What follows belongs to an exercise in optimizing a design on an open flow for small area and a short achievable clock period; a production flow would make more cautious choices. The RTL was checked by simulation tests, not by an equivalence proof against the original design. The series may have gaps, and a smaller design here may also do less where the tests do not look.

==> flow/run.sh <==
#!/bin/bash
# synth_recipe.tcl (not shown) runs the flow's synth.tcl, then flattens the netlist and writes it again
# the make line also repeats each setting of config.mk as NAME=value (left out here)
make -C /OpenROAD-flow-scripts/flow DESIGN_CONFIG=/design/flow/config.mk WORK_HOME=/design/flow/orfs CLKGATE_MAP_FILE= SYNTH_SCRIPT=/design/flow/synth_recipe.tcl finish
==> flow/config.mk <==
export PLATFORM = sky130hd
export DESIGN_NAME = reg_alu
export DESIGN_NICKNAME = reg_alu
export VERILOG_FILES = /design/flow/design.v
export SDC_FILE = /design/flow/constraint.sdc
export NUM_CORES = 4
export LEC_CHECK = 0
export CAP_MARGIN = 20
export CORE_MARGIN = 2
export CORE_UTILIZATION = 40
export SLEW_MARGIN = 20
==> flow/constraint.sdc <==
create_clock -name core_clock -period 10.0 [get_ports {clk}]
set_input_delay 2.0000 -clock core_clock [delete_from_list [all_inputs] [get_ports {clk}]]
set_output_delay 2.0000 -clock core_clock [all_outputs]
set_load 0.01 [all_outputs]
==> flow/design.v <==
module invert (input wire i, output wire o);
   assign o = !i;
endmodule
module and2 (input wire i0, i1, output wire o);
  assign o = i0 & i1;
endmodule
module or2 (input wire i0, i1, output wire o);
  assign o = i0 | i1;
endmodule
module xor2 (input wire i0, i1, output wire o);
  assign o = i0 ^ i1;
endmodule
module nand2 (input wire i0, i1, output wire o);
   wire t;
   and2 and2_0 (i0, i1, t);
   invert invert_0 (t, o);
endmodule
module nor2 (input wire i0, i1, output wire o);
   wire t;
   or2 or2_0 (i0, i1, t);
   invert invert_0 (t, o);
endmodule
module xnor2 (input wire i0, i1, output wire o);
   wire t;
   xor2 xor2_0 (i0, i1, t);
   invert invert_0 (t, o);
endmodule
module and3 (input wire i0, i1, i2, output wire o);
   wire t;
   and2 and2_0 (i0, i1, t);
   and2 and2_1 (i2, t, o);
endmodule
module or3 (input wire i0, i1, i2, output wire o);
   wire t;
   or2 or2_0 (i0, i1, t);
   or2 or2_1 (i2, t, o);
endmodule
module nor3 (input wire i0, i1, i2, output wire o);
   wire t;
   or2 or2_0 (i0, i1, t);
   nor2 nor2_0 (i2, t, o);
endmodule
module nand3 (input wire i0, i1, i2, output wire o);
   wire t;
   and2 and2_0 (i0, i1, t);
   nand2 nand2_1 (i2, t, o);
endmodule
module xor3 (input wire i0, i1, i2, output wire o);
   wire t;
   xor2 xor2_0 (i0, i1, t);
   xor2 xor2_1 (i2, t, o);
endmodule
module xnor3 (input wire i0, i1, i2, output wire o);
   wire t;
   xor2 xor2_0 (i0, i1, t);
   xnor2 xnor2_0 (i2, t, o);
endmodule
module mux2 (input wire i0, i1, j, output wire o);
  assign o = (j==0)?i0:i1;
endmodule
module mux4 (input wire [0:3] i, input wire j1, j0, output wire o);
  wire  t0, t1;
  mux2 mux2_0 (i[0], i[1], j1, t0);
  mux2 mux2_1 (i[2], i[3], j1, t1);
  mux2 mux2_2 (t0, t1, j0, o);
endmodule
module mux8 (input wire [0:7] i, input wire j2, j1, j0, output wire o);
  wire  t0, t1;
  mux4 mux4_0 (i[0:3], j2, j1, t0);
  mux4 mux4_1 (i[4:7], j2, j1, t1);
  mux2 mux2_0 (t0, t1, j0, o);
endmodule
module demux2 (input wire i, j, output wire o0, o1);
  assign o0 = (j==0)?i:1'b0;
  assign o1 = (j==1)?i:1'b0;
endmodule
module demux4 (input wire i, j1, j0, output wire [0:3] o);
  wire  t0, t1;
  demux2 demux2_0 (i, j1, t0, t1);
  demux2 demux2_1 (t0, j0, o[0], o[1]);
  demux2 demux2_2 (t1, j0, o[2], o[3]);
endmodule
module demux8 (input wire i, j2, j1, j0, output wire [0:7] o);
  wire  t0, t1;
  demux2 demux2_0 (i, j2, t0, t1);
  demux4 demux4_0 (t0, j1, j0, o[0:3]);
  demux4 demux4_1 (t1, j1, j0, o[4:7]);
endmodule
module df (input wire clk, in, output wire out);
  reg df_out;
  always@(posedge clk) df_out <= in;
  assign out = df_out;
endmodule
module dfr (input wire clk, reset, in, output wire out);
  wire reset_, df_in;
  invert invert_0 (reset, reset_);
  and2 and2_0 (in, reset_, df_in);
  df df_0 (clk, df_in, out);
endmodule
module dfrl (input wire clk, reset, load, in, output wire out);
  wire _in;
  mux2 mux2_0(out, in, load, _in);
  dfr dfr_1(clk, reset, _in, out);
endmodule
module dfs (input wire clk, set, in, output wire out);
  wire dfr_in,dfr_out;
  invert invert_0(in, dfr_in);
  invert invert_1(dfr_out, out);
  dfr dfr_2(clk, set, dfr_in, dfr_out);
endmodule
module dfsl (input wire clk, set, load, in, output wire out);
  wire _in;
  mux2 mux2_0(out, in, load, _in);
  dfs dfs_1(clk, set, _in, out);
endmodule
module fa (input wire i0, i1, cin, output wire sum, cout);
   wire t0, t1, t2;
   xor3 _i0 (i0, i1, cin, sum);
   and2 _i1 (i0, i1, t0);
   and2 _i2 (i1, cin, t1);
   and2 _i3 (cin, i0, t2);
   or3 _i4 (t0, t1, t2, cout);
endmodule
module addsub (input wire addsub, i0, i1, cin, output wire sumdiff, cout);
  wire t;
  fa _i0 (i0, t, cin, sumdiff, cout);
  xor2 _i1 (i1, addsub, t);
endmodule
module alu_slice (input wire [1:0] op, input wire i0, i1, cin, output wire o, cout);
   wire t_sumdiff, t_and, t_or, t_andor;
   addsub _i0 (op[0], i0, i1, cin, t_sumdiff, cout);
   and2 _i1 (i0, i1, t_and);
   or2 _i2 (i0, i1, t_or);
   mux2 _i3 (t_and, t_or, op[0], t_andor);
   mux2 _i4 (t_sumdiff, t_andor, op[1], o);
endmodule
module alu (input wire [1:0] op, input wire [15:0] i0, i1,
    output wire [15:0] o, output wire cout);
   wire	[14:0] c;
   alu_slice _i0 (op, i0[0], i1[0], op[0] , o[0], c[0]);
   alu_slice _i1 (op, i0[1], i1[1], c[0], o[1], c[1]);
   alu_slice _i2 (op, i0[2], i1[2], c[1], o[2], c[2]);
   alu_slice _i3 (op, i0[3], i1[3], c[2], o[3], c[3]);
   alu_slice _i4 (op, i0[4], i1[4], c[3], o[4], c[4]);
   alu_slice _i5 (op, i0[5], i1[5], c[4], o[5], c[5]);
   alu_slice _i6 (op, i0[6], i1[6], c[5], o[6], c[6]);
   alu_slice _i7 (op, i0[7], i1[7], c[6], o[7], c[7]);
   alu_slice _i8 (op, i0[8], i1[8], c[7], o[8], c[8]);
   alu_slice _i9 (op, i0[9], i1[9], c[8], o[9], c[9]);
   alu_slice _i10 (op, i0[10], i1[10], c[9] , o[10], c[10]);
   alu_slice _i11 (op, i0[11], i1[11], c[10], o[11], c[11]);
   alu_slice _i12 (op, i0[12], i1[12], c[11], o[12], c[12]);
   alu_slice _i13 (op, i0[13], i1[13], c[12], o[13], c[13]);
   alu_slice _i14 (op, i0[14], i1[14], c[13], o[14], c[14]);
   alu_slice _i15 (op, i0[15], i1[15], c[14], o[15], cout);
endmodule
module reg_file (input wire clk, reset, wr, input wire [2:0] rd_addr_a, rd_addr_b, wr_addr, input wire [15:0] d_in, output wire [15:0] d_out_a, d_out_b);
	wire [15:0] t0, t1, t2, t3, t4, t5, t6, t7, reg_op0, reg_op1,  reg_op2,  reg_op3,  reg_op4,  reg_op5,  reg_op6,  reg_op7;
	wire [0:7] wrload;
	STBitDemux8 writer(wr_addr, d_in, t0, t1, t2, t3, t4, t5, t6, t7);
	demux8 load_demux(wr, wr_addr[2], wr_addr[1], wr_addr[0], wrload);
	STBitReg reg_0(clk, reset, wrload[0], d_in, reg_op0);
	STBitReg reg_1(clk, reset, wrload[1], d_in, reg_op1);
	STBitReg reg_2(clk, reset, wrload[2], d_in, reg_op2);
	STBitReg reg_3(clk, reset, wrload[3], d_in, reg_op3);
	STBitReg reg_4(clk, reset, wrload[4], d_in, reg_op4);
	STBitReg reg_5(clk, reset, wrload[5], d_in, reg_op5);
	STBitReg reg_6(clk, reset, wrload[6], d_in, reg_op6);
	STBitReg reg_7(clk, reset, wrload[7], d_in, reg_op7);
	STBitMux8 read_a(rd_addr_a, reg_op0, reg_op1,  reg_op2,  reg_op3,  reg_op4,  reg_op5,  reg_op6,  reg_op7, d_out_a);
	STBitMux8 read_b(rd_addr_b, reg_op0, reg_op1,  reg_op2,  reg_op3,  reg_op4,  reg_op5,  reg_op6,  reg_op7, d_out_b);
endmodule
module reg_alu (input wire clk, reset, sel, wr, input wire [1:0] op, input wire [2:0] rd_addr_a,
		rd_addr_b, wr_addr, input wire [15:0] d_in, output wire [15:0] d_out_a, d_out_b, output wire cout);
	wire [15:0] alu_outp, reg_din;
	wire alu_cout;
	reg_file reg_m(clk, reset, wr, rd_addr_a, rd_addr_b, wr_addr, reg_din, d_out_a, d_out_b);
	STBitMux2 din_mux(d_in, alu_outp, sel, reg_din);
	alu alu_m(op, d_out_a, d_out_b, alu_outp, alu_cout);
	dfr cout_dfr(clk, reset, alu_cout, cout);
endmodule
module STBitReg(input wire clk, rst, load, input wire[15:0] inp, output wire [15:0] outp);
	dfrl dfrl_0( clk, rst, load, inp[0], outp[0] );
	dfrl dfrl_1( clk, rst, load, inp[1], outp[1] );
	dfrl dfrl_2( clk, rst, load, inp[2], outp[2] );
	dfrl dfrl_3( clk, rst, load, inp[3], outp[3] );
	dfrl dfrl_4( clk, rst, load, inp[4], outp[4] );
	dfrl dfrl_5( clk, rst, load, inp[5], outp[5] );
	dfrl dfrl_6( clk, rst, load, inp[6], outp[6] );
	dfrl dfrl_7( clk, rst, load, inp[7], outp[7] );
	dfrl dfrl_8( clk, rst, load, inp[8], outp[8] );
	dfrl dfrl_9( clk, rst, load, inp[9], outp[9] );
	dfrl dfrl_10( clk, rst, load, inp[10], outp[10] );
	dfrl dfrl_11( clk, rst, load, inp[11], outp[11] );
	dfrl dfrl_12( clk, rst, load, inp[12], outp[12] );
	dfrl dfrl_13( clk, rst, load, inp[13], outp[13] );
	dfrl dfrl_14( clk, rst, load, inp[14], outp[14] );
	dfrl dfrl_15( clk, rst, load, inp[15], outp[15] );
endmodule
module STBitDemux8(input wire [2:0] s, input wire [15:0] inp, output [15:0] o0, o1, o2, o3, o4, o5, o6, o7);
	demux8 b_0( inp[0], s[2], s[1], s[0], { o0[0], o1[0], o2[0], o3[0], o4[0], o5[0], o6[0], o7[0] } );
	demux8 b_1( inp[1], s[2], s[1], s[0], { o0[1], o1[1], o2[1], o3[1], o4[1], o5[1], o6[1], o7[1] } );
	demux8 b_2( inp[2], s[2], s[1], s[0], { o0[2], o1[2], o2[2], o3[2], o4[2], o5[2], o6[2], o7[2] } );
	demux8 b_3( inp[3], s[2], s[1], s[0], { o0[3], o1[3], o2[3], o3[3], o4[3], o5[3], o6[3], o7[3] } );
	demux8 b_4( inp[4], s[2], s[1], s[0], { o0[4], o1[4], o2[4], o3[4], o4[4], o5[4], o6[4], o7[4] } );
	demux8 b_5( inp[5], s[2], s[1], s[0], { o0[5], o1[5], o2[5], o3[5], o4[5], o5[5], o6[5], o7[5] } );
	demux8 b_6( inp[6], s[2], s[1], s[0], { o0[6], o1[6], o2[6], o3[6], o4[6], o5[6], o6[6], o7[6] } );
	demux8 b_7( inp[7], s[2], s[1], s[0], { o0[7], o1[7], o2[7], o3[7], o4[7], o5[7], o6[7], o7[7] } );
	demux8 b_8( inp[8], s[2], s[1], s[0], { o0[8], o1[8], o2[8], o3[8], o4[8], o5[8], o6[8], o7[8] } );
	demux8 b_9( inp[9], s[2], s[1], s[0], { o0[9], o1[9], o2[9], o3[9], o4[9], o5[9], o6[9], o7[9] } );
	demux8 b_10( inp[10], s[2], s[1], s[0], { o0[10], o1[10], o2[10], o3[10], o4[10], o5[10], o6[10], o7[10] } );
	demux8 b_11( inp[11], s[2], s[1], s[0], { o0[11], o1[11], o2[11], o3[11], o4[11], o5[11], o6[11], o7[11] } );
	demux8 b_12( inp[12], s[2], s[1], s[0], { o0[12], o1[12], o2[12], o3[12], o4[12], o5[12], o6[12], o7[12] } );
	demux8 b_13( inp[13], s[2], s[1], s[0], { o0[13], o1[13], o2[13], o3[13], o4[13], o5[13], o6[13], o7[13] } );
	demux8 b_14( inp[14], s[2], s[1], s[0], { o0[14], o1[14], o2[14], o3[14], o4[14], o5[14], o6[14], o7[14] } );
	demux8 b_15( inp[15], s[2], s[1], s[0], { o0[15], o1[15], o2[15], o3[15], o4[15], o5[15], o6[15], o7[15] } );
endmodule
module STBitMux8(input wire [2:0] s, input wire [15:0] i0, i1, i2, i3, i4, i5, i6, i7, output wire [15:0] out);
	mux8 b_0( { i0[0], i1[0], i2[0], i3[0], i4[0], i5[0], i6[0], i7[0] }, s[0], s[1], s[2], out[0] );
	mux8 b_1( { i0[1], i1[1], i2[1], i3[1], i4[1], i5[1], i6[1], i7[1] }, s[0], s[1], s[2], out[1] );
	mux8 b_2( { i0[2], i1[2], i2[2], i3[2], i4[2], i5[2], i6[2], i7[2] }, s[0], s[1], s[2], out[2] );
	mux8 b_3( { i0[3], i1[3], i2[3], i3[3], i4[3], i5[3], i6[3], i7[3] }, s[0], s[1], s[2], out[3] );
	mux8 b_4( { i0[4], i1[4], i2[4], i3[4], i4[4], i5[4], i6[4], i7[4] }, s[0], s[1], s[2], out[4] );
	mux8 b_5( { i0[5], i1[5], i2[5], i3[5], i4[5], i5[5], i6[5], i7[5] }, s[0], s[1], s[2], out[5] );
	mux8 b_6( { i0[6], i1[6], i2[6], i3[6], i4[6], i5[6], i6[6], i7[6] }, s[0], s[1], s[2], out[6] );
	mux8 b_7( { i0[7], i1[7], i2[7], i3[7], i4[7], i5[7], i6[7], i7[7] }, s[0], s[1], s[2], out[7] );
	mux8 b_8( { i0[8], i1[8], i2[8], i3[8], i4[8], i5[8], i6[8], i7[8] }, s[0], s[1], s[2], out[8] );
	mux8 b_9( { i0[9], i1[9], i2[9], i3[9], i4[9], i5[9], i6[9], i7[9] }, s[0], s[1], s[2], out[9] );
	mux8 b_10( { i0[10], i1[10], i2[10], i3[10], i4[10], i5[10], i6[10], i7[10] }, s[0], s[1], s[2], out[10] );
	mux8 b_11( { i0[11], i1[11], i2[11], i3[11], i4[11], i5[11], i6[11], i7[11] }, s[0], s[1], s[2], out[11] );
	mux8 b_12( { i0[12], i1[12], i2[12], i3[12], i4[12], i5[12], i6[12], i7[12] }, s[0], s[1], s[2], out[12] );
	mux8 b_13( { i0[13], i1[13], i2[13], i3[13], i4[13], i5[13], i6[13], i7[13] }, s[0], s[1], s[2], out[13] );
	mux8 b_14( { i0[14], i1[14], i2[14], i3[14], i4[14], i5[14], i6[14], i7[14] }, s[0], s[1], s[2], out[14] );
	mux8 b_15( { i0[15], i1[15], i2[15], i3[15], i4[15], i5[15], i6[15], i7[15] }, s[0], s[1], s[2], out[15] );
endmodule
module STBitMux2(input [15:0] i0, i1, input s, output [15:0] o);
    mux2 op_0( i0[0], i1[0], s, o[0] );
    mux2 op_1( i0[1], i1[1], s, o[1] );
    mux2 op_2( i0[2], i1[2], s, o[2] );
    mux2 op_3( i0[3], i1[3], s, o[3] );
    mux2 op_4( i0[4], i1[4], s, o[4] );
    mux2 op_5( i0[5], i1[5], s, o[5] );
    mux2 op_6( i0[6], i1[6], s, o[6] );
    mux2 op_7( i0[7], i1[7], s, o[7] );
    mux2 op_8( i0[8], i1[8], s, o[8] );
    mux2 op_9( i0[9], i1[9], s, o[9] );
    mux2 op_10( i0[10], i1[10], s, o[10] );
    mux2 op_11( i0[11], i1[11], s, o[11] );
    mux2 op_12( i0[12], i1[12], s, o[12] );
    mux2 op_13( i0[13], i1[13], s, o[13] );
    mux2 op_14( i0[14], i1[14], s, o[14] );
    mux2 op_15( i0[15], i1[15], s, o[15] );
endmodule
==> flow_summary_export.csv, run 1 <==
group,metric,value,unit
worst_setup_path,cp_launch_type,"input pin",
grt,track_usage,22.4,%
detailed_routing,drt_first_iter_violations,479,
sta,number_of_hold_violations_in_the_final_report,0,
sta,setup_ws,478,ps
worst_hold_path,min-delay-start,"reg_m.reg_6.dfrl_12.dfr_1.df_0.df_out",
worst_setup_path,cp-end-kind,"register",
final_layout,layout_commonest_cell,"sky130_fd_sc_hd__o21ai_1",
final_layout,dominant-cell-class,"multi-input combinational cells",
yosys,ys_ff_latch,129,
clock_tree,tritoncts.num_buffers,17,
place,dpl_worst_slack,-6.05,ps
worst_setup_path,reg2reg_to,"reg_m.reg_2.dfrl_15.dfr_1.df_0.df_out",
yosys,synth_enable_flop_cells,0,
yosys,post_synth_fa_ha_maj_area_fraction,5.62,%
detailed_routing,top_layer_used,"met4",
detailed_routing,dr.pass1.iters,5,
worst_hold_path,whs_endpoint,"reg_m.reg_6.dfrl_12.dfr_1.df_0.df_out",
floorplan,ios,64,
grt,grt_pass1_vias,6769,
yosys,synth_seq_area_share,30.9,%
clock_tree,cts-hold-fix-buffers,0,
final_layout,layout.buffer.nonclock.area_share,9.32,%
worst_setup_path,cp-endpoint,"reg_m.reg_2.dfrl_15.dfr_1.df_0.df_out",
worst_setup_path,critical_path.startpoint,"rd_addr_b[2]",
floorplan,die-width,149,um
worst_setup_path,worst_path_max_delay_cell,"sky130_fd_sc_hd__mux4_2",
sta,rsz_0062_raised_after_global_routing,"false",
final_layout,signal_buffers,101,
final_layout,area_delta_synth_final,14.1,%
clock_tree,cts_htree_levels,4,
sta,fin_skew,8.50,ps
place,detailed_place_hpwl,15900,um
yosys,yosys.area_share.xor_xnor,1.57,%
clock_tree,cts_max_path_buffers,2,
final_layout,sh_seq_area,27.1,%
floorplan,fp.dieH,149,um
worst_setup_path,timing.critical_path.slowest_cell_delay,500,ps
job,maximum_capacitance_violations,0,
yosys,most_frequent_cells_after_synthesis,"sky130_fd_sc_hd__o21ai_1, sky130_fd_sc_hd__dfxtp_1, sky130_fd_sc_hd__nand2_1",
worst_hold_path,min_path_type,"register to register",
grt,met2_usage,37.0,%
yosys,post-synth-top-area-cell,"sky130_fd_sc_hd__dfxtp_1",
worst_setup_path,rrSetupSlack,1920,ps
grt,grt_use_met1,30.4,%
place,gp_congestion,0.815,
grt,grt_antenna_before_repair,0,
yosys,ys_dominant_reg_cell,"sky130_fd_sc_hd__dfxtp_1",
grt,met3_usage,3.80,%
clock_tree,cell_at_the_root_of_the_clock_tree,"sky130_fd_sc_hd__clkbuf_16",
final_layout,multiInputGateArea,0.00503,sq mm
sta,finalSetupTns,0,ps
floorplan,design.core.area,0.0204,sq mm
clock_tree,clk-insertion-delay-late,420,ps
grt,busiest_metal_layer_after_global_routing,"met2",
clock_tree,tritoncts,"done",
clock_tree,clkTransAtPathRegs,50,ps
yosys,yosys.area.top_type_share,30.9,%
yosys,ys_async_sr_fraction,0,%
detailed_routing,drc,0,
yosys,ys_types,36,
sta,setup-violations-final,0,
final_layout,inv_count,32,
yosys,synthMuxAreaShare,22.3,%
worst_setup_path,cp_data_required_time,10280,ps
run_status,outcome,"finished clean",
worst_setup_path,worst-r2r-cell-count,25,
sta,tightestPinTransition,958,ps
sta,min_period,9520,ps
grt,overflow,0,
sta,layout_worst_path_cycle_share,95.2,%
yosys,postSynthNetCount,1009,
clock_tree,post_cts.repair.setup_buffers,0,
final_layout,layout.nets,1025,
worst_setup_path,r2r_start,"reg_m.reg_2.dfrl_1.dfr_1.df_0.df_out",
yosys,synthMostInstantiatedCell,"sky130_fd_sc_hd__o21ai_1",
floorplan,starting_density_of_the_core,41.0,%
yosys,synthCells,963,
grt,grt_first_pass_wirelength,37800,um
worst_hold_path,min_path_cells,2,
final_layout,multi_input_area_share,52.8,%
clock_tree,cts_sinks,129,
worst_setup_path,cp_max_fo,8,
final_layout,clkCellAreaFrac,6.01,%
worst_setup_path,critPathMostFrequentCell,"sky130_fd_sc_hd__fa_1",
detailed_routing,met1Wirelength,10700,um
worst_setup_path,critPathArrivalTime,9800,ps
final_layout,layout.area.seq,0.00258,sq mm
floorplan,tap-cell-count,270,
Run 1, final layout:
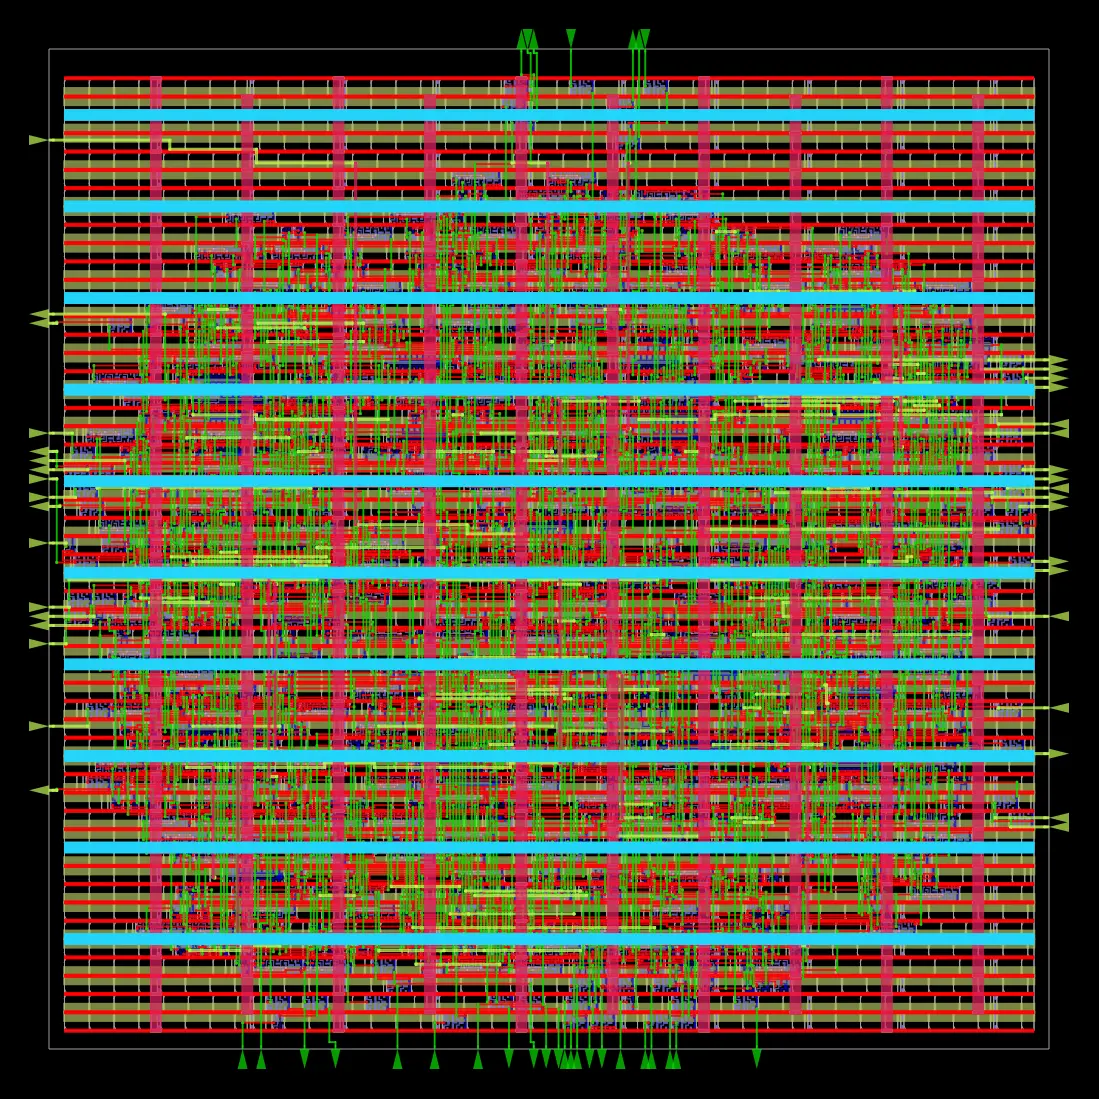
Die Area: 0.0221 sq mm
routed wire length: 24,000 um
end-of-flow core utilization: 46.8%

Run 1, wiring by layer:
Two of the layers only.
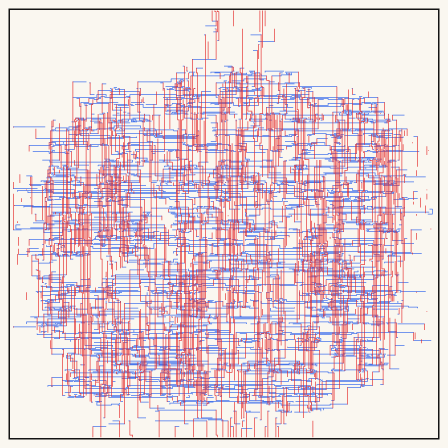
blue -> M1  # wire length 10,700 um
red -> M2  # wire length 11,600 um

Run 1, the metal 4 layer:
Supply wires on this layer in gray.
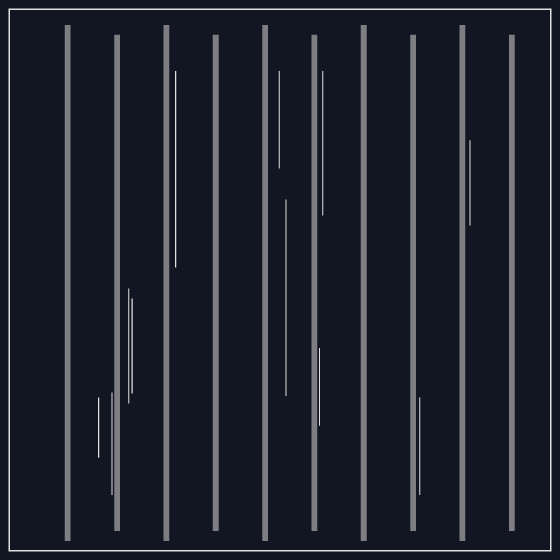
share of all routed wire = 1.4%
main direction = vertical
total number of vias: 7,061

Run 1, metal 3:
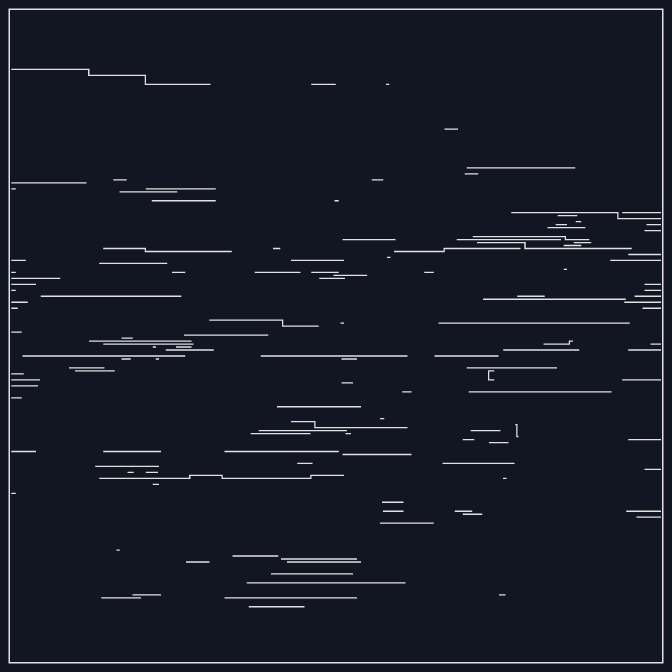
main direction = horizontal
wire length on this layer = 1,420 um

## Run 2: what changed since run 1
==> flow/design.v (replaced) <==
module alu (input wire [1:0] op, input wire [15:0] a, b,
            output wire [15:0] y, output wire co);
   wire [15:0] bx = b ^ {16{op[0]}};
   wire [15:0] p  = a ^ bx;
   wire [15:0] g0 = a & bx;
   wire [15:0] t0 = a | bx;
   wire [15:0] G0 = {g0[15:1], g0[0] | (t0[0] & op[0])};
   wire [15:0] P0 = t0;
   wire [15:0] G1, P1, G2, P2, G3, P3, G4, P4;
   genvar i;
   generate
      for (i = 0; i < 16; i = i + 1) begin : pf
         if (i % 2 == 1) begin : l1
            assign G1[i] = G0[i] | (P0[i] & G0[i-1]);
            assign P1[i] = P0[i] & P0[i-1];
         end else begin : l1n
            assign G1[i] = G0[i];
            assign P1[i] = P0[i];
         end
         if (i % 4 >= 2) begin : l2
            assign G2[i] = G1[i] | (P1[i] & G1[(i/4)*4+1]);
            assign P2[i] = P1[i] & P1[(i/4)*4+1];
         end else begin : l2n
            assign G2[i] = G1[i];
            assign P2[i] = P1[i];
         end
         if (i % 8 >= 4) begin : l3
            assign G3[i] = G2[i] | (P2[i] & G2[(i/8)*8+3]);
            assign P3[i] = P2[i] & P2[(i/8)*8+3];
         end else begin : l3n
            assign G3[i] = G2[i];
            assign P3[i] = P2[i];
         end
         if (i % 16 >= 8) begin : l4
            assign G4[i] = G3[i] | (P3[i] & G3[7]);
            assign P4[i] = P3[i] & P3[7];
         end else begin : l4n
            assign G4[i] = G3[i];
            assign P4[i] = P3[i];
         end
      end
   endgenerate
   wire [15:0] ci = {G4[14:0], op[0]};
   wire [15:0] s  = p ^ ci;
   wire [15:0] l  = op[0] ? (a | b) : (a & b);
   assign y  = op[1] ? l : s;
   assign co = G4[15];
endmodule
module reg_alu (input wire clk, reset, sel, wr, input wire [1:0] op,
                input wire [2:0] rd_addr_a, rd_addr_b, wr_addr,
                input wire [15:0] d_in,
                output wire [15:0] d_out_a, d_out_b, output wire cout);
   reg [15:0] r0, r1, r2, r3, r4, r5, r6, r7;
   reg        c_q;
   wire [15:0] a, b, y;
   wire        c;
   rf_read rda (rd_addr_a, r0, r1, r2, r3, r4, r5, r6, r7, a);
   rf_read rdb (rd_addr_b, r0, r1, r2, r3, r4, r5, r6, r7, b);
   alu alu_m (op, a, b, y, c);
   wire [15:0] wd = reset ? 16'h0000 : (sel ? y : d_in);
   wire [7:0]  hit = {8{wr}} & (8'b1 << wr_addr);
   wire [7:0]  en  = hit | {8{reset}};
   always @(posedge clk) begin
      if (en[0]) r0 <= wd;
      if (en[1]) r1 <= wd;
      if (en[2]) r2 <= wd;
      if (en[3]) r3 <= wd;
      if (en[4]) r4 <= wd;
      if (en[5]) r5 <= wd;
      if (en[6]) r6 <= wd;
      if (en[7]) r7 <= wd;
      c_q <= c & ~reset;
   end
   assign d_out_a = a;
   assign d_out_b = b;
   assign cout = c_q;
endmodule
module rf_read (input wire [2:0] s, input wire [15:0] i0, i1, i2, i3, i4, i5, i6, i7,
                output reg [15:0] o);
   always @(*)
      case (s)
        3'd0: o = i0;
        3'd1: o = i1;
        3'd2: o = i2;
        3'd3: o = i3;
        3'd4: o = i4;
        3'd5: o = i5;
        3'd6: o = i6;
        default: o = i7;
      endcase
endmodule
Run 2, the metal 4 layer:
Supply wires on this layer in gray.
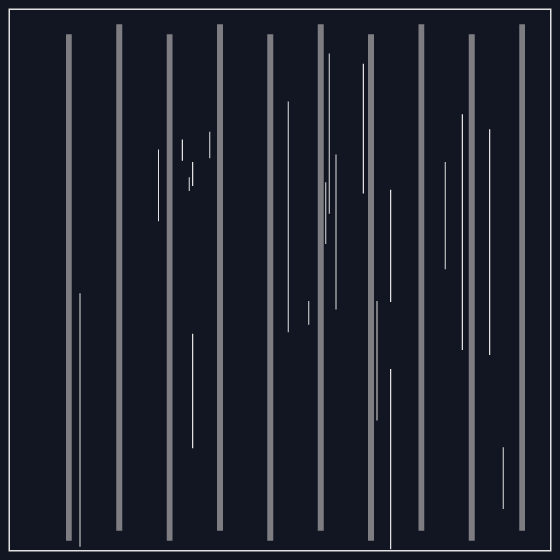
share of all routed wire = 2.6%
nets with wire on the layer = 16
total number of vias: 6,251
routed wire length: 24,200 um

Run 2, final layout:
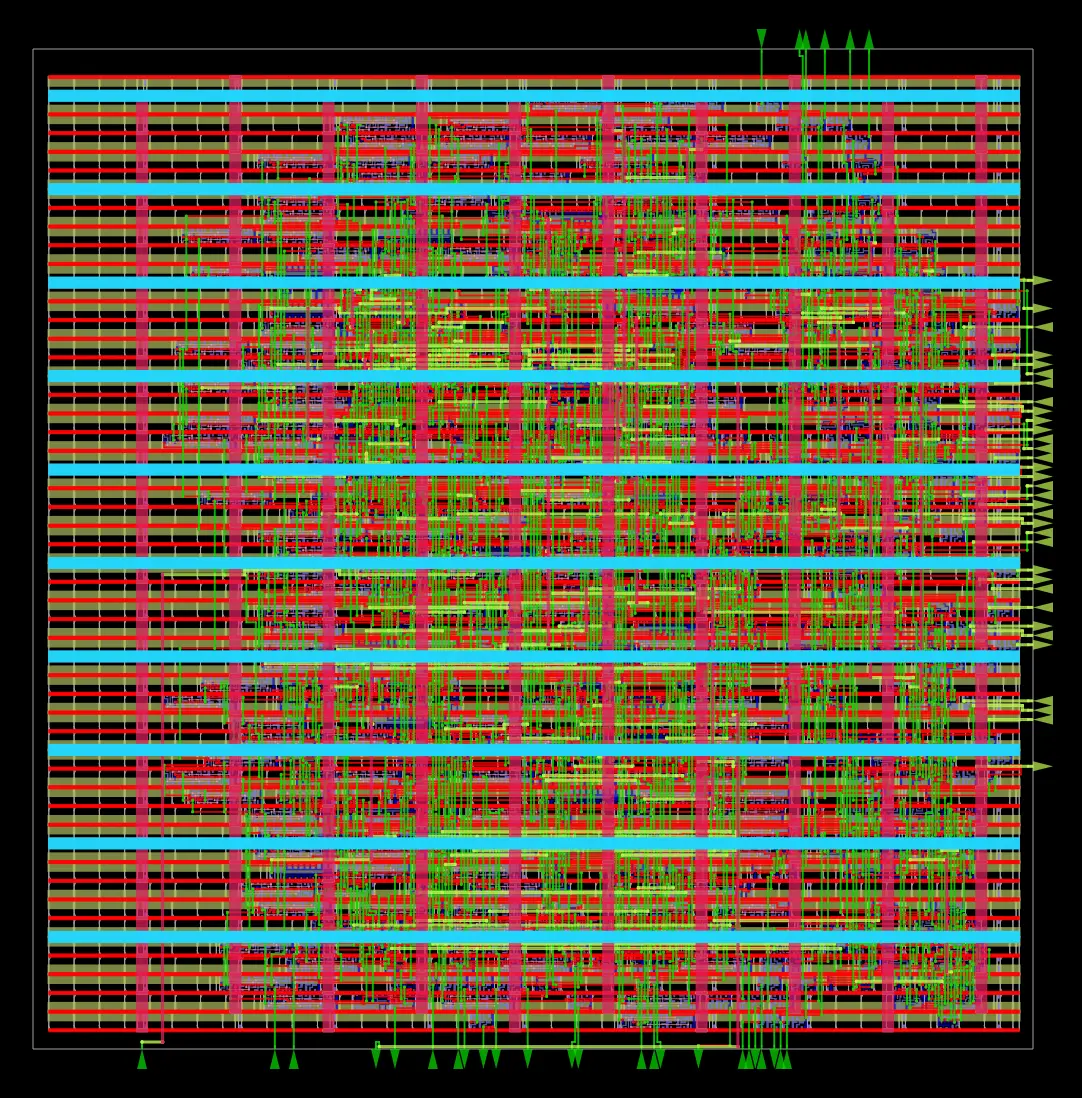
final std cells w/o fill: 1,032
end-of-flow core utilization: 47.7%
vertical die dimension: 146 um
area of all placed cells without fillers: 0.00934 sq mm

Run 2, metal 3:
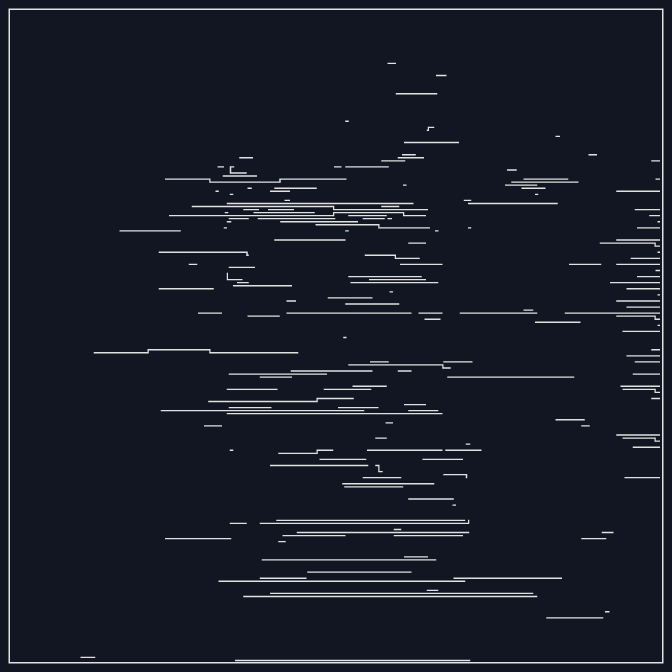
longest straight run = 65.3 um
share of all routed wire = 8.1%
wire length on this layer = 1,960 um
main direction = horizontal
met3 layer usage reported by global route: 3.86%

Run 2, I/O nets highlighted:
Bar = 50 um.
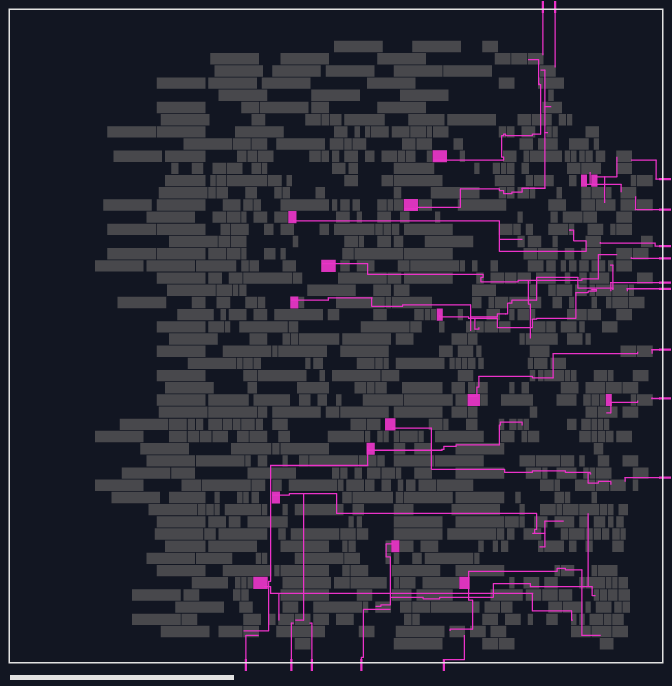
magenta -> d_out_a  # bits 16, direction output, edge 9 east, 5 south, 2 north, end cells 16, buffers 16, wire 1,200 um

==> flow_summary_export.csv, run 2 <==
group,metric,value,unit
final_layout,inv_count,52,
clock_tree,clkTransAtPathRegs,60,ps
floorplan,die-width,146,um
worst_setup_path,cp-endpoint,"d_out_a[3]",
sta,fin_skew,7.30,ps
clock_tree,cts_sinks,129,
worst_hold_path,whs_endpoint,"c_q",
yosys,ys_types,80,
sta,tightestPinTransition,1180,ps
grt,grt_pass1_vias,5970,
yosys,ys_dominant_reg_cell,"sky130_fd_sc_hd__edfxtp_1",
final_layout,multi_input_area_share,39.5,%
yosys,yosys.area_share.xor_xnor,2.41,%
worst_hold_path,min-delay-start,"r7[15]",
clock_tree,cell_at_the_root_of_the_clock_tree,"sky130_fd_sc_hd__clkbuf_16",
yosys,synthMuxAreaShare,9.62,%
sta,setup_ws,2660,ps
clock_tree,cts_max_path_buffers,2,
floorplan,ios,64,
final_layout,layout_commonest_cell,"sky130_fd_sc_hd__edfxtp_1",
worst_setup_path,cp_data_required_time,8000,ps
clock_tree,tritoncts,"done",
clock_tree,clk-insertion-delay-late,420,ps
grt,grt_use_met1,32.3,%
sta,finalSetupTns,0,ps
sta,min_period,7340,ps
yosys,synthCells,706,
grt,met2_usage,35.4,%
floorplan,starting_density_of_the_core,40.9,%
yosys,ys_async_sr_fraction,0,%
place,dpl_worst_slack,2380,ps
yosys,post-synth-top-area-cell,"sky130_fd_sc_hd__edfxtp_1",
worst_setup_path,cp_max_fo,20,
final_layout,multiInputGateArea,0.00368,sq mm
grt,overflow,0,
worst_setup_path,r2r_start,"r4[1]",
worst_setup_path,worst-r2r-cell-count,13,
place,gp_congestion,0.913,
place,port-buffer-count,63,
worst_setup_path,timing.critical_path.slowest_cell_delay,980,ps
floorplan,fp.dieArea,0.0212,sq mm
yosys,most_frequent_cells_after_synthesis,"sky130_fd_sc_hd__edfxtp_1, sky130_fd_sc_hd__nor2_1, sky130_fd_sc_hd__inv_1",
final_layout,layout.buffer.nonclock.area_share,7.21,%
clock_tree,post_cts.repair.setup_buffers,0,
worst_setup_path,critPathMostFrequentCell,"sky130_fd_sc_hd__clkdlybuf4s50_1",
sta,rsz_0062_raised_after_global_routing,"false",
grt,busiest_metal_layer_after_global_routing,"met2",
detailed_routing,met1Wirelength,10600,um
floorplan,tap-cell-count,265,
detailed_routing,drt_first_iter_violations,827,
final_layout,layout.nets,817,
final_layout,sh_seq_area,41.4,%
worst_hold_path,min_path_cells,5,
worst_setup_path,cp_launch_type,"input pin",
final_layout,dominant-cell-class,"registers",
place,detailed_place_hpwl,16600,um
clock_tree,cts-hold-fix-buffers,0,
worst_setup_path,worst_path_max_delay_cell,"sky130_fd_sc_hd__clkdlybuf4s50_1",
grt,grt_antenna_before_repair,0,
detailed_routing,drc,0,
yosys,ys_ff_latch,129,
yosys,yosys.area.top_type_share,48.0,%
worst_setup_path,cp-end-kind,"primary output",
yosys,post_synth_fa_ha_maj_area_fraction,6.17,%
yosys,synth_enable_flop_cells,128,
worst_setup_path,reg2reg_to,"r4[5]",
worst_hold_path,min_path_type,"register to register",
run_status,outcome,"finished clean",
clock_tree,cts_htree_levels,4,
yosys,postSynthNetCount,769,
final_layout,area_delta_synth_final,16.5,%
sta,layout_worst_path_cycle_share,73.4,%
final_layout,layout.area.seq,0.00386,sq mm
grt,grt_first_pass_wirelength,36900,um
worst_setup_path,critPathArrivalTime,5340,ps
clock_tree,tritoncts.num_buffers,17,
yosys,synthMostInstantiatedCell,"sky130_fd_sc_hd__edfxtp_1",
final_layout,clkCellAreaFrac,6.29,%
detailed_routing,top_layer_used,"met4",
final_layout,signal_buffers,71,
worst_setup_path,critical_path.startpoint,"rd_addr_a[0]",
--- run 3 (changed files replaced; the others as in run 2) ---
==> flow/design.v <==
module g_inv (input wire a, output wire y);
   assign y = ~a;
endmodule
module g_nand2 (input wire a, b, output wire y);
   assign y = ~(a & b);
endmodule
module g_nor2 (input wire a, b, output wire y);
   assign y = ~(a | b);
endmodule
module g_and2b (input wire an, b, output wire y);
   assign y = ~an & b;
endmodule
module g_nand3 (input wire a, b, c, output wire y);
   assign y = ~(a & b & c);
endmodule
module g_xor2 (input wire a, b, output wire y);
   assign y = a ^ b;
endmodule
module g_maj3 (input wire a, b, c, output wire y);
   assign y = (a & b) | (a & c) | (b & c);
endmodule
module g_mux2 (input wire a0, a1, s, output wire y);
   assign y = s ? a1 : a0;
endmodule
module g_a22o (input wire a1, a2, b1, b2, output wire y);
   assign y = (a1 & a2) | (b1 & b2);
endmodule
module g_a22oi (input wire a1, a2, b1, b2, output wire y);
   assign y = ~((a1 & a2) | (b1 & b2));
endmodule
module g_a222oi (input wire a1, a2, b1, b2, c1, c2, output wire y);
   assign y = ~((a1 & a2) | (b1 & b2) | (c1 & c2));
endmodule
module dec3 (input wire [2:0] s, output wire [7:0] h);
   assign h = 8'b1 << s;
endmodule
module rdbit (input wire [7:0] h, input wire [7:0] d, output wire o);
   wire y1, y2, y3;
   g_a222oi u1 (h[0], d[0], h[1], d[1], h[2], d[2], y1);
   g_a222oi u2 (h[3], d[3], h[4], d[4], h[5], d[5], y2);
   g_a22oi  u3 (h[6], d[6], h[7], d[7], y3);
   g_nand3  u4 (y1, y2, y3, o);
endmodule
module prefix16 (input wire [15:0] gn, tn, input wire cin, output wire [16:0] c);
   wire [15:0] G0 = {~gn[15:1], ~gn[0] | (~tn[0] & cin)};
   wire [15:0] P0 = ~tn;
   wire [15:0] G1, P1, G2, P2, G3, P3, G4;
   genvar i;
   generate
      for (i = 0; i < 16; i = i + 1) begin : pf
         if (i % 2 == 1) begin : l1
            assign G1[i] = G0[i] | (P0[i] & G0[i-1]);
            assign P1[i] = P0[i] & P0[i-1];
         end else begin : l1n
            assign G1[i] = G0[i];
            assign P1[i] = P0[i];
         end
         if (i % 4 >= 2) begin : l2
            assign G2[i] = G1[i] | (P1[i] & G1[(i/4)*4+1]);
            assign P2[i] = P1[i] & P1[(i/4)*4+1];
         end else begin : l2n
            assign G2[i] = G1[i];
            assign P2[i] = P1[i];
         end
         if (i % 8 >= 4) begin : l3
            assign G3[i] = G2[i] | (P2[i] & G2[(i/8)*8+3]);
            assign P3[i] = P2[i] & P2[(i/8)*8+3];
         end else begin : l3n
            assign G3[i] = G2[i];
            assign P3[i] = P2[i];
         end
         if (i >= 8) begin : l4
            assign G4[i] = G3[i] | (P3[i] & G3[7]);
         end else begin : l4n
            assign G4[i] = G3[i];
         end
      end
   endgenerate
   assign c = {G4, cin};
endmodule
module alu (input wire [1:0] op, input wire [15:0] a, b,
            output wire [15:0] y, output wire co);
   wire [15:0] bx, gn, tn, p, l, s;
   wire [16:0] c;
   wire op1n = ~op[1];
   genvar i;
   generate
      for (i = 0; i < 16; i = i + 1) begin : bs
         g_xor2  ux (b[i], op[0], bx[i]);
         g_nand2 ug (a[i], bx[i], gn[i]);
         g_nor2  ut (a[i], bx[i], tn[i]);
         g_xor2  up (a[i], bx[i], p[i]);
         g_maj3  ul (a[i], b[i], op[0], l[i]);    
         g_xor2  us (p[i], c[i], s[i]);
         g_a22o  uy (op[1], l[i], op1n, s[i], y[i]);
      end
   endgenerate
   prefix16 pfx (gn, tn, op[0], c);
   assign co = c[16];
endmodule
module reg_alu (input wire clk, reset, sel, wr, input wire [1:0] op,
                input wire [2:0] rd_addr_a, rd_addr_b, wr_addr,
                input wire [15:0] d_in,
                output wire [15:0] d_out_a, d_out_b, output wire cout);
   reg  [15:0] r [0:7];
   reg         c_q;
   wire [7:0]  ha, hb, hw;
   wire [15:0] a, b, y, wd;
   wire [15:0] nx [0:7];
   wire        c;
   dec3 deca (rd_addr_a, ha);
   dec3 decb (rd_addr_b, hb);
   dec3 decw (wr_addr, hw);
   genvar i, j;
   generate
      for (i = 0; i < 16; i = i + 1) begin : rd
         rdbit ua (ha, {r[7][i], r[6][i], r[5][i], r[4][i], r[3][i], r[2][i], r[1][i], r[0][i]}, a[i]);
         rdbit ub (hb, {r[7][i], r[6][i], r[5][i], r[4][i], r[3][i], r[2][i], r[1][i], r[0][i]}, b[i]);
      end
   endgenerate
   alu alu_m (op, a, b, y, c);
   wire s1 = sel & ~reset;
   wire s0 = ~sel & ~reset;
   generate
      for (i = 0; i < 16; i = i + 1) begin : wdb
         g_a22o uw (s1, y[i], s0, d_in[i], wd[i]);
      end
   endgenerate
   wire [7:0] en  = ({8{wr}} & hw) | {8{reset}};
   wire [7:0] enn = ~en;
   generate
      for (j = 0; j < 8; j = j + 1) begin : rg
         for (i = 0; i < 16; i = i + 1) begin : bt
            g_a22o uh (en[j], wd[i], enn[j], r[j][i], nx[j][i]);
         end
         always @(posedge clk) r[j] <= nx[j];
      end
   endgenerate
   always @(posedge clk) c_q <= c & ~reset;
   assign d_out_a = a;
   assign d_out_b = b;
   assign cout = c_q;
endmodule
==> flow/config.mk <==
export PLATFORM = sky130hd
export DESIGN_NAME = reg_alu
export DESIGN_NICKNAME = reg_alu
export VERILOG_FILES = /design/flow/design.v
export SDC_FILE = /design/flow/constraint.sdc
export NUM_CORES = 4
export LEC_CHECK = 0
export CAP_MARGIN = 20
export CORE_MARGIN = 2
export CORE_UTILIZATION = 40
export CTS_BUF_LIST = sky130_fd_sc_hd__clkbuf_4
export SETUP_SLACK_MARGIN = 4.5
export SLEW_MARGIN = 20
export SYNTH_HIERARCHICAL = 1
Run 3, the metal 4 layer:
Supply wires on this layer in gray.
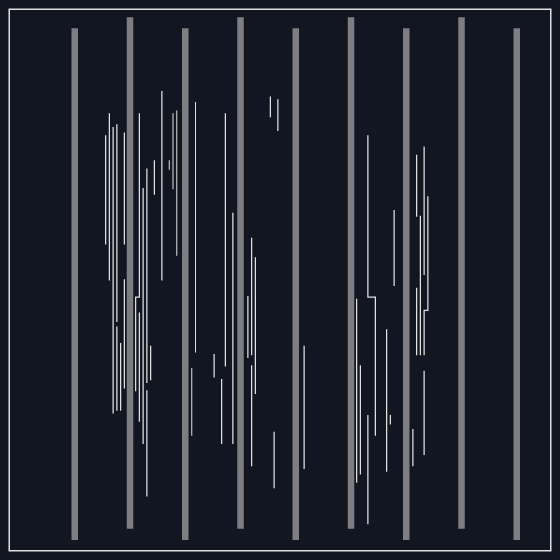
wire length on this layer = 1,400 um
main direction = vertical
share of all routed wire = 5.1%

Run 3, metal 3:
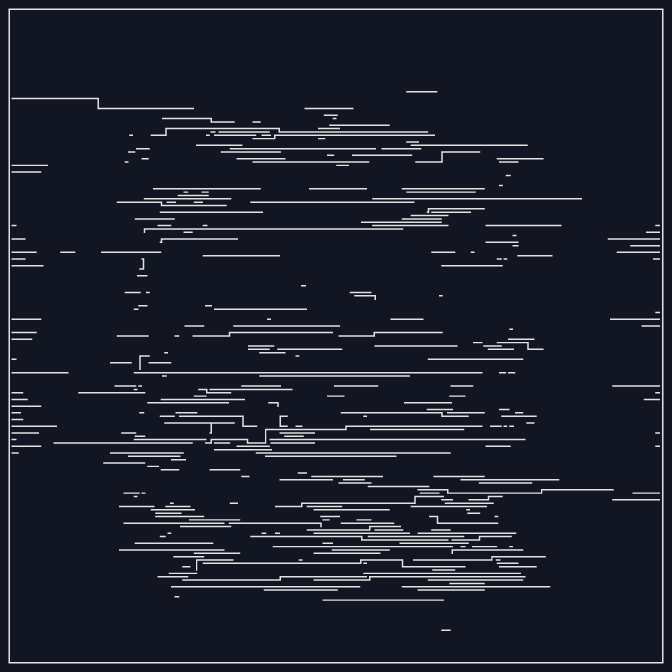
share of all routed wire = 11%
longest straight run = 70.6 um
nets with wire on the layer = 159
main direction = horizontal
wire length on this layer = 2,910 um

Run 3, final layout:
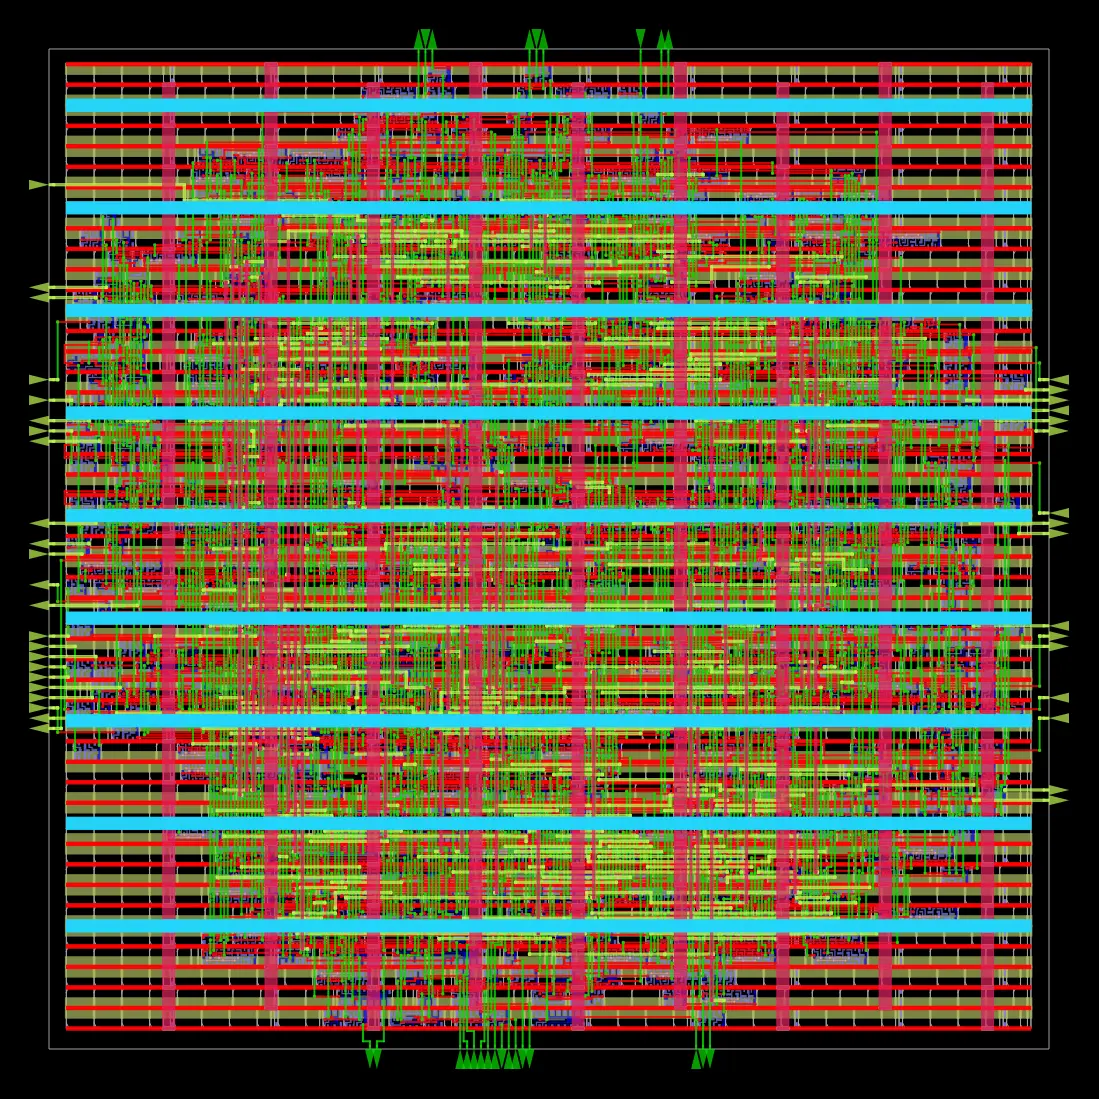
Rows: 47
count of pins on the block boundary: 64
vertical die dimension: 133 um
end-of-flow core utilization: 51.6%

Run 3, I/O nets highlighted:
Bar = 50 um.
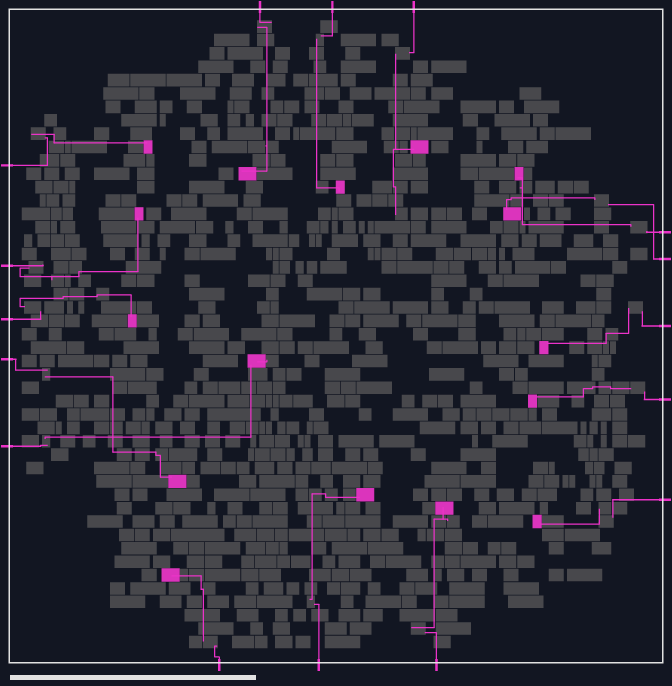
magenta -> d_out_a  # bits 16, direction output, edge 5 east, 5 west, 3 north, 3 south, end cells 16, buffers 16, wire 646 um
IO buf count: 63

==> flow_summary_export.csv, run 3 <==
group,metric,value,unit
yosys,synth_seq_area_share,39.1,%
worst_hold_path,min_path_type,"register to register",
worst_setup_path,r2r_start,"r[0][3]",
detailed_routing,dr_total_vias,6929,
worst_setup_path,cp-endpoint,"d_out_b[6]",
final_layout,total_inserted_antenna_cells,0,
detailed_routing,met1Wirelength,10800,um
final_layout,finalNonFillerCells,991,
final_layout,layout.buffer.nonclock.area_share,13.9,%
sta,layout_worst_path_cycle_share,55.0,%
yosys,post_synth_main_area_contributors,"sky130_fd_sc_hd__dfxtp_1, sky130_fd_sc_hd__a22o_1, sky130_fd_sc_hd__a222oi_1, sky130_fd_sc_hd__xor2_1, sky130_fd_sc_hd__a22oi_2",
clock_tree,cts-hold-fix-buffers,0,
detailed_routing,route.detailed.wl_per_inst,27.9,um
yosys,post_synth_fa_ha_maj_area_fraction,2.72,%
yosys,main_combinational_cell_family_by_area_after_synthesis,"compound AO/OA/AOI/OAI gates",
place,detailed_place_hpwl,15000,um
worst_setup_path,cp.depth,6,
worst_setup_path,worst-r2r-cell-count,13,
sta,fin_hold_ws,514,ps
worst_hold_path,min-delay-start,"r[1][11]",
final_layout,layout_commonest_cell,"sky130_fd_sc_hd__a22o_1",
detailed_routing,dr.pass1.iters,10,
final_layout,area_delta_synth_final,27.6,%
worst_setup_path,cp_launch_type,"input pin",
detailed_routing,number_of_vias_per_cell,6.99,
detailed_routing,drt_first_iter_violations,1358,
floorplan,fp.dieArea,0.0176,sq mm
worst_setup_path,worst_path_max_delay_cell,"sky130_fd_sc_hd__a222oi_1",
clock_tree,post_cts.repair.setup_buffers,52,
yosys,postSynthNetCount,641,
clock_tree,cts_repair_resize_count,90,
place,gp_congestion,0.812,
final_layout,multiInputCombCellCount,471,
worst_setup_path,timing.critical_path.slowest_cell_delay,380,ps
clock_tree,cts_htree_levels,4,
sta,finalSetupTns,0,ps
sta,number_of_hold_violations_in_the_final_report,0,
yosys,most_frequent_cells_after_synthesis,"sky130_fd_sc_hd__a22o_1, sky130_fd_sc_hd__dfxtp_1, sky130_fd_sc_hd__a222oi_1",
clock_tree,cell_at_the_root_of_the_clock_tree,"sky130_fd_sc_hd__clkbuf_4",
clock_tree,tritoncts,"done",
grt,grt_use_met1,38.5,%
floorplan,starting_density_of_the_core,40.4,%
sta,setup-violations-final,0,
job,maximum_capacitance_violations,0,
final_layout,layout.filler_cells,1525,
worst_setup_path,critPathArrivalTime,3500,ps
final_layout,top_register,"r",
final_layout,largest_register_ffs,128,
clock_tree,cts_sinks,129,
sta,timing.final.max_slew_violations,0,
sta,min_period,5500,ps
grt,met2_usage,48.8,%
grt,overflow,0,
grt,grt_first_pass_wirelength,41000,um
final_layout,stdcell_area,0.00844,sq mm
worst_setup_path,critical_path.n_buffers_inverters,3,
clock_tree,clk-insertion-delay-late,560,ps
yosys,ys_async_sr_fraction,0,%
yosys,ys_dominant_reg_cell,"sky130_fd_sc_hd__dfxtp_1",
clock_tree,clkTransAtPathRegs,100,ps
clock_tree,cts_max_path_buffers,2,
final_layout,multiInputGateArea,0.00414,sq mm
worst_setup_path,path_cells,"buf_4 > and3b_4 > buf_4 > a222oi_1 > nand3_1 > clkdlybuf4s15_1",
worst_setup_path,cp_data_required_time,8000,ps
worst_hold_path,min_path_cells,1,
grt,met3_usage,7.55,%
sta,tightestPinTransition,1260,ps
detailed_routing,final_antenna_net_count,0,
yosys,yosys.area.top_type_share,39.1,%
final_layout,inv_count,7,
sta,fin_skew,13.1,ps
floorplan,tap-cell-count,220,
clock_tree,tritoncts.num_buffers,17,
final_layout,dominant-cell-class,"multi-input combinational cells",
floorplan,die-width,133,um
yosys,synth_simple_gate_area_share,8.80,%
grt,track_usage,30.9,%
grt,grt_max_degree,35,
worst_hold_path,whs_endpoint,"r[1][11]",
sta,rsz_0062_raised_after_global_routing,"false",
detailed_routing,postRouteWirelength,27700,um
final_layout,sh_seq_area,30.6,%
final_layout,nClkBuffers,19,
yosys,synthMuxAreaShare,0,%
worst_setup_path,reg2reg_to,"r[6][13]",
worst_setup_path,cp-end-kind,"primary output",
place,dpl_worst_slack,3590,ps
sta,setup_ws,4500,ps
yosys,synth_compound_area_share,41.8,%
yosys,synth_area,0.00661,sq mm
sta,maxClockFrequency,182,MHz
place,placed_cells,898,
yosys,avgSynthCellArea,10.8,sq um
yosys,ys_ff_latch,129,
grt,busiest_metal_layer_after_global_routing,"met2",
worst_setup_path,cp_max_fo,9,
yosys,ys_types,40,
yosys,post-synth-top-area-cell,"sky130_fd_sc_hd__dfxtp_1",
yosys,synthCells,610,
detailed_routing,met2RoutedLength,12600,um
final_layout,layout_common_cells,"sky130_fd_sc_hd__a22o_1, sky130_fd_sc_hd__dfxtp_1, sky130_fd_sc_hd__buf_4",
grt,grt_antenna_before_repair,0,
yosys,yosys.area_share.xor_xnor,6.36,%
final_layout,layout.nets,791,
detailed_routing,drc,0,
worst_setup_path,critPathMostFrequentCell,"sky130_fd_sc_hd__buf_4",
yosys,synthMostInstantiatedCell,"sky130_fd_sc_hd__a22o_1",
detailed_routing,route.met3.wl,2910,um
yosys,synth_enable_flop_cells,0,
run_status,outcome,"finished clean",
final_layout,clkCellAreaFrac,2.85,%
final_layout,layout-drive-gt1-share,27.2,%
detailed_routing,top_layer_used,"met4",
final_layout,multi_input_area_share,49.1,%
final_layout,signal_buffers,134,
final_layout,layout_top_registers,"r x128, c_q x1",
final_layout,layout.area.seq,0.00258,sq mm
worst_setup_path,critical_path.startpoint,"rd_addr_b[2]",
final_layout,sequential_cells,129,
worst_setup_path,crit_family,"buffers and inverters",
grt,grt_pass1_vias,6851,
## Run 4: files that changed since run 3, shown whole
removed: flow/run.sh
==> flow/design.v <==
module g_inv (input wire a, output wire y);
   assign y = ~a;
endmodule
module g_nand2 (input wire a, b, output wire y);
   assign y = ~(a & b);
endmodule
module g_nor2 (input wire a, b, output wire y);
   assign y = ~(a | b);
endmodule
module g_and2b (input wire an, b, output wire y);
   assign y = ~an & b;
endmodule
module g_nand3 (input wire a, b, c, output wire y);
   assign y = ~(a & b & c);
endmodule
module g_xor2 (input wire a, b, output wire y);
   assign y = a ^ b;
endmodule
module g_maj3 (input wire a, b, c, output wire y);
   assign y = (a & b) | (a & c) | (b & c);
endmodule
module g_mux2 (input wire a0, a1, s, output wire y);
   assign y = s ? a1 : a0;
endmodule
module g_a22o (input wire a1, a2, b1, b2, output wire y);
   assign y = (a1 & a2) | (b1 & b2);
endmodule
module g_a22oi (input wire a1, a2, b1, b2, output wire y);
   assign y = ~((a1 & a2) | (b1 & b2));
endmodule
module g_a222oi (input wire a1, a2, b1, b2, c1, c2, output wire y);
   assign y = ~((a1 & a2) | (b1 & b2) | (c1 & c2));
endmodule
module dec3 (input wire [2:0] s, output wire [7:0] h);
   assign h = 8'b1 << s;
endmodule
module dec3f (input wire [2:0] s, output wire [7:0] h);
   wire [2:0] sn;
   wire [7:0] hn;
   g_inv i0 (s[0], sn[0]);
   g_inv i1 (s[1], sn[1]);
   g_inv i2 (s[2], sn[2]);
   genvar j;
   generate
      for (j = 0; j < 8; j = j + 1) begin : ln
         g_nand3 un (j[2] ? s[2] : sn[2], j[1] ? s[1] : sn[1], j[0] ? s[0] : sn[0], hn[j]);
         g_inv   ui (hn[j], h[j]);
      end
   endgenerate
endmodule
module rdbit (input wire [7:0] h, input wire [7:0] d, output wire o);
   assign o = |(h & d);
endmodule
module g_xnor2 (input wire a, b, output wire y);
   assign y = ~(a ^ b);
endmodule
module g_a21oi (input wire a1, a2, b1, output wire y);
   assign y = ~((a1 & a2) | b1);
endmodule
module g_o21ai (input wire a1, a2, b1, output wire y);
   assign y = ~((a1 | a2) & b1);
endmodule
module alu (input wire [1:0] op, input wire [15:0] a, b,
            output wire [15:0] y, output wire co);
   wire [15:0] bx, gn, tn, g, p, l, s;
   wire cinn = ~op[0];
   wire op1n = ~op[1];
   wire g0c;
   wire g0c_i;
   wire G1_1;
   wire G1_3;
   wire P1_3;
   wire G1_5;
   wire P1_5;
   wire G1_7;
   wire P1_7;
   wire G1_9;
   wire P1_9;
   wire G1_11;
   wire P1_11;
   wire G1_13;
   wire P1_13;
   wire G1_15;
   wire P1_15;
   wire G1_1_i;
   wire G2_2;
   wire G2_3;
   wire G1_5_i;
   wire G2_6;
   wire P1_5_i;
   wire P2_6;
   wire G2_7;
   wire P2_7;
   wire G1_9_i;
   wire G2_10;
   wire P1_9_i;
   wire P2_10;
   wire G2_11;
   wire P2_11;
   wire G1_13_i;
   wire G2_14;
   wire P1_13_i;
   wire P2_14;
   wire G2_15;
   wire P2_15;
   wire G3_4;
   wire G3_5;
   wire G2_3_i;
   wire G3_6;
   wire G3_7;
   wire G3_12;
   wire P3_12;
   wire G3_13;
   wire P3_13;
   wire G2_14_i;
   wire P2_14_i;
   wire G3_14;
   wire P3_14;
   wire G3_15;
   wire P3_15;
   wire G3_7_i;
   wire G4_8;
   wire G4_9;
   wire G4_10;
   wire G4_11;
   wire G4_12;
   wire G4_13;
   wire G4_14;
   wire G4_15;
   genvar i;
   generate
      for (i = 0; i < 16; i = i + 1) begin : bs
         g_xor2  ux (b[i], op[0], bx[i]);
         g_nand2 ug (a[i], bx[i], gn[i]);
         g_nor2  ut (a[i], bx[i], tn[i]);
         g_inv   uq (gn[i], g[i]);
         g_nor2  up (tn[i], g[i], p[i]);           
         g_maj3  ul (a[i], b[i], op[0], l[i]);    
         g_a22o  uy (op[1], l[i], op1n, s[i], y[i]);
      end
   endgenerate
   g_o21ai u_o21ai_0 (tn[0], cinn, gn[0], g0c);
   g_inv u_inv_0 (g0c, g0c_i);
   g_o21ai u_o21ai_1 (tn[1], g0c_i, gn[1], G1_1);
   g_o21ai u_o21ai_2 (tn[3], gn[2], gn[3], G1_3);
   g_nor2 u_nor2_0 (tn[3], tn[2], P1_3);
   g_o21ai u_o21ai_3 (tn[5], gn[4], gn[5], G1_5);
   g_nor2 u_nor2_1 (tn[5], tn[4], P1_5);
   g_o21ai u_o21ai_4 (tn[7], gn[6], gn[7], G1_7);
   g_nor2 u_nor2_2 (tn[7], tn[6], P1_7);
   g_o21ai u_o21ai_5 (tn[9], gn[8], gn[9], G1_9);
   g_nor2 u_nor2_3 (tn[9], tn[8], P1_9);
   g_o21ai u_o21ai_6 (tn[11], gn[10], gn[11], G1_11);
   g_nor2 u_nor2_4 (tn[11], tn[10], P1_11);
   g_o21ai u_o21ai_7 (tn[13], gn[12], gn[13], G1_13);
   g_nor2 u_nor2_5 (tn[13], tn[12], P1_13);
   g_o21ai u_o21ai_8 (tn[15], gn[14], gn[15], G1_15);
   g_nor2 u_nor2_6 (tn[15], tn[14], P1_15);
   g_inv u_inv_1 (G1_1, G1_1_i);
   g_o21ai u_o21ai_9 (tn[2], G1_1_i, gn[2], G2_2);
   g_a21oi u_a21oi_0 (P1_3, G1_1, G1_3, G2_3);
   g_inv u_inv_2 (G1_5, G1_5_i);
   g_o21ai u_o21ai_10 (tn[6], G1_5_i, gn[6], G2_6);
   g_inv u_inv_3 (P1_5, P1_5_i);
   g_nor2 u_nor2_7 (tn[6], P1_5_i, P2_6);
   g_a21oi u_a21oi_1 (P1_7, G1_5, G1_7, G2_7);
   g_nand2 u_nand2_0 (P1_7, P1_5, P2_7);
   g_inv u_inv_4 (G1_9, G1_9_i);
   g_o21ai u_o21ai_11 (tn[10], G1_9_i, gn[10], G2_10);
   g_inv u_inv_5 (P1_9, P1_9_i);
   g_nor2 u_nor2_8 (tn[10], P1_9_i, P2_10);
   g_a21oi u_a21oi_2 (P1_11, G1_9, G1_11, G2_11);
   g_nand2 u_nand2_1 (P1_11, P1_9, P2_11);
   g_inv u_inv_6 (G1_13, G1_13_i);
   g_o21ai u_o21ai_12 (tn[14], G1_13_i, gn[14], G2_14);
   g_inv u_inv_7 (P1_13, P1_13_i);
   g_nor2 u_nor2_9 (tn[14], P1_13_i, P2_14);
   g_a21oi u_a21oi_3 (P1_15, G1_13, G1_15, G2_15);
   g_nand2 u_nand2_2 (P1_15, P1_13, P2_15);
   g_o21ai u_o21ai_13 (tn[4], G2_3, gn[4], G3_4);
   g_o21ai u_o21ai_14 (P1_5_i, G2_3, G1_5_i, G3_5);
   g_inv u_inv_8 (G2_3, G2_3_i);
   g_a21oi u_a21oi_4 (P2_6, G2_3_i, G2_6, G3_6);
   g_o21ai u_o21ai_15 (P2_7, G2_3, G2_7, G3_7);
   g_o21ai u_o21ai_16 (tn[12], G2_11, gn[12], G3_12);
   g_nor2 u_nor2_10 (tn[12], P2_11, P3_12);
   g_o21ai u_o21ai_17 (P1_13_i, G2_11, G1_13_i, G3_13);
   g_nor2 u_nor2_11 (P1_13_i, P2_11, P3_13);
   g_inv u_inv_9 (G2_14, G2_14_i);
   g_inv u_inv_10 (P2_14, P2_14_i);
   g_o21ai u_o21ai_18 (P2_14_i, G2_11, G2_14_i, G3_14);
   g_nor2 u_nor2_12 (P2_14_i, P2_11, P3_14);
   g_o21ai u_o21ai_19 (P2_15, G2_11, G2_15, G3_15);
   g_nor2 u_nor2_13 (P2_15, P2_11, P3_15);
   g_inv u_inv_11 (G3_7, G3_7_i);
   g_o21ai u_o21ai_20 (tn[8], G3_7_i, gn[8], G4_8);
   g_o21ai u_o21ai_21 (P1_9_i, G3_7_i, G1_9_i, G4_9);
   g_a21oi u_a21oi_5 (P2_10, G3_7, G2_10, G4_10);
   g_o21ai u_o21ai_22 (P2_11, G3_7_i, G2_11, G4_11);
   g_a21oi u_a21oi_6 (P3_12, G3_7, G3_12, G4_12);
   g_a21oi u_a21oi_7 (P3_13, G3_7, G3_13, G4_13);
   g_a21oi u_a21oi_8 (P3_14, G3_7, G3_14, G4_14);
   g_a21oi u_a21oi_9 (P3_15, G3_7, G3_15, G4_15);
   g_xor2 us_0 (p[0], op[0], s[0]);
   g_xor2 us_1 (p[1], g0c, s[1]);
   g_xor2 us_2 (p[2], G1_1, s[2]);
   g_xor2 us_3 (p[3], G2_2, s[3]);
   g_xnor2 us_4 (p[4], G2_3, s[4]);
   g_xor2 us_5 (p[5], G3_4, s[5]);
   g_xor2 us_6 (p[6], G3_5, s[6]);
   g_xnor2 us_7 (p[7], G3_6, s[7]);
   g_xor2 us_8 (p[8], G3_7, s[8]);
   g_xor2 us_9 (p[9], G4_8, s[9]);
   g_xor2 us_10 (p[10], G4_9, s[10]);
   g_xnor2 us_11 (p[11], G4_10, s[11]);
   g_xor2 us_12 (p[12], G4_11, s[12]);
   g_xnor2 us_13 (p[13], G4_12, s[13]);
   g_xnor2 us_14 (p[14], G4_13, s[14]);
   g_xnor2 us_15 (p[15], G4_14, s[15]);
   assign co = ~G4_15;
endmodule
module reg_alu (input wire clk, reset, sel, wr, input wire [1:0] op,
                input wire [2:0] rd_addr_a, rd_addr_b, wr_addr,
                input wire [15:0] d_in,
                output wire [15:0] d_out_a, d_out_b, output wire cout);
   reg  [15:0] r [0:7];
   reg         c_q;
   wire [7:0]  ha, hb, hw;
   wire [15:0] a, b, y, wd;
   wire [15:0] nx [0:7];
   wire        c;
   dec3f deca (rd_addr_a, ha);
   dec3f decb (rd_addr_b, hb);
   dec3 decw (wr_addr, hw);
   genvar i, j;
   generate
      for (i = 0; i < 16; i = i + 1) begin : rd
         rdbit ua (ha, {r[7][i], r[6][i], r[5][i], r[4][i], r[3][i], r[2][i], r[1][i], r[0][i]}, a[i]);
         rdbit ub (hb, {r[7][i], r[6][i], r[5][i], r[4][i], r[3][i], r[2][i], r[1][i], r[0][i]}, b[i]);
      end
   endgenerate
   alu alu_m (op, a, b, y, c);
   wire s1 = sel & ~reset;
   wire s0 = ~sel & ~reset;
   generate
      for (i = 0; i < 16; i = i + 1) begin : wdb
         g_a22o uw (s1, y[i], s0, d_in[i], wd[i]);
      end
   endgenerate
   wire [7:0] en  = ({8{wr}} & hw) | {8{reset}};
   wire [7:0] enn = ~en;
   generate
      for (j = 0; j < 8; j = j + 1) begin : rg
         for (i = 0; i < 16; i = i + 1) begin : bt
            g_a22o uh (en[j], wd[i], enn[j], r[j][i], nx[j][i]);
         end
         always @(posedge clk) r[j] <= nx[j];
      end
   endgenerate
   always @(posedge clk) c_q <= c & ~reset;
   assign d_out_a = a;
   assign d_out_b = b;
   assign cout = c_q;
endmodule
==> flow/flow/run.sh <==
#!/bin/bash
# Standard ORFS layout (standard.sh, synthesis unchanged) with these
# changes to how the layout is made:
#  - port buffers start as buf_1 rather than the delay cell buffer_ports picks
#    by default (the resizer upsizes them where timing or slew needs it);
#  - the resizer may swap a cell for one of a different footprint;
#  - clock tree built from clkbuf_4 only, without dummy balancing loads.
set -euo pipefail
export BUFFER_PORTS_ARGS="-buffer_cell sky130_fd_sc_hd__buf_1"
export CTS_ARGS="-sink_clustering_enable -repair_clock_nets -dont_use_dummy_load -buf_list {sky130_fd_sc_hd__clkbuf_4}"
bash standard.sh MATCH_CELL_FOOTPRINT=0 finish > standard_flow.log 2>&1
==> flow/standard.sh <==
#!/bin/bash
# synth_recipe.tcl (not shown) runs the flow's synth.tcl, then flattens the netlist and writes it again
# the make line also repeats each setting of config.mk as NAME=value (left out here)
make -C /OpenROAD-flow-scripts/flow DESIGN_CONFIG=/design/flow/config.mk WORK_HOME=/design/flow/orfs CLKGATE_MAP_FILE= SYNTH_SCRIPT=/design/flow/synth_recipe.tcl "${@:-finish}"
==> flow/config.mk <==
export PLATFORM = sky130hd
export DESIGN_NAME = reg_alu
export DESIGN_NICKNAME = reg_alu
export VERILOG_FILES = /design/flow/design.v
export SDC_FILE = /design/flow/constraint.sdc
export NUM_CORES = 4
export LEC_CHECK = 0
export CAP_MARGIN = 20
export CORE_MARGIN = 2
export CORE_UTILIZATION = 40
export SETUP_SLACK_MARGIN = 4.3
export SLEW_MARGIN = 20
export SYNTH_HIERARCHICAL = 1
Run 4, I/O nets highlighted:
Bar = 50 um.
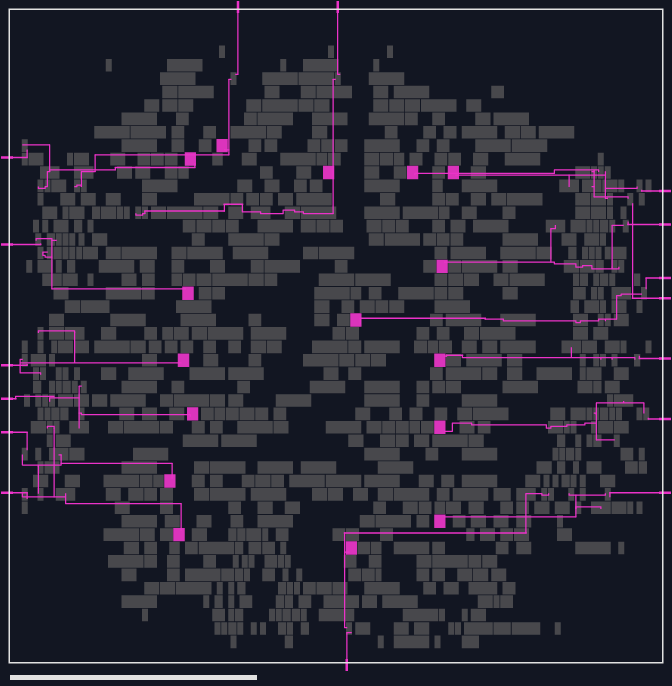
magenta -> d_out_a  # bits 16, direction output, edge 7 east, 6 west, 2 north, 1 south, end cells 16, buffers 16, wire 979 um

Run 4, final layout:
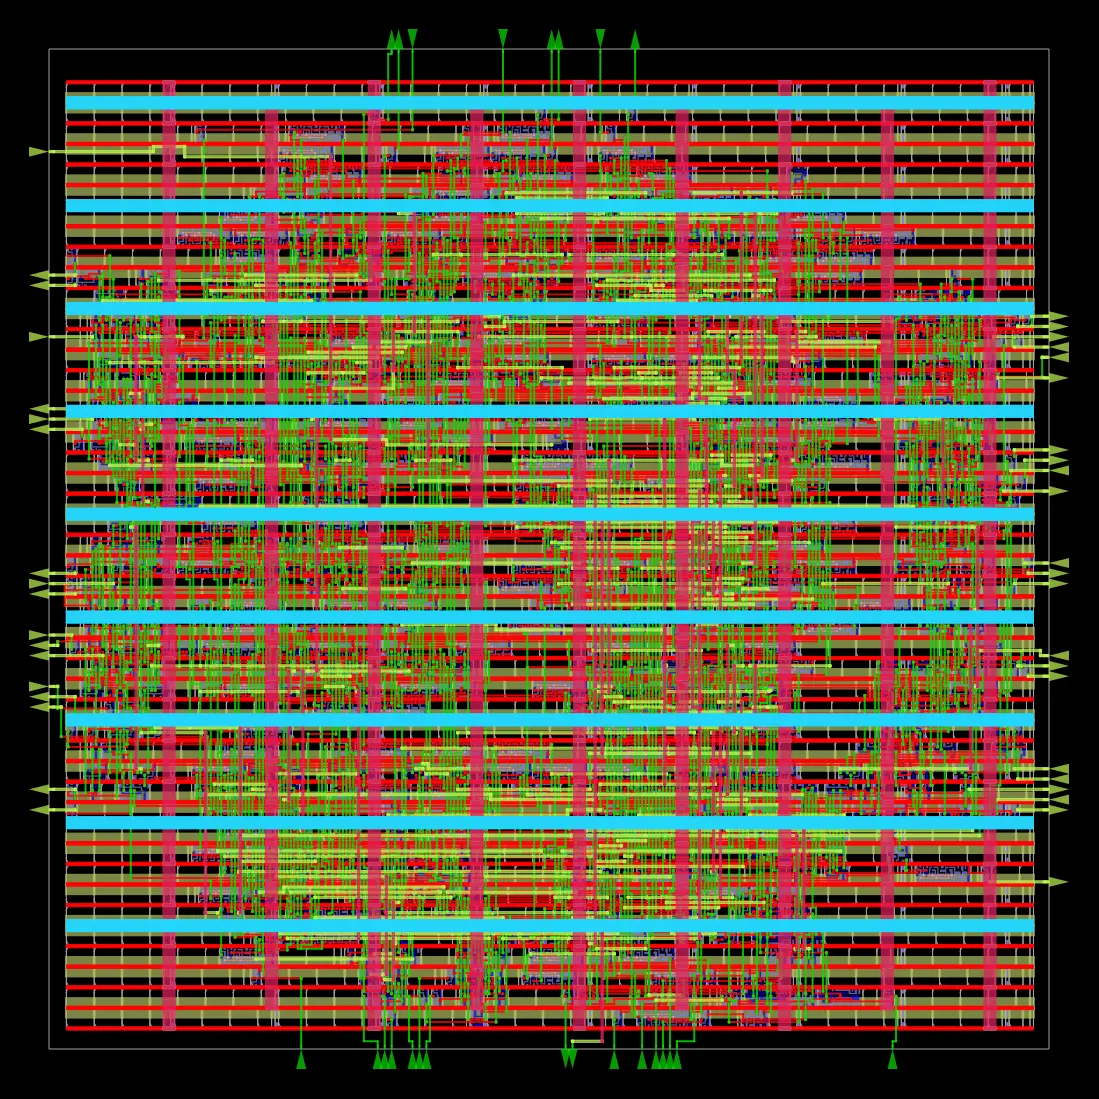
vertical die dimension: 132 um
final std cells w/o fill: 999

Run 4, the metal 4 layer:
Supply wires on this layer in gray.
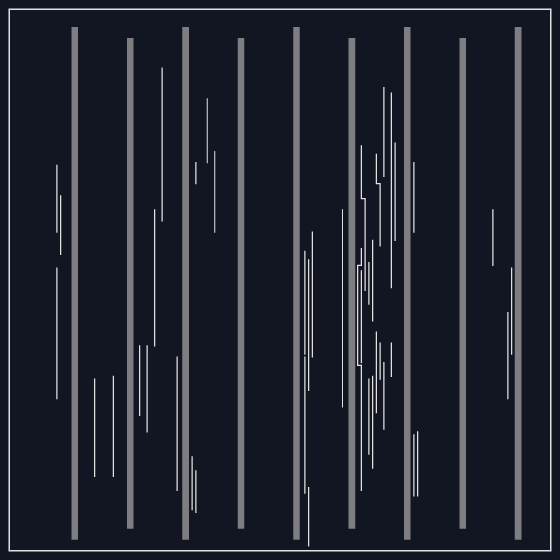
wire length on this layer = 963 um
nets with wire on the layer = 28

Run 4, wiring by layer:
Two of the layers only.
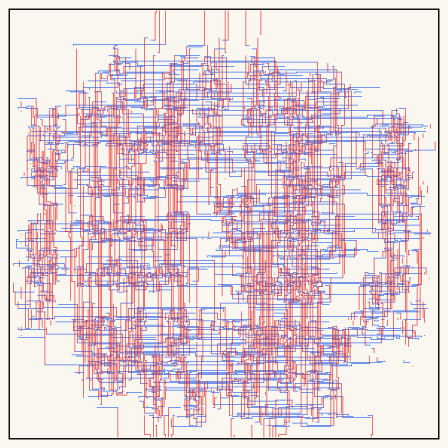
overall global routing resource usage: 27.5%
total number of vias: 6,660
routed wire length per instance: 24.4 um

==> flow_summary_export.csv, run 4 <==
group,metric,value,unit
floorplan,starting_density_of_the_core,41.1,%
final_layout,layout.area.seq,0.00258,sq mm
detailed_routing,top_layer_used,"met4",
place,port-buffer-count,63,
worst_setup_path,cp_data_required_time,8000,ps
yosys,postSynthNetCount,726,
yosys,synth_area,0.00658,sq mm
worst_hold_path,min_path_cells,1,
worst_setup_path,cp-endpoint,"d_out_a[7]",
floorplan,tap-cell-count,216,
yosys,synth_simple_gate_area_share,9.28,%
clock_tree,cts_max_path_buffers,2,
grt,met3_usage,9.65,%
yosys,post_synth_main_area_contributors,"sky130_fd_sc_hd__dfxtp_1, sky130_fd_sc_hd__a22o_1, sky130_fd_sc_hd__a22oi_1, sky130_fd_sc_hd__xor2_1, sky130_fd_sc_hd__nand4_1",
final_layout,largest_register_ffs,128,
sta,tightestPinTransition,1210,ps
grt,grt_pass1_vias,6548,
final_layout,layout_commonest_cell,"sky130_fd_sc_hd__a22o_1",
grt,grt_max_degree,35,
worst_setup_path,critical_path.n_buffers_inverters,4,
sta,rsz_0062_raised_after_global_routing,"false",
clock_tree,clk-insertion-delay-late,550,ps
final_layout,layout.filler_cells,1626,
yosys,synthCells,695,
final_layout,layout_top_registers,"r x128, c_q x1",
worst_setup_path,critPathArrivalTime,3570,ps
yosys,most_frequent_cells_after_synthesis,"sky130_fd_sc_hd__a22o_1, sky130_fd_sc_hd__dfxtp_1, sky130_fd_sc_hd__a22oi_1",
yosys,ys_types,23,
yosys,yosys.area_share.xor_xnor,4.26,%
worst_setup_path,cp_max_fo,16,
final_layout,final_core_util,45.7,%
final_layout,layout.nets,816,
final_layout,layout-drive-gt1-share,9.96,%
sta,setup_ws,4430,ps
run_status,outcome,"finished clean",
worst_setup_path,timing.critical_path.slowest_cell_delay,530,ps
worst_setup_path,worst_path_max_delay_cell,"sky130_fd_sc_hd__inv_1",
final_layout,nClkBuffers,17,
sta,finalSetupTns,0,ps
yosys,ys_ff_latch,129,
floorplan,die-width,132,um
yosys,ys_dominant_reg_cell,"sky130_fd_sc_hd__dfxtp_1",
detailed_routing,postRouteWirelength,24300,um
yosys,synth_seq_area_share,39.3,%
sta,number_of_hold_violations_in_the_final_report,0,
final_layout,multiInputGateArea,0.00381,sq mm
yosys,synthMostInstantiatedCell,"sky130_fd_sc_hd__a22o_1",
detailed_routing,drt_first_iter_violations,939,
final_layout,signal_buffers,75,
detailed_routing,drc,0,
grt,grt_antenna_before_repair,0,
worst_setup_path,critical_path.startpoint,"rd_addr_a[0]",
clock_tree,cts_htree_levels,4,
sta,fin_skew,25.3,ps
sta,layout_worst_path_cycle_share,55.7,%
worst_hold_path,min_path_type,"register to register",
job,maximum_capacitance_violations,0,
floorplan,ios,64,
worst_setup_path,cp_launch_type,"input pin",
clock_tree,clkTransAtPathRegs,90,ps
grt,grt_use_met1,34.3,%
worst_setup_path,cp-end-kind,"primary output",
detailed_routing,final_antenna_net_count,0,
place,dpl_worst_slack,3580,ps
clock_tree,cell_at_the_root_of_the_clock_tree,"sky130_fd_sc_hd__clkbuf_4",
final_layout,stdcell_area,0.00732,sq mm
clock_tree,cts_sinks,129,
final_layout,layout.buffer.nonclock.area_share,4.48,%
final_layout,multiInputCombCellCount,509,
worst_setup_path,crit_family,"buffers and inverters",
detailed_routing,met1Wirelength,9770,um
grt,met2_usage,42.5,%
grt,busiest_metal_layer_after_global_routing,"met2",
floorplan,fp.dieArea,0.0175,sq mm
final_layout,sh_seq_area,35.3,%
final_layout,sequential_cells,129,
place,detailed_place_hpwl,14900,um
clock_tree,cts-hold-fix-buffers,0,
detailed_routing,met2RoutedLength,10600,um
final_layout,clkCellAreaFrac,1.74,%
floorplan,floorplan.rows,46,
yosys,yosys.area.top_type_share,39.3,%
yosys,post_synth_fa_ha_maj_area_fraction,2.74,%
clock_tree,tritoncts.num_buffers,17,
place,gp_congestion,0.866,
clock_tree,post_cts.repair.setup_buffers,0,
clock_tree,cts_repair_resize_count,1,
final_layout,dominant-cell-class,"multi-input combinational cells",
sta,setup-violations-final,0,
worst_hold_path,whs_endpoint,"r[7][5]",
grt,grt_first_pass_wirelength,36900,um
yosys,post-synth-top-area-cell,"sky130_fd_sc_hd__dfxtp_1",
sta,fin_hold_ws,509,ps
worst_setup_path,worst-r2r-cell-count,15,
## Run 5: what changed since run 4
--- a/flow/design.v
+++ b/flow/design.v
@@ -61,9 +61,9 @@
    assign y = ~((a1 | a2) & b1);
 endmodule
-module alu (input wire [1:0] op, input wire [15:0] a, b,
-            output wire [15:0] y, output wire co);
-   wire [15:0] bx, gn, tn, g, p, l, s;
-   wire cinn = ~op[0];
-   wire op1n = ~op[1];
+module alu (input wire op0, input wire [15:0] a, b,
+            output wire [15:0] s, l, output wire co);
+   wire [15:0] bx, gn, tn, g, p;
+   wire [1:0] op = {1'b0, op0};
+   wire cinn = ~op0;
    wire g0c;
    wire g0c_i;
@@ -137,5 +137,4 @@
          g_nor2  up (tn[i], g[i], p[i]);           
          g_maj3  ul (a[i], b[i], op[0], l[i]);    
-         g_a22o  uy (op[1], l[i], op1n, s[i], y[i]);
       end
    endgenerate
@@ -227,5 +226,5 @@
    reg         c_q;
    wire [7:0]  ha, hb, hw;
-   wire [15:0] a, b, y, wd;
+   wire [15:0] a, b, wd;
    wire [15:0] nx [0:7];
    wire        c;
@@ -240,10 +239,13 @@
       end
    endgenerate
-   alu alu_m (op, a, b, y, c);
-   wire s1 = sel & ~reset;
+   wire [15:0] sm, lg, wdn;
+   alu alu_m (op[0], a, b, sm, lg, c);
+   wire sl = sel & ~reset & op[1];
+   wire ss = sel & ~reset & ~op[1];
    wire s0 = ~sel & ~reset;
    generate
       for (i = 0; i < 16; i = i + 1) begin : wdb
-         g_a22o uw (s1, y[i], s0, d_in[i], wd[i]);
+         g_a222oi uw (ss, sm[i], sl, lg[i], s0, d_in[i], wdn[i]);
+         g_inv    uv (wdn[i], wd[i]);
       end
    endgenerate
--- a/flow/config.mk
+++ b/flow/config.mk
@@ -9,5 +9,5 @@
 export CORE_MARGIN = 2
 export CORE_UTILIZATION = 40
-export SETUP_SLACK_MARGIN = 4.3
-export SLEW_MARGIN = 20
+export SETUP_SLACK_MARGIN = 4.7
+export SLEW_MARGIN = 80
 export SYNTH_HIERARCHICAL = 1
Run 5, the metal 4 layer:
Supply wires on this layer in gray.
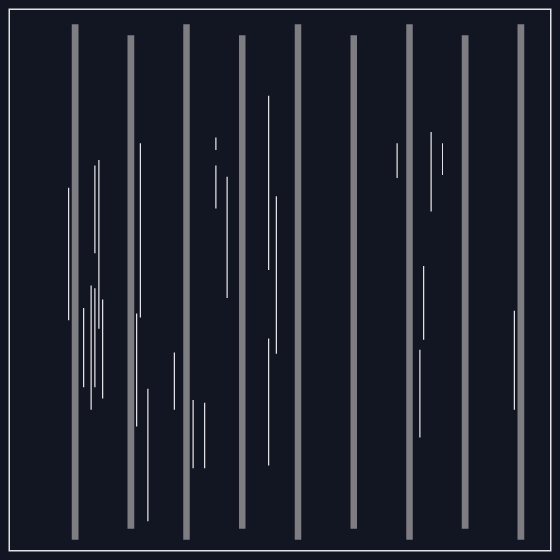
total number of vias: 6,688
routed wire length: 24,200 um

Run 5, metal 3:
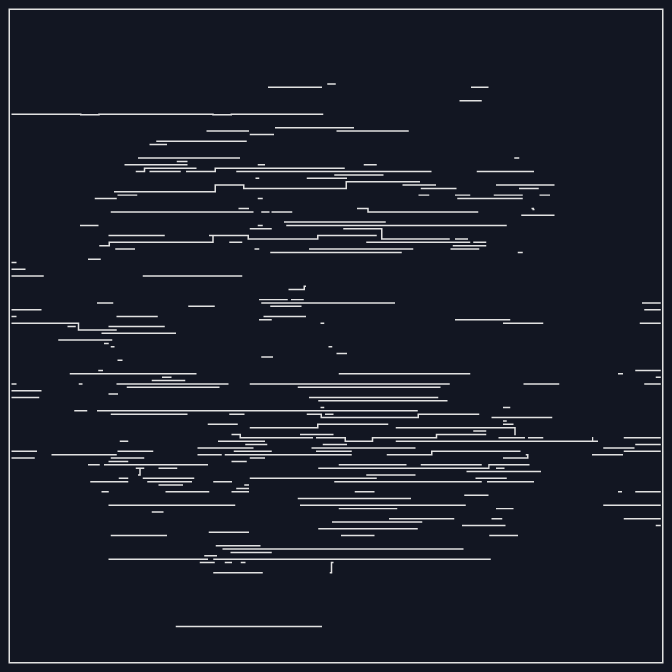
wire length on this layer = 2,380 um
main direction = horizontal

Run 5, final layout:
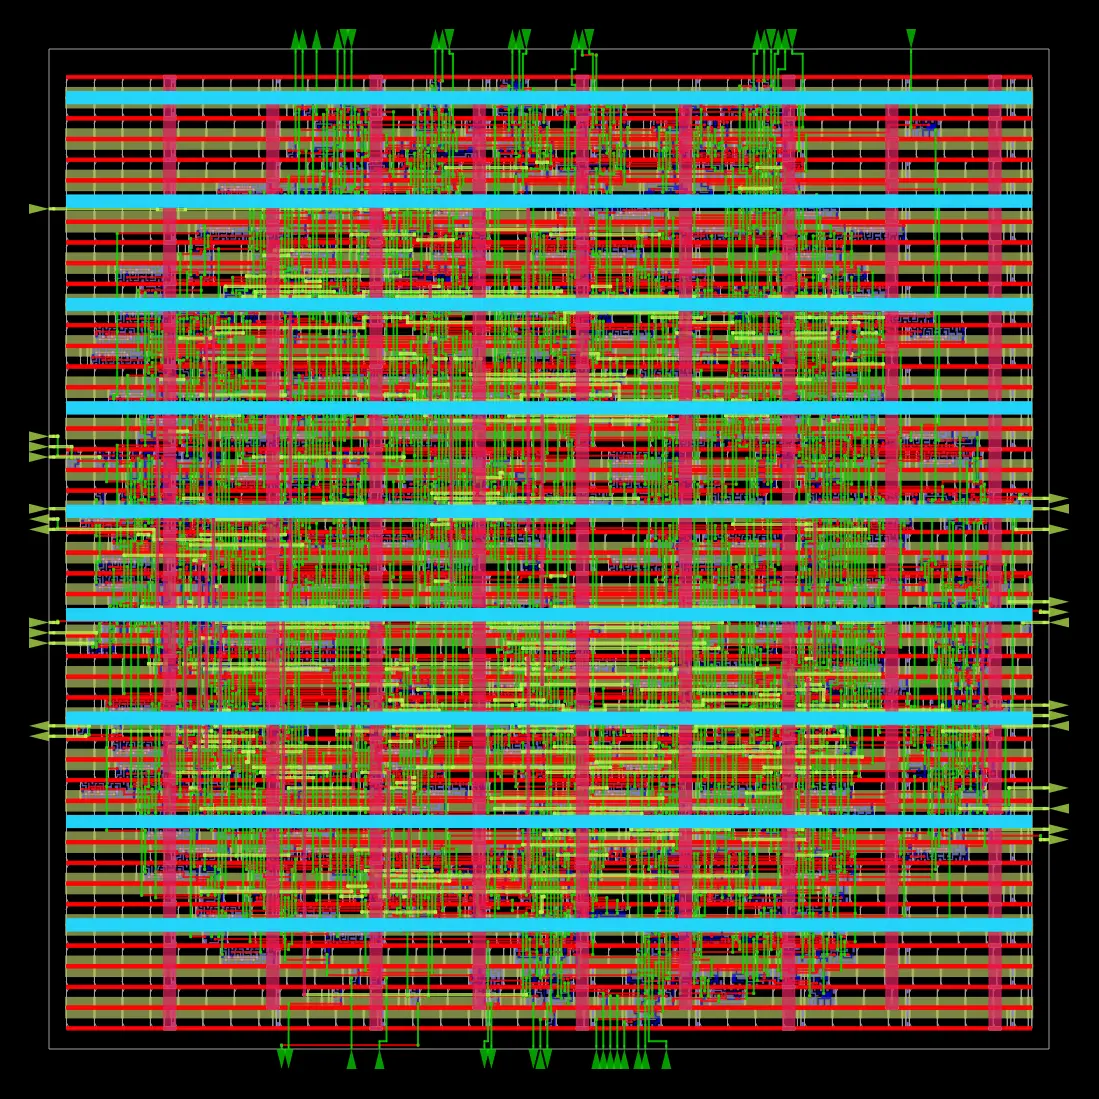
vertical die dimension: 132 um
end-of-flow core utilization: 47.5%
area of all placed cells without fillers: 0.00755 sq mm
Rows: 46

Run 5, I/O nets highlighted:
Bar = 50 um.
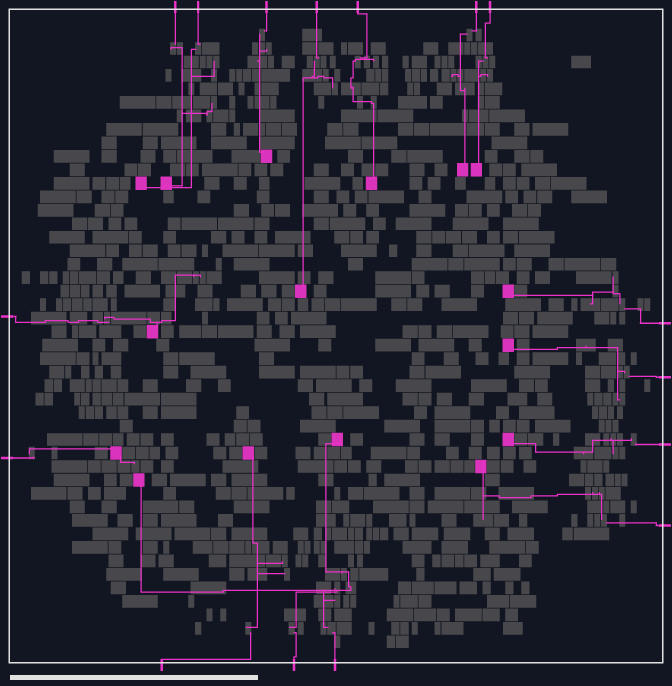
magenta -> d_out_a  # bits 16, direction output, edge 7 north, 4 east, 3 south, 2 west, end cells 16, buffers 16, wire 783 um

==> flow_summary_export.csv, run 5 <==
group,metric,value,unit
clock_tree,cts-hold-fix-buffers,0,
worst_setup_path,critPathArrivalTime,3220,ps
final_layout,layout_top_registers,"r x128, c_q x1",
sta,number_of_hold_violations_in_the_final_report,0,
final_layout,finalNonFillerCells,1013,
yosys,synth_simple_gate_area_share,9.46,%
run_status,outcome,"finished clean",
worst_setup_path,timing.critical_path.slowest_cell_delay,260,ps
clock_tree,cts_repair_resize_count,4,
detailed_routing,met1Wirelength,10100,um
yosys,yosys.area.top_type_share,39.7,%
grt,met2_usage,42.0,%
detailed_routing,drc,0,
grt,grt_use_met1,36.4,%
sta,finalSetupTns,0,ps
detailed_routing,met2RoutedLength,11100,um
yosys,synth_seq_area_share,39.7,%
sta,layout_worst_path_cycle_share,52.2,%
worst_setup_path,cp_max_fo,16,
grt,grt_first_pass_wirelength,36400,um
place,placed_cells,989,
final_layout,layout.buffer.nonclock.area_share,6.35,%
grt,grt_pass1_vias,6242,
yosys,postSynthNetCount,726,
clock_tree,clk-insertion-delay-late,550,ps
final_layout,multiInputGateArea,0.00379,sq mm
final_layout,layout.nets,830,
yosys,post_synth_main_area_contributors,"sky130_fd_sc_hd__dfxtp_1, sky130_fd_sc_hd__a22o_1, sky130_fd_sc_hd__a22oi_1, sky130_fd_sc_hd__inv_1, sky130_fd_sc_hd__xor2_1",
clock_tree,cts_max_path_buffers,2,
worst_hold_path,whs_endpoint,"r[1][10]",
final_layout,layout.filler_cells,1523,
final_layout,nClkBuffers,17,
sta,fin_skew,33.1,ps
grt,track_usage,27.3,%
worst_setup_path,r2r_start,"r[0][0]",
grt,grt_max_degree,21,
worst_hold_path,min_path_type,"register to register",
worst_setup_path,cp_launch_type,"input pin",
sta,tightestPinTransition,363,ps
floorplan,die-width,132,um
final_layout,sh_seq_area,34.2,%
floorplan,fp.dieArea,0.0173,sq mm
worst_hold_path,min_path_cells,1,
worst_setup_path,worst_path_max_delay_cell,"sky130_fd_sc_hd__nand4_1",
worst_setup_path,crit_family,"buffers and inverters",
worst_setup_path,cp-endpoint,"d_out_a[11]",
final_layout,sequential_cells,129,
clock_tree,cell_at_the_root_of_the_clock_tree,"sky130_fd_sc_hd__clkbuf_4",
sta,setup_ws,4780,ps
place,gp_congestion,0.876,
worst_setup_path,cp_data_required_time,8000,ps
floorplan,tap-cell-count,216,
detailed_routing,route.detailed.wl_per_inst,23.9,um
final_layout,layout-drive-gt1-share,15.9,%
detailed_routing,top_layer_used,"met4",
final_layout,dominant-cell-class,"multi-input combinational cells",
final_layout,signal_buffers,89,
grt,busiest_metal_layer_after_global_routing,"met2",
sta,setup-violations-final,0,
place,detailed_place_hpwl,14900,um
clock_tree,post_cts.repair.setup_buffers,3,
sta,fin_hold_ws,505,ps
yosys,ys_types,25,
job,maximum_capacitance_violations,0,
clock_tree,tritoncts.num_buffers,17,
yosys,post-synth-top-area-cell,"sky130_fd_sc_hd__dfxtp_1",
place,dpl_worst_slack,3780,ps
yosys,synthMuxAreaShare,0,%
final_layout,layout.area.seq,0.00258,sq mm
grt,met3_usage,7.48,%
yosys,most_frequent_cells_after_synthesis,"sky130_fd_sc_hd__dfxtp_1, sky130_fd_sc_hd__a22o_1, sky130_fd_sc_hd__a22oi_1",
floorplan,ios,64,
detailed_routing,drt_first_iter_violations,920,
detailed_routing,final_antenna_net_count,0,
final_layout,largest_register_ffs,128,
yosys,ys_ff_latch,129,
worst_setup_path,cp-end-kind,"primary output",
clock_tree,clkTransAtPathRegs,90,ps
worst_setup_path,critical_path.startpoint,"rd_addr_a[2]",
yosys,synthMostInstantiatedCell,"sky130_fd_sc_hd__dfxtp_1",
grt,grt_antenna_before_repair,0,
final_layout,layout_commonest_cell,"sky130_fd_sc_hd__dfxtp_1",
sta,timing.final.max_slew_violations,0,
final_layout,clkCellAreaFrac,1.69,%
sta,rsz_0062_raised_after_global_routing,"true",
place,port-buffer-count,63,
final_layout,multiInputCombCellCount,494,
yosys,synth_area,0.00650,sq mm
yosys,yosys.area_share.xor_xnor,4.31,%
yosys,synthCells,695,
floorplan,starting_density_of_the_core,40.9,%
worst_setup_path,critical_path.n_buffers_inverters,4,
## Run 6: what changed since run 5
--- a/flow/config.mk
+++ b/flow/config.mk
@@ -10,4 +10,4 @@
 export CORE_UTILIZATION = 40
 export SETUP_SLACK_MARGIN = 4.7
-export SLEW_MARGIN = 80
+export SLEW_MARGIN = 75
 export SYNTH_HIERARCHICAL = 1
Run 6, I/O nets highlighted:
Bar = 50 um.
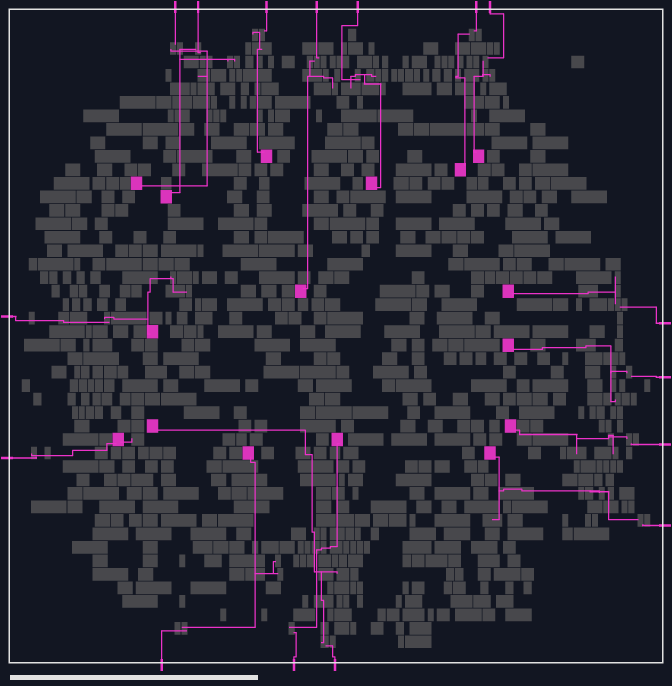
magenta -> d_out_a  # bits 16, direction output, edge 7 north, 4 east, 3 south, 2 west, end cells 16, buffers 16, wire 801 um

Run 6, the metal 4 layer:
Supply wires on this layer in gray.
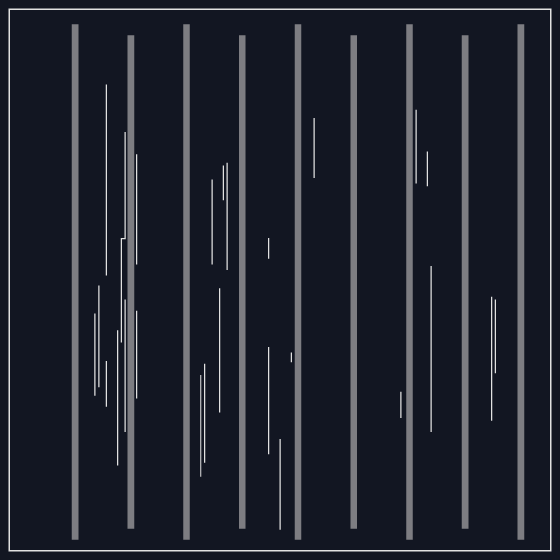
main direction = vertical
wire length on this layer = 586 um
share of all routed wire = 2.4%
routed wire length: 24,500 um
total number of vias: 6,664

Run 6, wiring by layer:
Two of the layers only.
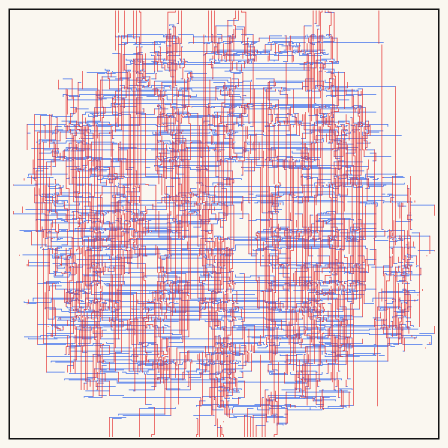
red -> M2  # wire length 11,100 um
blue -> M1  # wire length 10,000 um
overall global routing resource usage: 27.7%
routed wire length per instance: 24.2 um

Run 6, final layout:
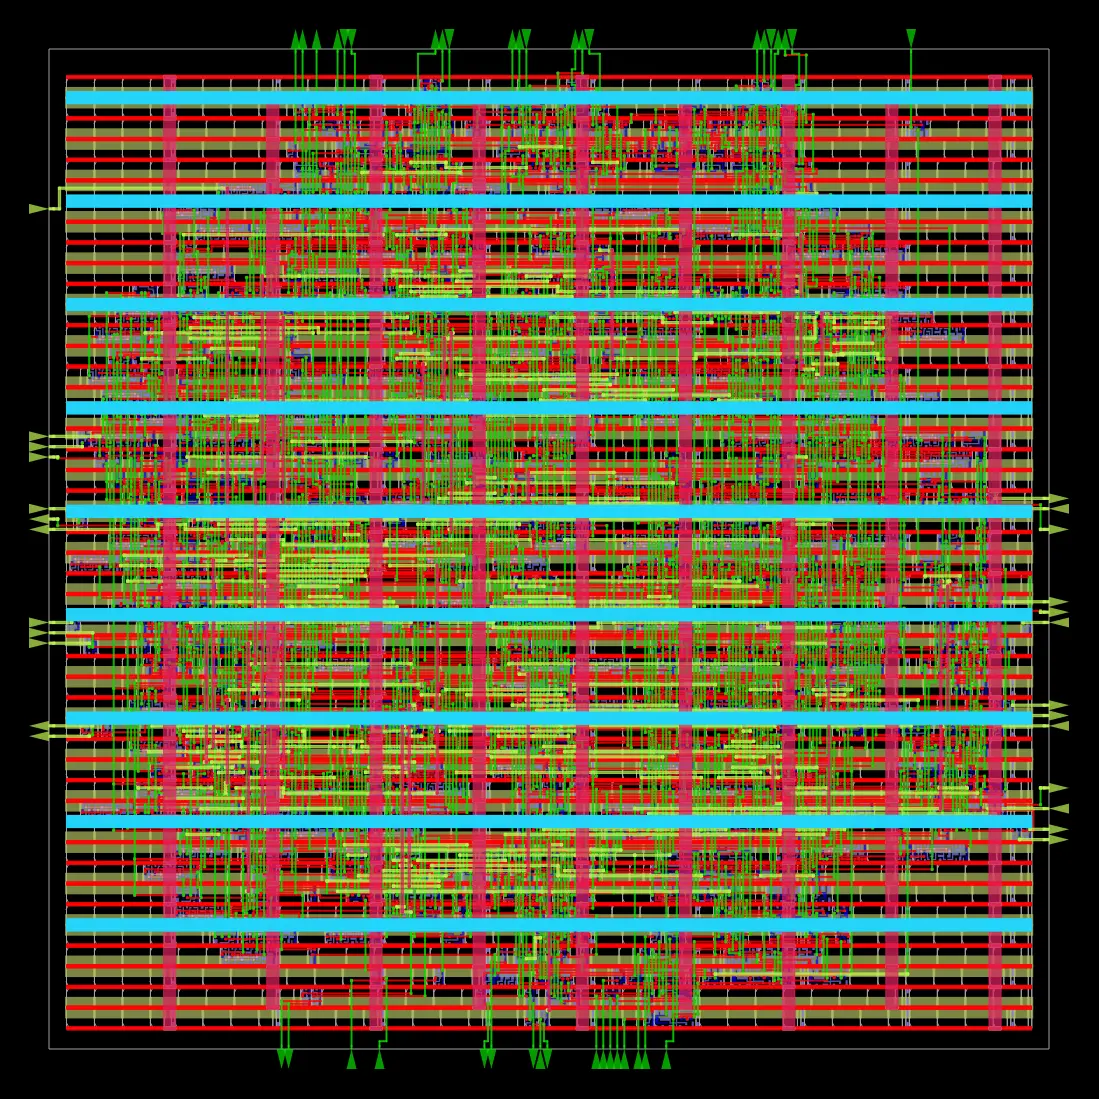
final std cells w/o fill: 1,013
area of all placed cells without fillers: 0.00749 sq mm

==> flow_summary_export.csv, run 6 <==
group,metric,value,unit
place,placed_cells,986,
final_layout,final_core_util,47.2,%
floorplan,starting_density_of_the_core,40.9,%
floorplan,floorplan.rows,46,
floorplan,fp.dieArea,0.0173,sq mm
yosys,synth_area,0.00650,sq mm
worst_setup_path,worst-r2r-cell-count,16,
clock_tree,cts-hold-fix-buffers,0,
final_layout,layout.filler_cells,1573,
sta,timing.final.max_slew_violations,0,
detailed_routing,drc,0,
yosys,ys.warnings.count,9,
yosys,synth_simple_gate_area_share,9.46,%
detailed_routing,drt_first_iter_violations,1072,
clock_tree,clkTransAtPathRegs,90,ps
worst_setup_path,cp-endpoint,"d_out_a[11]",
yosys,ys_dominant_reg_cell,"sky130_fd_sc_hd__dfxtp_1",
worst_hold_path,whs_endpoint,"r[5][14]",
sta,min_period,5240,ps
worst_setup_path,worstSetupPathType,"input pin to primary output",
grt,busiest_metal_layer_after_global_routing,"met2",
worst_setup_path,cp_launch_type,"input pin",
yosys,synthCells,695,
sta,layout_worst_path_cycle_share,52.4,%
worst_setup_path,cp_data_required_time,8000,ps
clock_tree,cts_htree_levels,4,
final_layout,layout_commonest_cell,"sky130_fd_sc_hd__dfxtp_1",
final_layout,inv_count,68,
worst_setup_path,crit_family,"buffers and inverters",
sta,rsz_0062_raised_after_global_routing,"false",
final_layout,layout.nets,830,
sta,fin_hold_ws,509,ps
worst_setup_path,critPathArrivalTime,3240,ps
yosys,synth_seq_area_share,39.7,%
worst_setup_path,reg2reg_to,"r[2][12]",
place,gp_congestion,0.876,
worst_setup_path,critical_path.n_buffers_inverters,4,
floorplan,fp.dieH,132,um
yosys,main_combinational_cell_family_by_area_after_synthesis,"compound AO/OA/AOI/OAI gates",
final_layout,total_inserted_antenna_cells,0,
floorplan,tap-cell-count,216,
clock_tree,cts_repair_resize_count,16,
final_layout,multiInputCombCellCount,494,
grt,overflow,0,
grt,met3_usage,7.18,%
sta,finalSetupTns,0,ps
job,maximum_capacitance_violations,0,
place,detailed_place_hpwl,14900,um
run_status,outcome,"finished clean",
detailed_routing,final_antenna_net_count,0,
final_layout,largest_register_ffs,128,
worst_setup_path,cp-end-kind,"primary output",
sta,maxClockFrequency,191,MHz
detailed_routing,top_layer_used,"met4",
place,post_dp_cell_area,0.00720,sq mm
yosys,post_synth_fa_ha_maj_area_fraction,2.77,%
final_layout,layout_common_cells,"sky130_fd_sc_hd__dfxtp_1, sky130_fd_sc_hd__a22o_1, sky130_fd_sc_hd__a22oi_1",
detailed_routing,met2RoutedLength,11100,um
final_layout,signal_buffers,89,
yosys,yosys.area_share.xor_xnor,4.31,%
place,dpl_worst_slack,3680,ps
yosys,ys_async_sr_fraction,0,%
final_layout,nClkBuffers,17,
grt,grt_pass1_vias,6233,
final_layout,sequential_cells,129,
worst_hold_path,min-delay-start,"r[5][14]",
worst_setup_path,timing.critical_path.slowest_cell_delay,270,ps
grt,met2_usage,42.3,%
detailed_routing,number_of_vias_per_cell,6.58,
final_layout,sh_seq_area,34.5,%
clock_tree,cell_at_the_root_of_the_clock_tree,"sky130_fd_sc_hd__clkbuf_4",
yosys,synth_enable_flop_cells,0,
worst_setup_path,cp.depth,7,
final_layout,layout-drive-gt1-share,14.9,%
final_layout,dominant-cell-class,"multi-input combinational cells",
grt,grt_max_degree,21,
sta,setup-violations-final,0,
sta,fin_skew,36.4,ps
clock_tree,tritoncts.num_buffers,17,
final_layout,multiInputGateArea,0.00376,sq mm
floorplan,ios,64,
detailed_routing,route.met3.wl,2820,um
grt,grt_use_met1,37.7,%
yosys,synthMuxAreaShare,0,%
clock_tree,tritoncts,"done",
yosys,ys_ff_latch,129,
worst_setup_path,rrSetupSlack,6660,ps
yosys,ys_types,25,
yosys,avgSynthCellArea,9.36,sq um
detailed_routing,met1Wirelength,10000,um
yosys,most_frequent_cells_after_synthesis,"sky130_fd_sc_hd__dfxtp_1, sky130_fd_sc_hd__a22o_1, sky130_fd_sc_hd__a22oi_1",
final_layout,layout_top_registers,"r x128, c_q x1",
grt,grt_antenna_before_repair,0,
sta,timing.max_slew.rel_slack,76.3,%
yosys,post_synth_main_area_contributors,"sky130_fd_sc_hd__dfxtp_1, sky130_fd_sc_hd__a22o_1, sky130_fd_sc_hd__a22oi_1, sky130_fd_sc_hd__inv_1, sky130_fd_sc_hd__xor2_1",
final_layout,area_delta_synth_final,15.2,%
yosys,synth_compound_area_share,39.2,%
final_layout,top_register,"r",
floorplan,design.core.area,0.0159,sq mm
final_layout,layout.area.seq,0.00258,sq mm
worst_hold_path,min_path_cells,1,
yosys,post-synth-top-area-cell,"sky130_fd_sc_hd__dfxtp_1",
worst_setup_path,cp_max_fo,16,
sta,tightestPinTransition,356,ps
clock_tree,cts_max_path_buffers,2,
sta,number_of_hold_violations_in_the_final_report,0,
floorplan,die-width,132,um
worst_setup_path,critical_path.startpoint,"rd_addr_a[2]",
yosys,yosys.area.top_type_share,39.7,%
yosys,postSynthNetCount,726,
grt,grt_first_pass_wirelength,36900,um
worst_hold_path,min_path_type,"register to register",
worst_setup_path,worst_path_max_delay_cell,"sky130_fd_sc_hd__nand4_1",
final_layout,layout.buffer.nonclock.area_share,6.16,%
clock_tree,cts_sinks,129,
final_layout,clkCellAreaFrac,1.70,%
yosys,synthMostInstantiatedCell,"sky130_fd_sc_hd__dfxtp_1",
sta,setup_ws,4760,ps
clock_tree,post_cts.repair.setup_buffers,3,
place,port-buffer-count,63,
detailed_routing,dr.pass1.iters,8,
final_layout,multi_input_area_share,50.2,%
worst_setup_path,path_cells,"clkbuf_2 > inv_1 > nand3_1 > inv_4 > a22oi_2 > nand4_1 > buf_2",
clock_tree,clk-insertion-delay-late,540,ps
worst_setup_path,r2r_start,"r[3][0]",
## Run 7: what changed since run 6
--- a/flow/config.mk
+++ b/flow/config.mk
@@ -9,5 +9,5 @@
 export CORE_MARGIN = 2
 export CORE_UTILIZATION = 40
-export SETUP_SLACK_MARGIN = 4.7
-export SLEW_MARGIN = 75
+export SETUP_SLACK_MARGIN = 4.6
+export SLEW_MARGIN = 60
 export SYNTH_HIERARCHICAL = 1
Run 7, wiring by layer:
Two of the layers only.
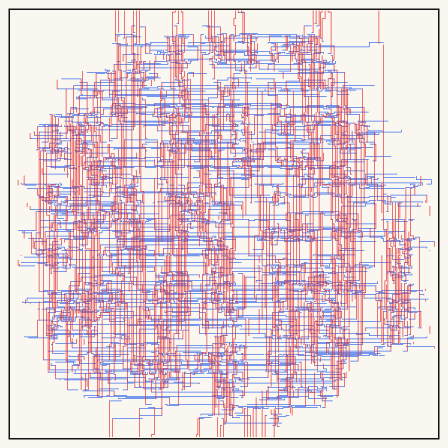
blue -> M1  # wire length 10,100 um
red -> M2  # wire length 11,000 um

Run 7, I/O nets highlighted:
Bar = 50 um.
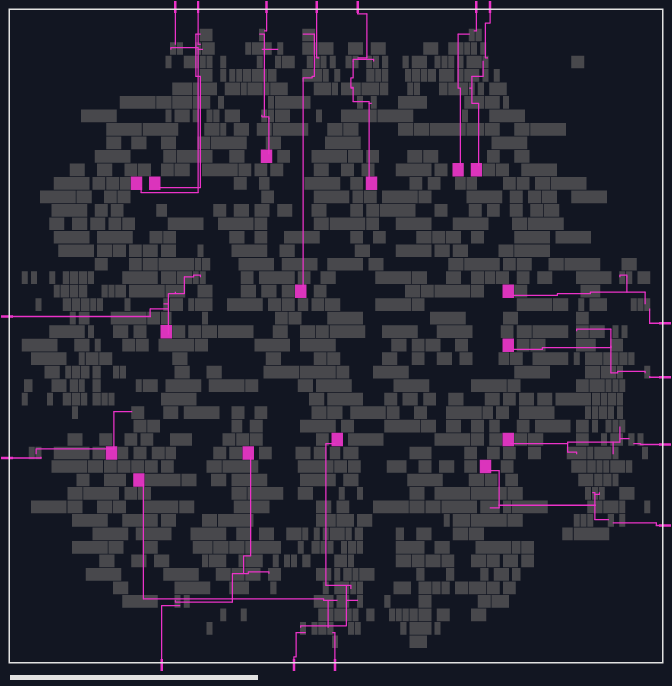
magenta -> d_out_a  # bits 16, direction output, edge 7 north, 4 east, 3 south, 2 west, end cells 16, buffers 16, wire 786 um

Run 7, metal 3:
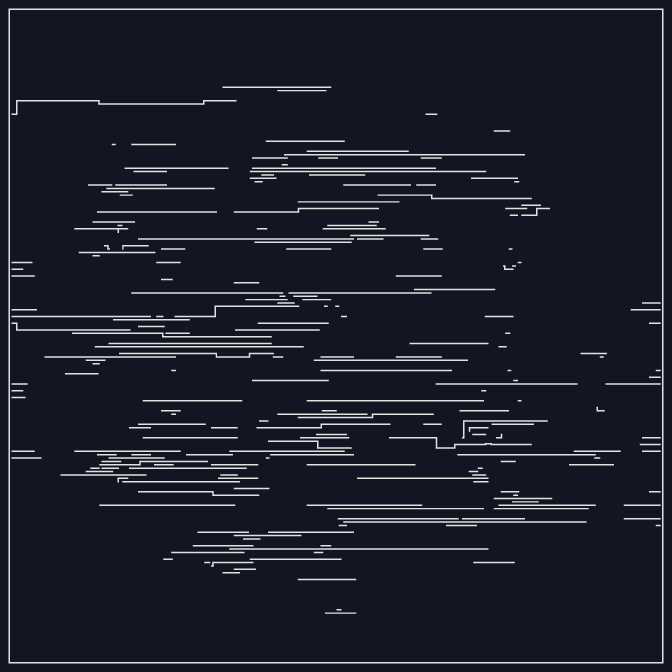
main direction = horizontal
wire length on this layer = 2,440 um
nets with wire on the layer = 128
longest straight run = 52.0 um
share of all routed wire = 10%

Run 7, final layout:
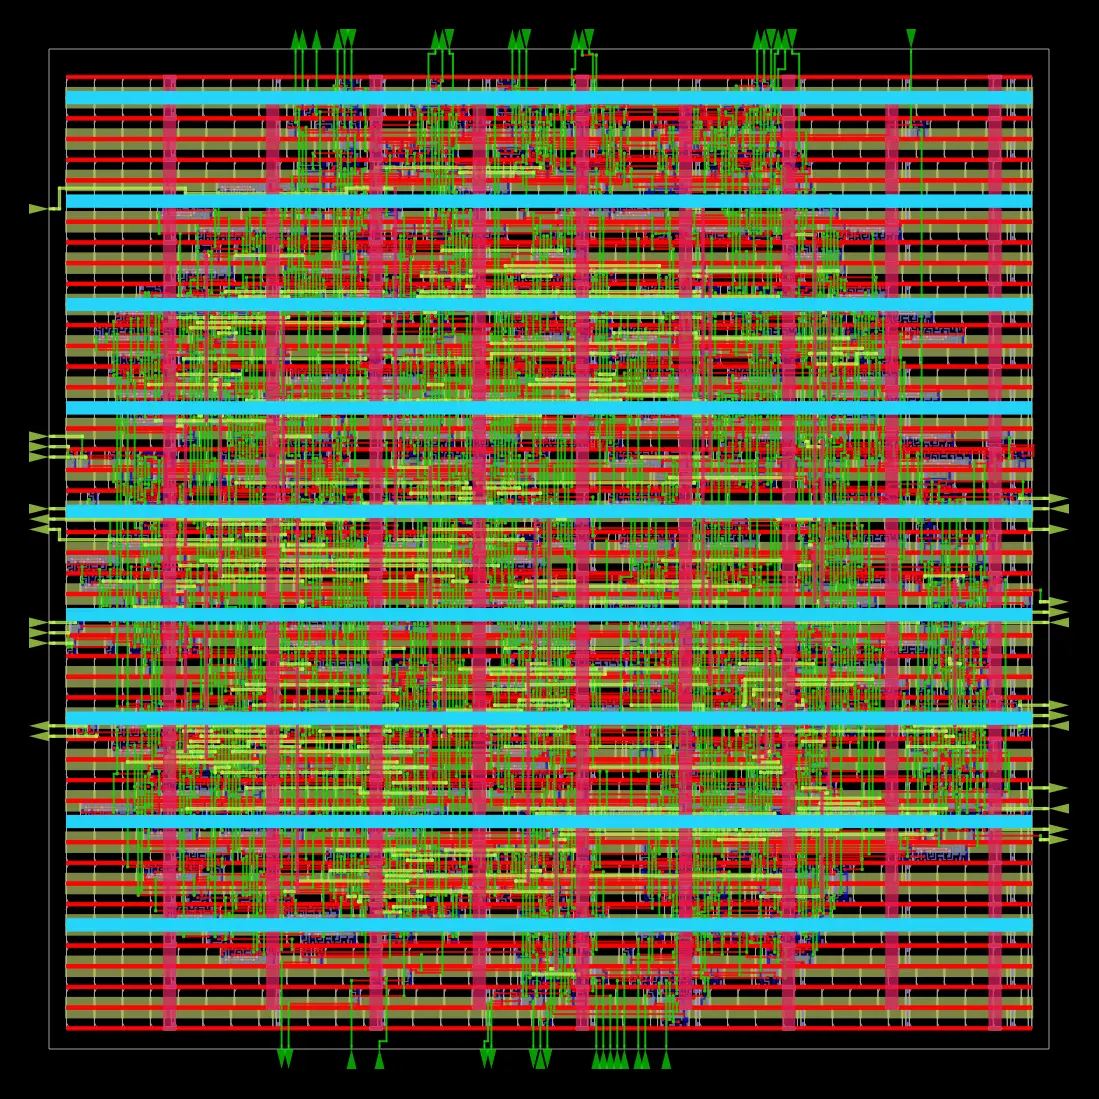
end-of-flow core utilization: 46.7%
area of all placed cells without fillers: 0.00742 sq mm
Die Area: 0.0173 sq mm
Horiz. Die Dim: 132 um
final std cells w/o fill: 1,021

==> flow_summary_export.csv, run 7 <==
group,metric,value,unit
sta,fin_hold_ws,507,ps
grt,grt_use_met1,36.8,%
yosys,synthMuxAreaShare,0,%
floorplan,design.core.area,0.0159,sq mm
sta,fin_skew,28.1,ps
final_layout,layout.buffer.nonclock.area_share,6.79,%
clock_tree,clk-insertion-delay-late,530,ps
worst_setup_path,path_cells,"buf_1 > inv_1 > nand3_1 > inv_2 > a22oi_1 > nand4_1 > clkbuf_2",
final_layout,layout-drive-gt1-share,14.7,%
place,placed_cells,983,
worst_setup_path,critical_path.startpoint,"rd_addr_b[1]",
floorplan,ios,64,
grt,grt_max_degree,21,
detailed_routing,final_antenna_net_count,0,
final_layout,layout_commonest_cell,"sky130_fd_sc_hd__dfxtp_1",
worst_setup_path,worst-r2r-cell-count,14,
sta,timing.max_slew.rel_slack,63.9,%
grt,grt_antenna_before_repair,0,
final_layout,largest_register_ffs,128,
sta,setup-violations-final,0,
run_status,outcome,"finished clean",
sta,finalSetupTns,0,ps
detailed_routing,dr.pass1.iters,6,
yosys,synthCells,695,
clock_tree,cts_sinks,129,
sta,maxClockFrequency,188,MHz
place,port-buffer-count,63,
yosys,ys_dominant_reg_cell,"sky130_fd_sc_hd__dfxtp_1",
worst_hold_path,min-delay-start,"r[1][3]",
yosys,post-synth-top-area-cell,"sky130_fd_sc_hd__dfxtp_1",
clock_tree,cts-hold-fix-buffers,0,
job,maximum_capacitance_violations,0,
clock_tree,cts_htree_levels,4,
worst_setup_path,cp_max_fo,16,
detailed_routing,number_of_vias_per_cell,6.48,
detailed_routing,drc,0,
yosys,synthMostInstantiatedCell,"sky130_fd_sc_hd__dfxtp_1",
clock_tree,cell_at_the_root_of_the_clock_tree,"sky130_fd_sc_hd__clkbuf_4",
yosys,ys.warnings.count,9,
detailed_routing,drt_first_iter_violations,948,
yosys,ys_ff_latch,129,
final_layout,top_register,"r",
yosys,avgSynthCellArea,9.36,sq um
worst_setup_path,worstSetupPathType,"input pin to primary output",
final_layout,area_delta_synth_final,14.1,%
place,post_dp_cell_area,0.00711,sq mm
clock_tree,tritoncts.num_buffers,17,
worst_setup_path,r2r_start,"r[3][0]",
detailed_routing,route.met3.wl,2440,um
final_layout,dominant-cell-class,"multi-input combinational cells",
worst_setup_path,critical_path.n_buffers_inverters,4,
worst_setup_path,cp.depth,7,
detailed_routing,route.detailed.wl_per_inst,23.7,um
grt,met3_usage,7.18,%
yosys,synth_enable_flop_cells,0,
grt,overflow,0,
sta,setup_ws,4670,ps
clock_tree,post_cts.repair.setup_buffers,0,
detailed_routing,top_layer_used,"met4",
grt,met2_usage,41.9,%
clock_tree,cts_repair_resize_count,0,
yosys,post_synth_fa_ha_maj_area_fraction,2.77,%
clock_tree,clkTransAtPathRegs,70,ps
sta,rsz_0062_raised_after_global_routing,"true",
yosys,synth_compound_area_share,39.2,%
detailed_routing,dr_total_vias,6620,
worst_setup_path,worst_path_max_delay_cell,"sky130_fd_sc_hd__nand4_1",

==> screenshots <==
Wiring by layer.
Two of the layers only.
shot_01.png
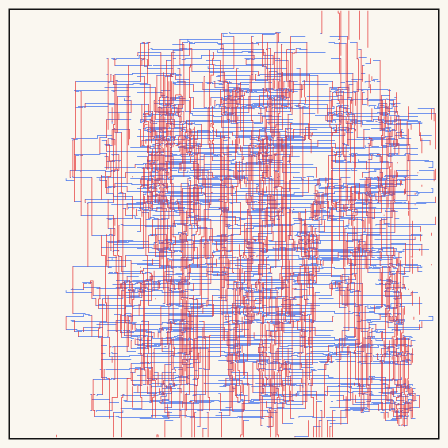
shot_02.png
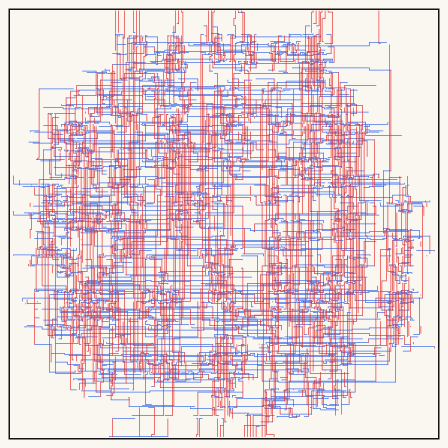
shot_03.png
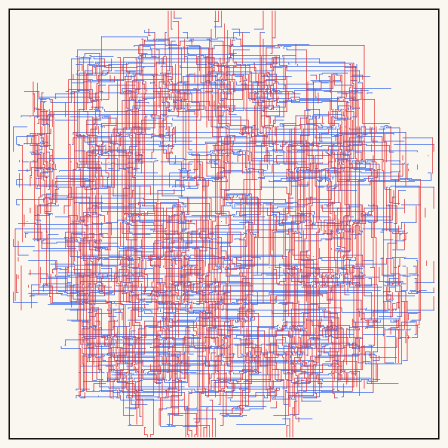
| picture | from |
|---|---|
| shot_01.png | run 2 |
| shot_02.png | run 5 |
| shot_03.png | run 3 |

## re-timing with driven ports
The results above use ideal ports. As a check the final layouts listed here were re-extracted and re-timed, cells and wires unchanged.
Step 1, drivers: a clkbuf_16 drives clk and a buf_2 each remaining input, both assumed.
Step 2 times the ports against the registers' clock, not the clock port: input delays grow and output delays shrink by t, the midpoint of the rising clock arrivals with the driver on.
a / b / c = no drivers / after step 1 / after step 2; a / b = the first two.
run | t, ns | setup slack, ns | pins driven straight from the clock port
run 1 | 0.460 | 0.478 / 0.476 / 0.016 | 1
run 2 | 0.454 | 2.660 / 2.632 / 2.259 | 1
run 3 | 0.593 | 4.502 / 4.468 / 4.063 | 1
run 4 | 0.575 | 4.432 / 4.410 / 4.112 | 1
run 5 | 0.568 | 4.783 / 4.758 / 4.404 | 1
run 6 | 0.563 | 4.759 / 4.734 / 4.436 | 1
run 7 | 0.552 | 4.673 / 4.651 / 4.354 | 1
After both steps every run listed still meets setup and hold. The setup slack of run 1, which loses most, moves by -0.002 ns with the drivers and by -0.462 ns with both steps.
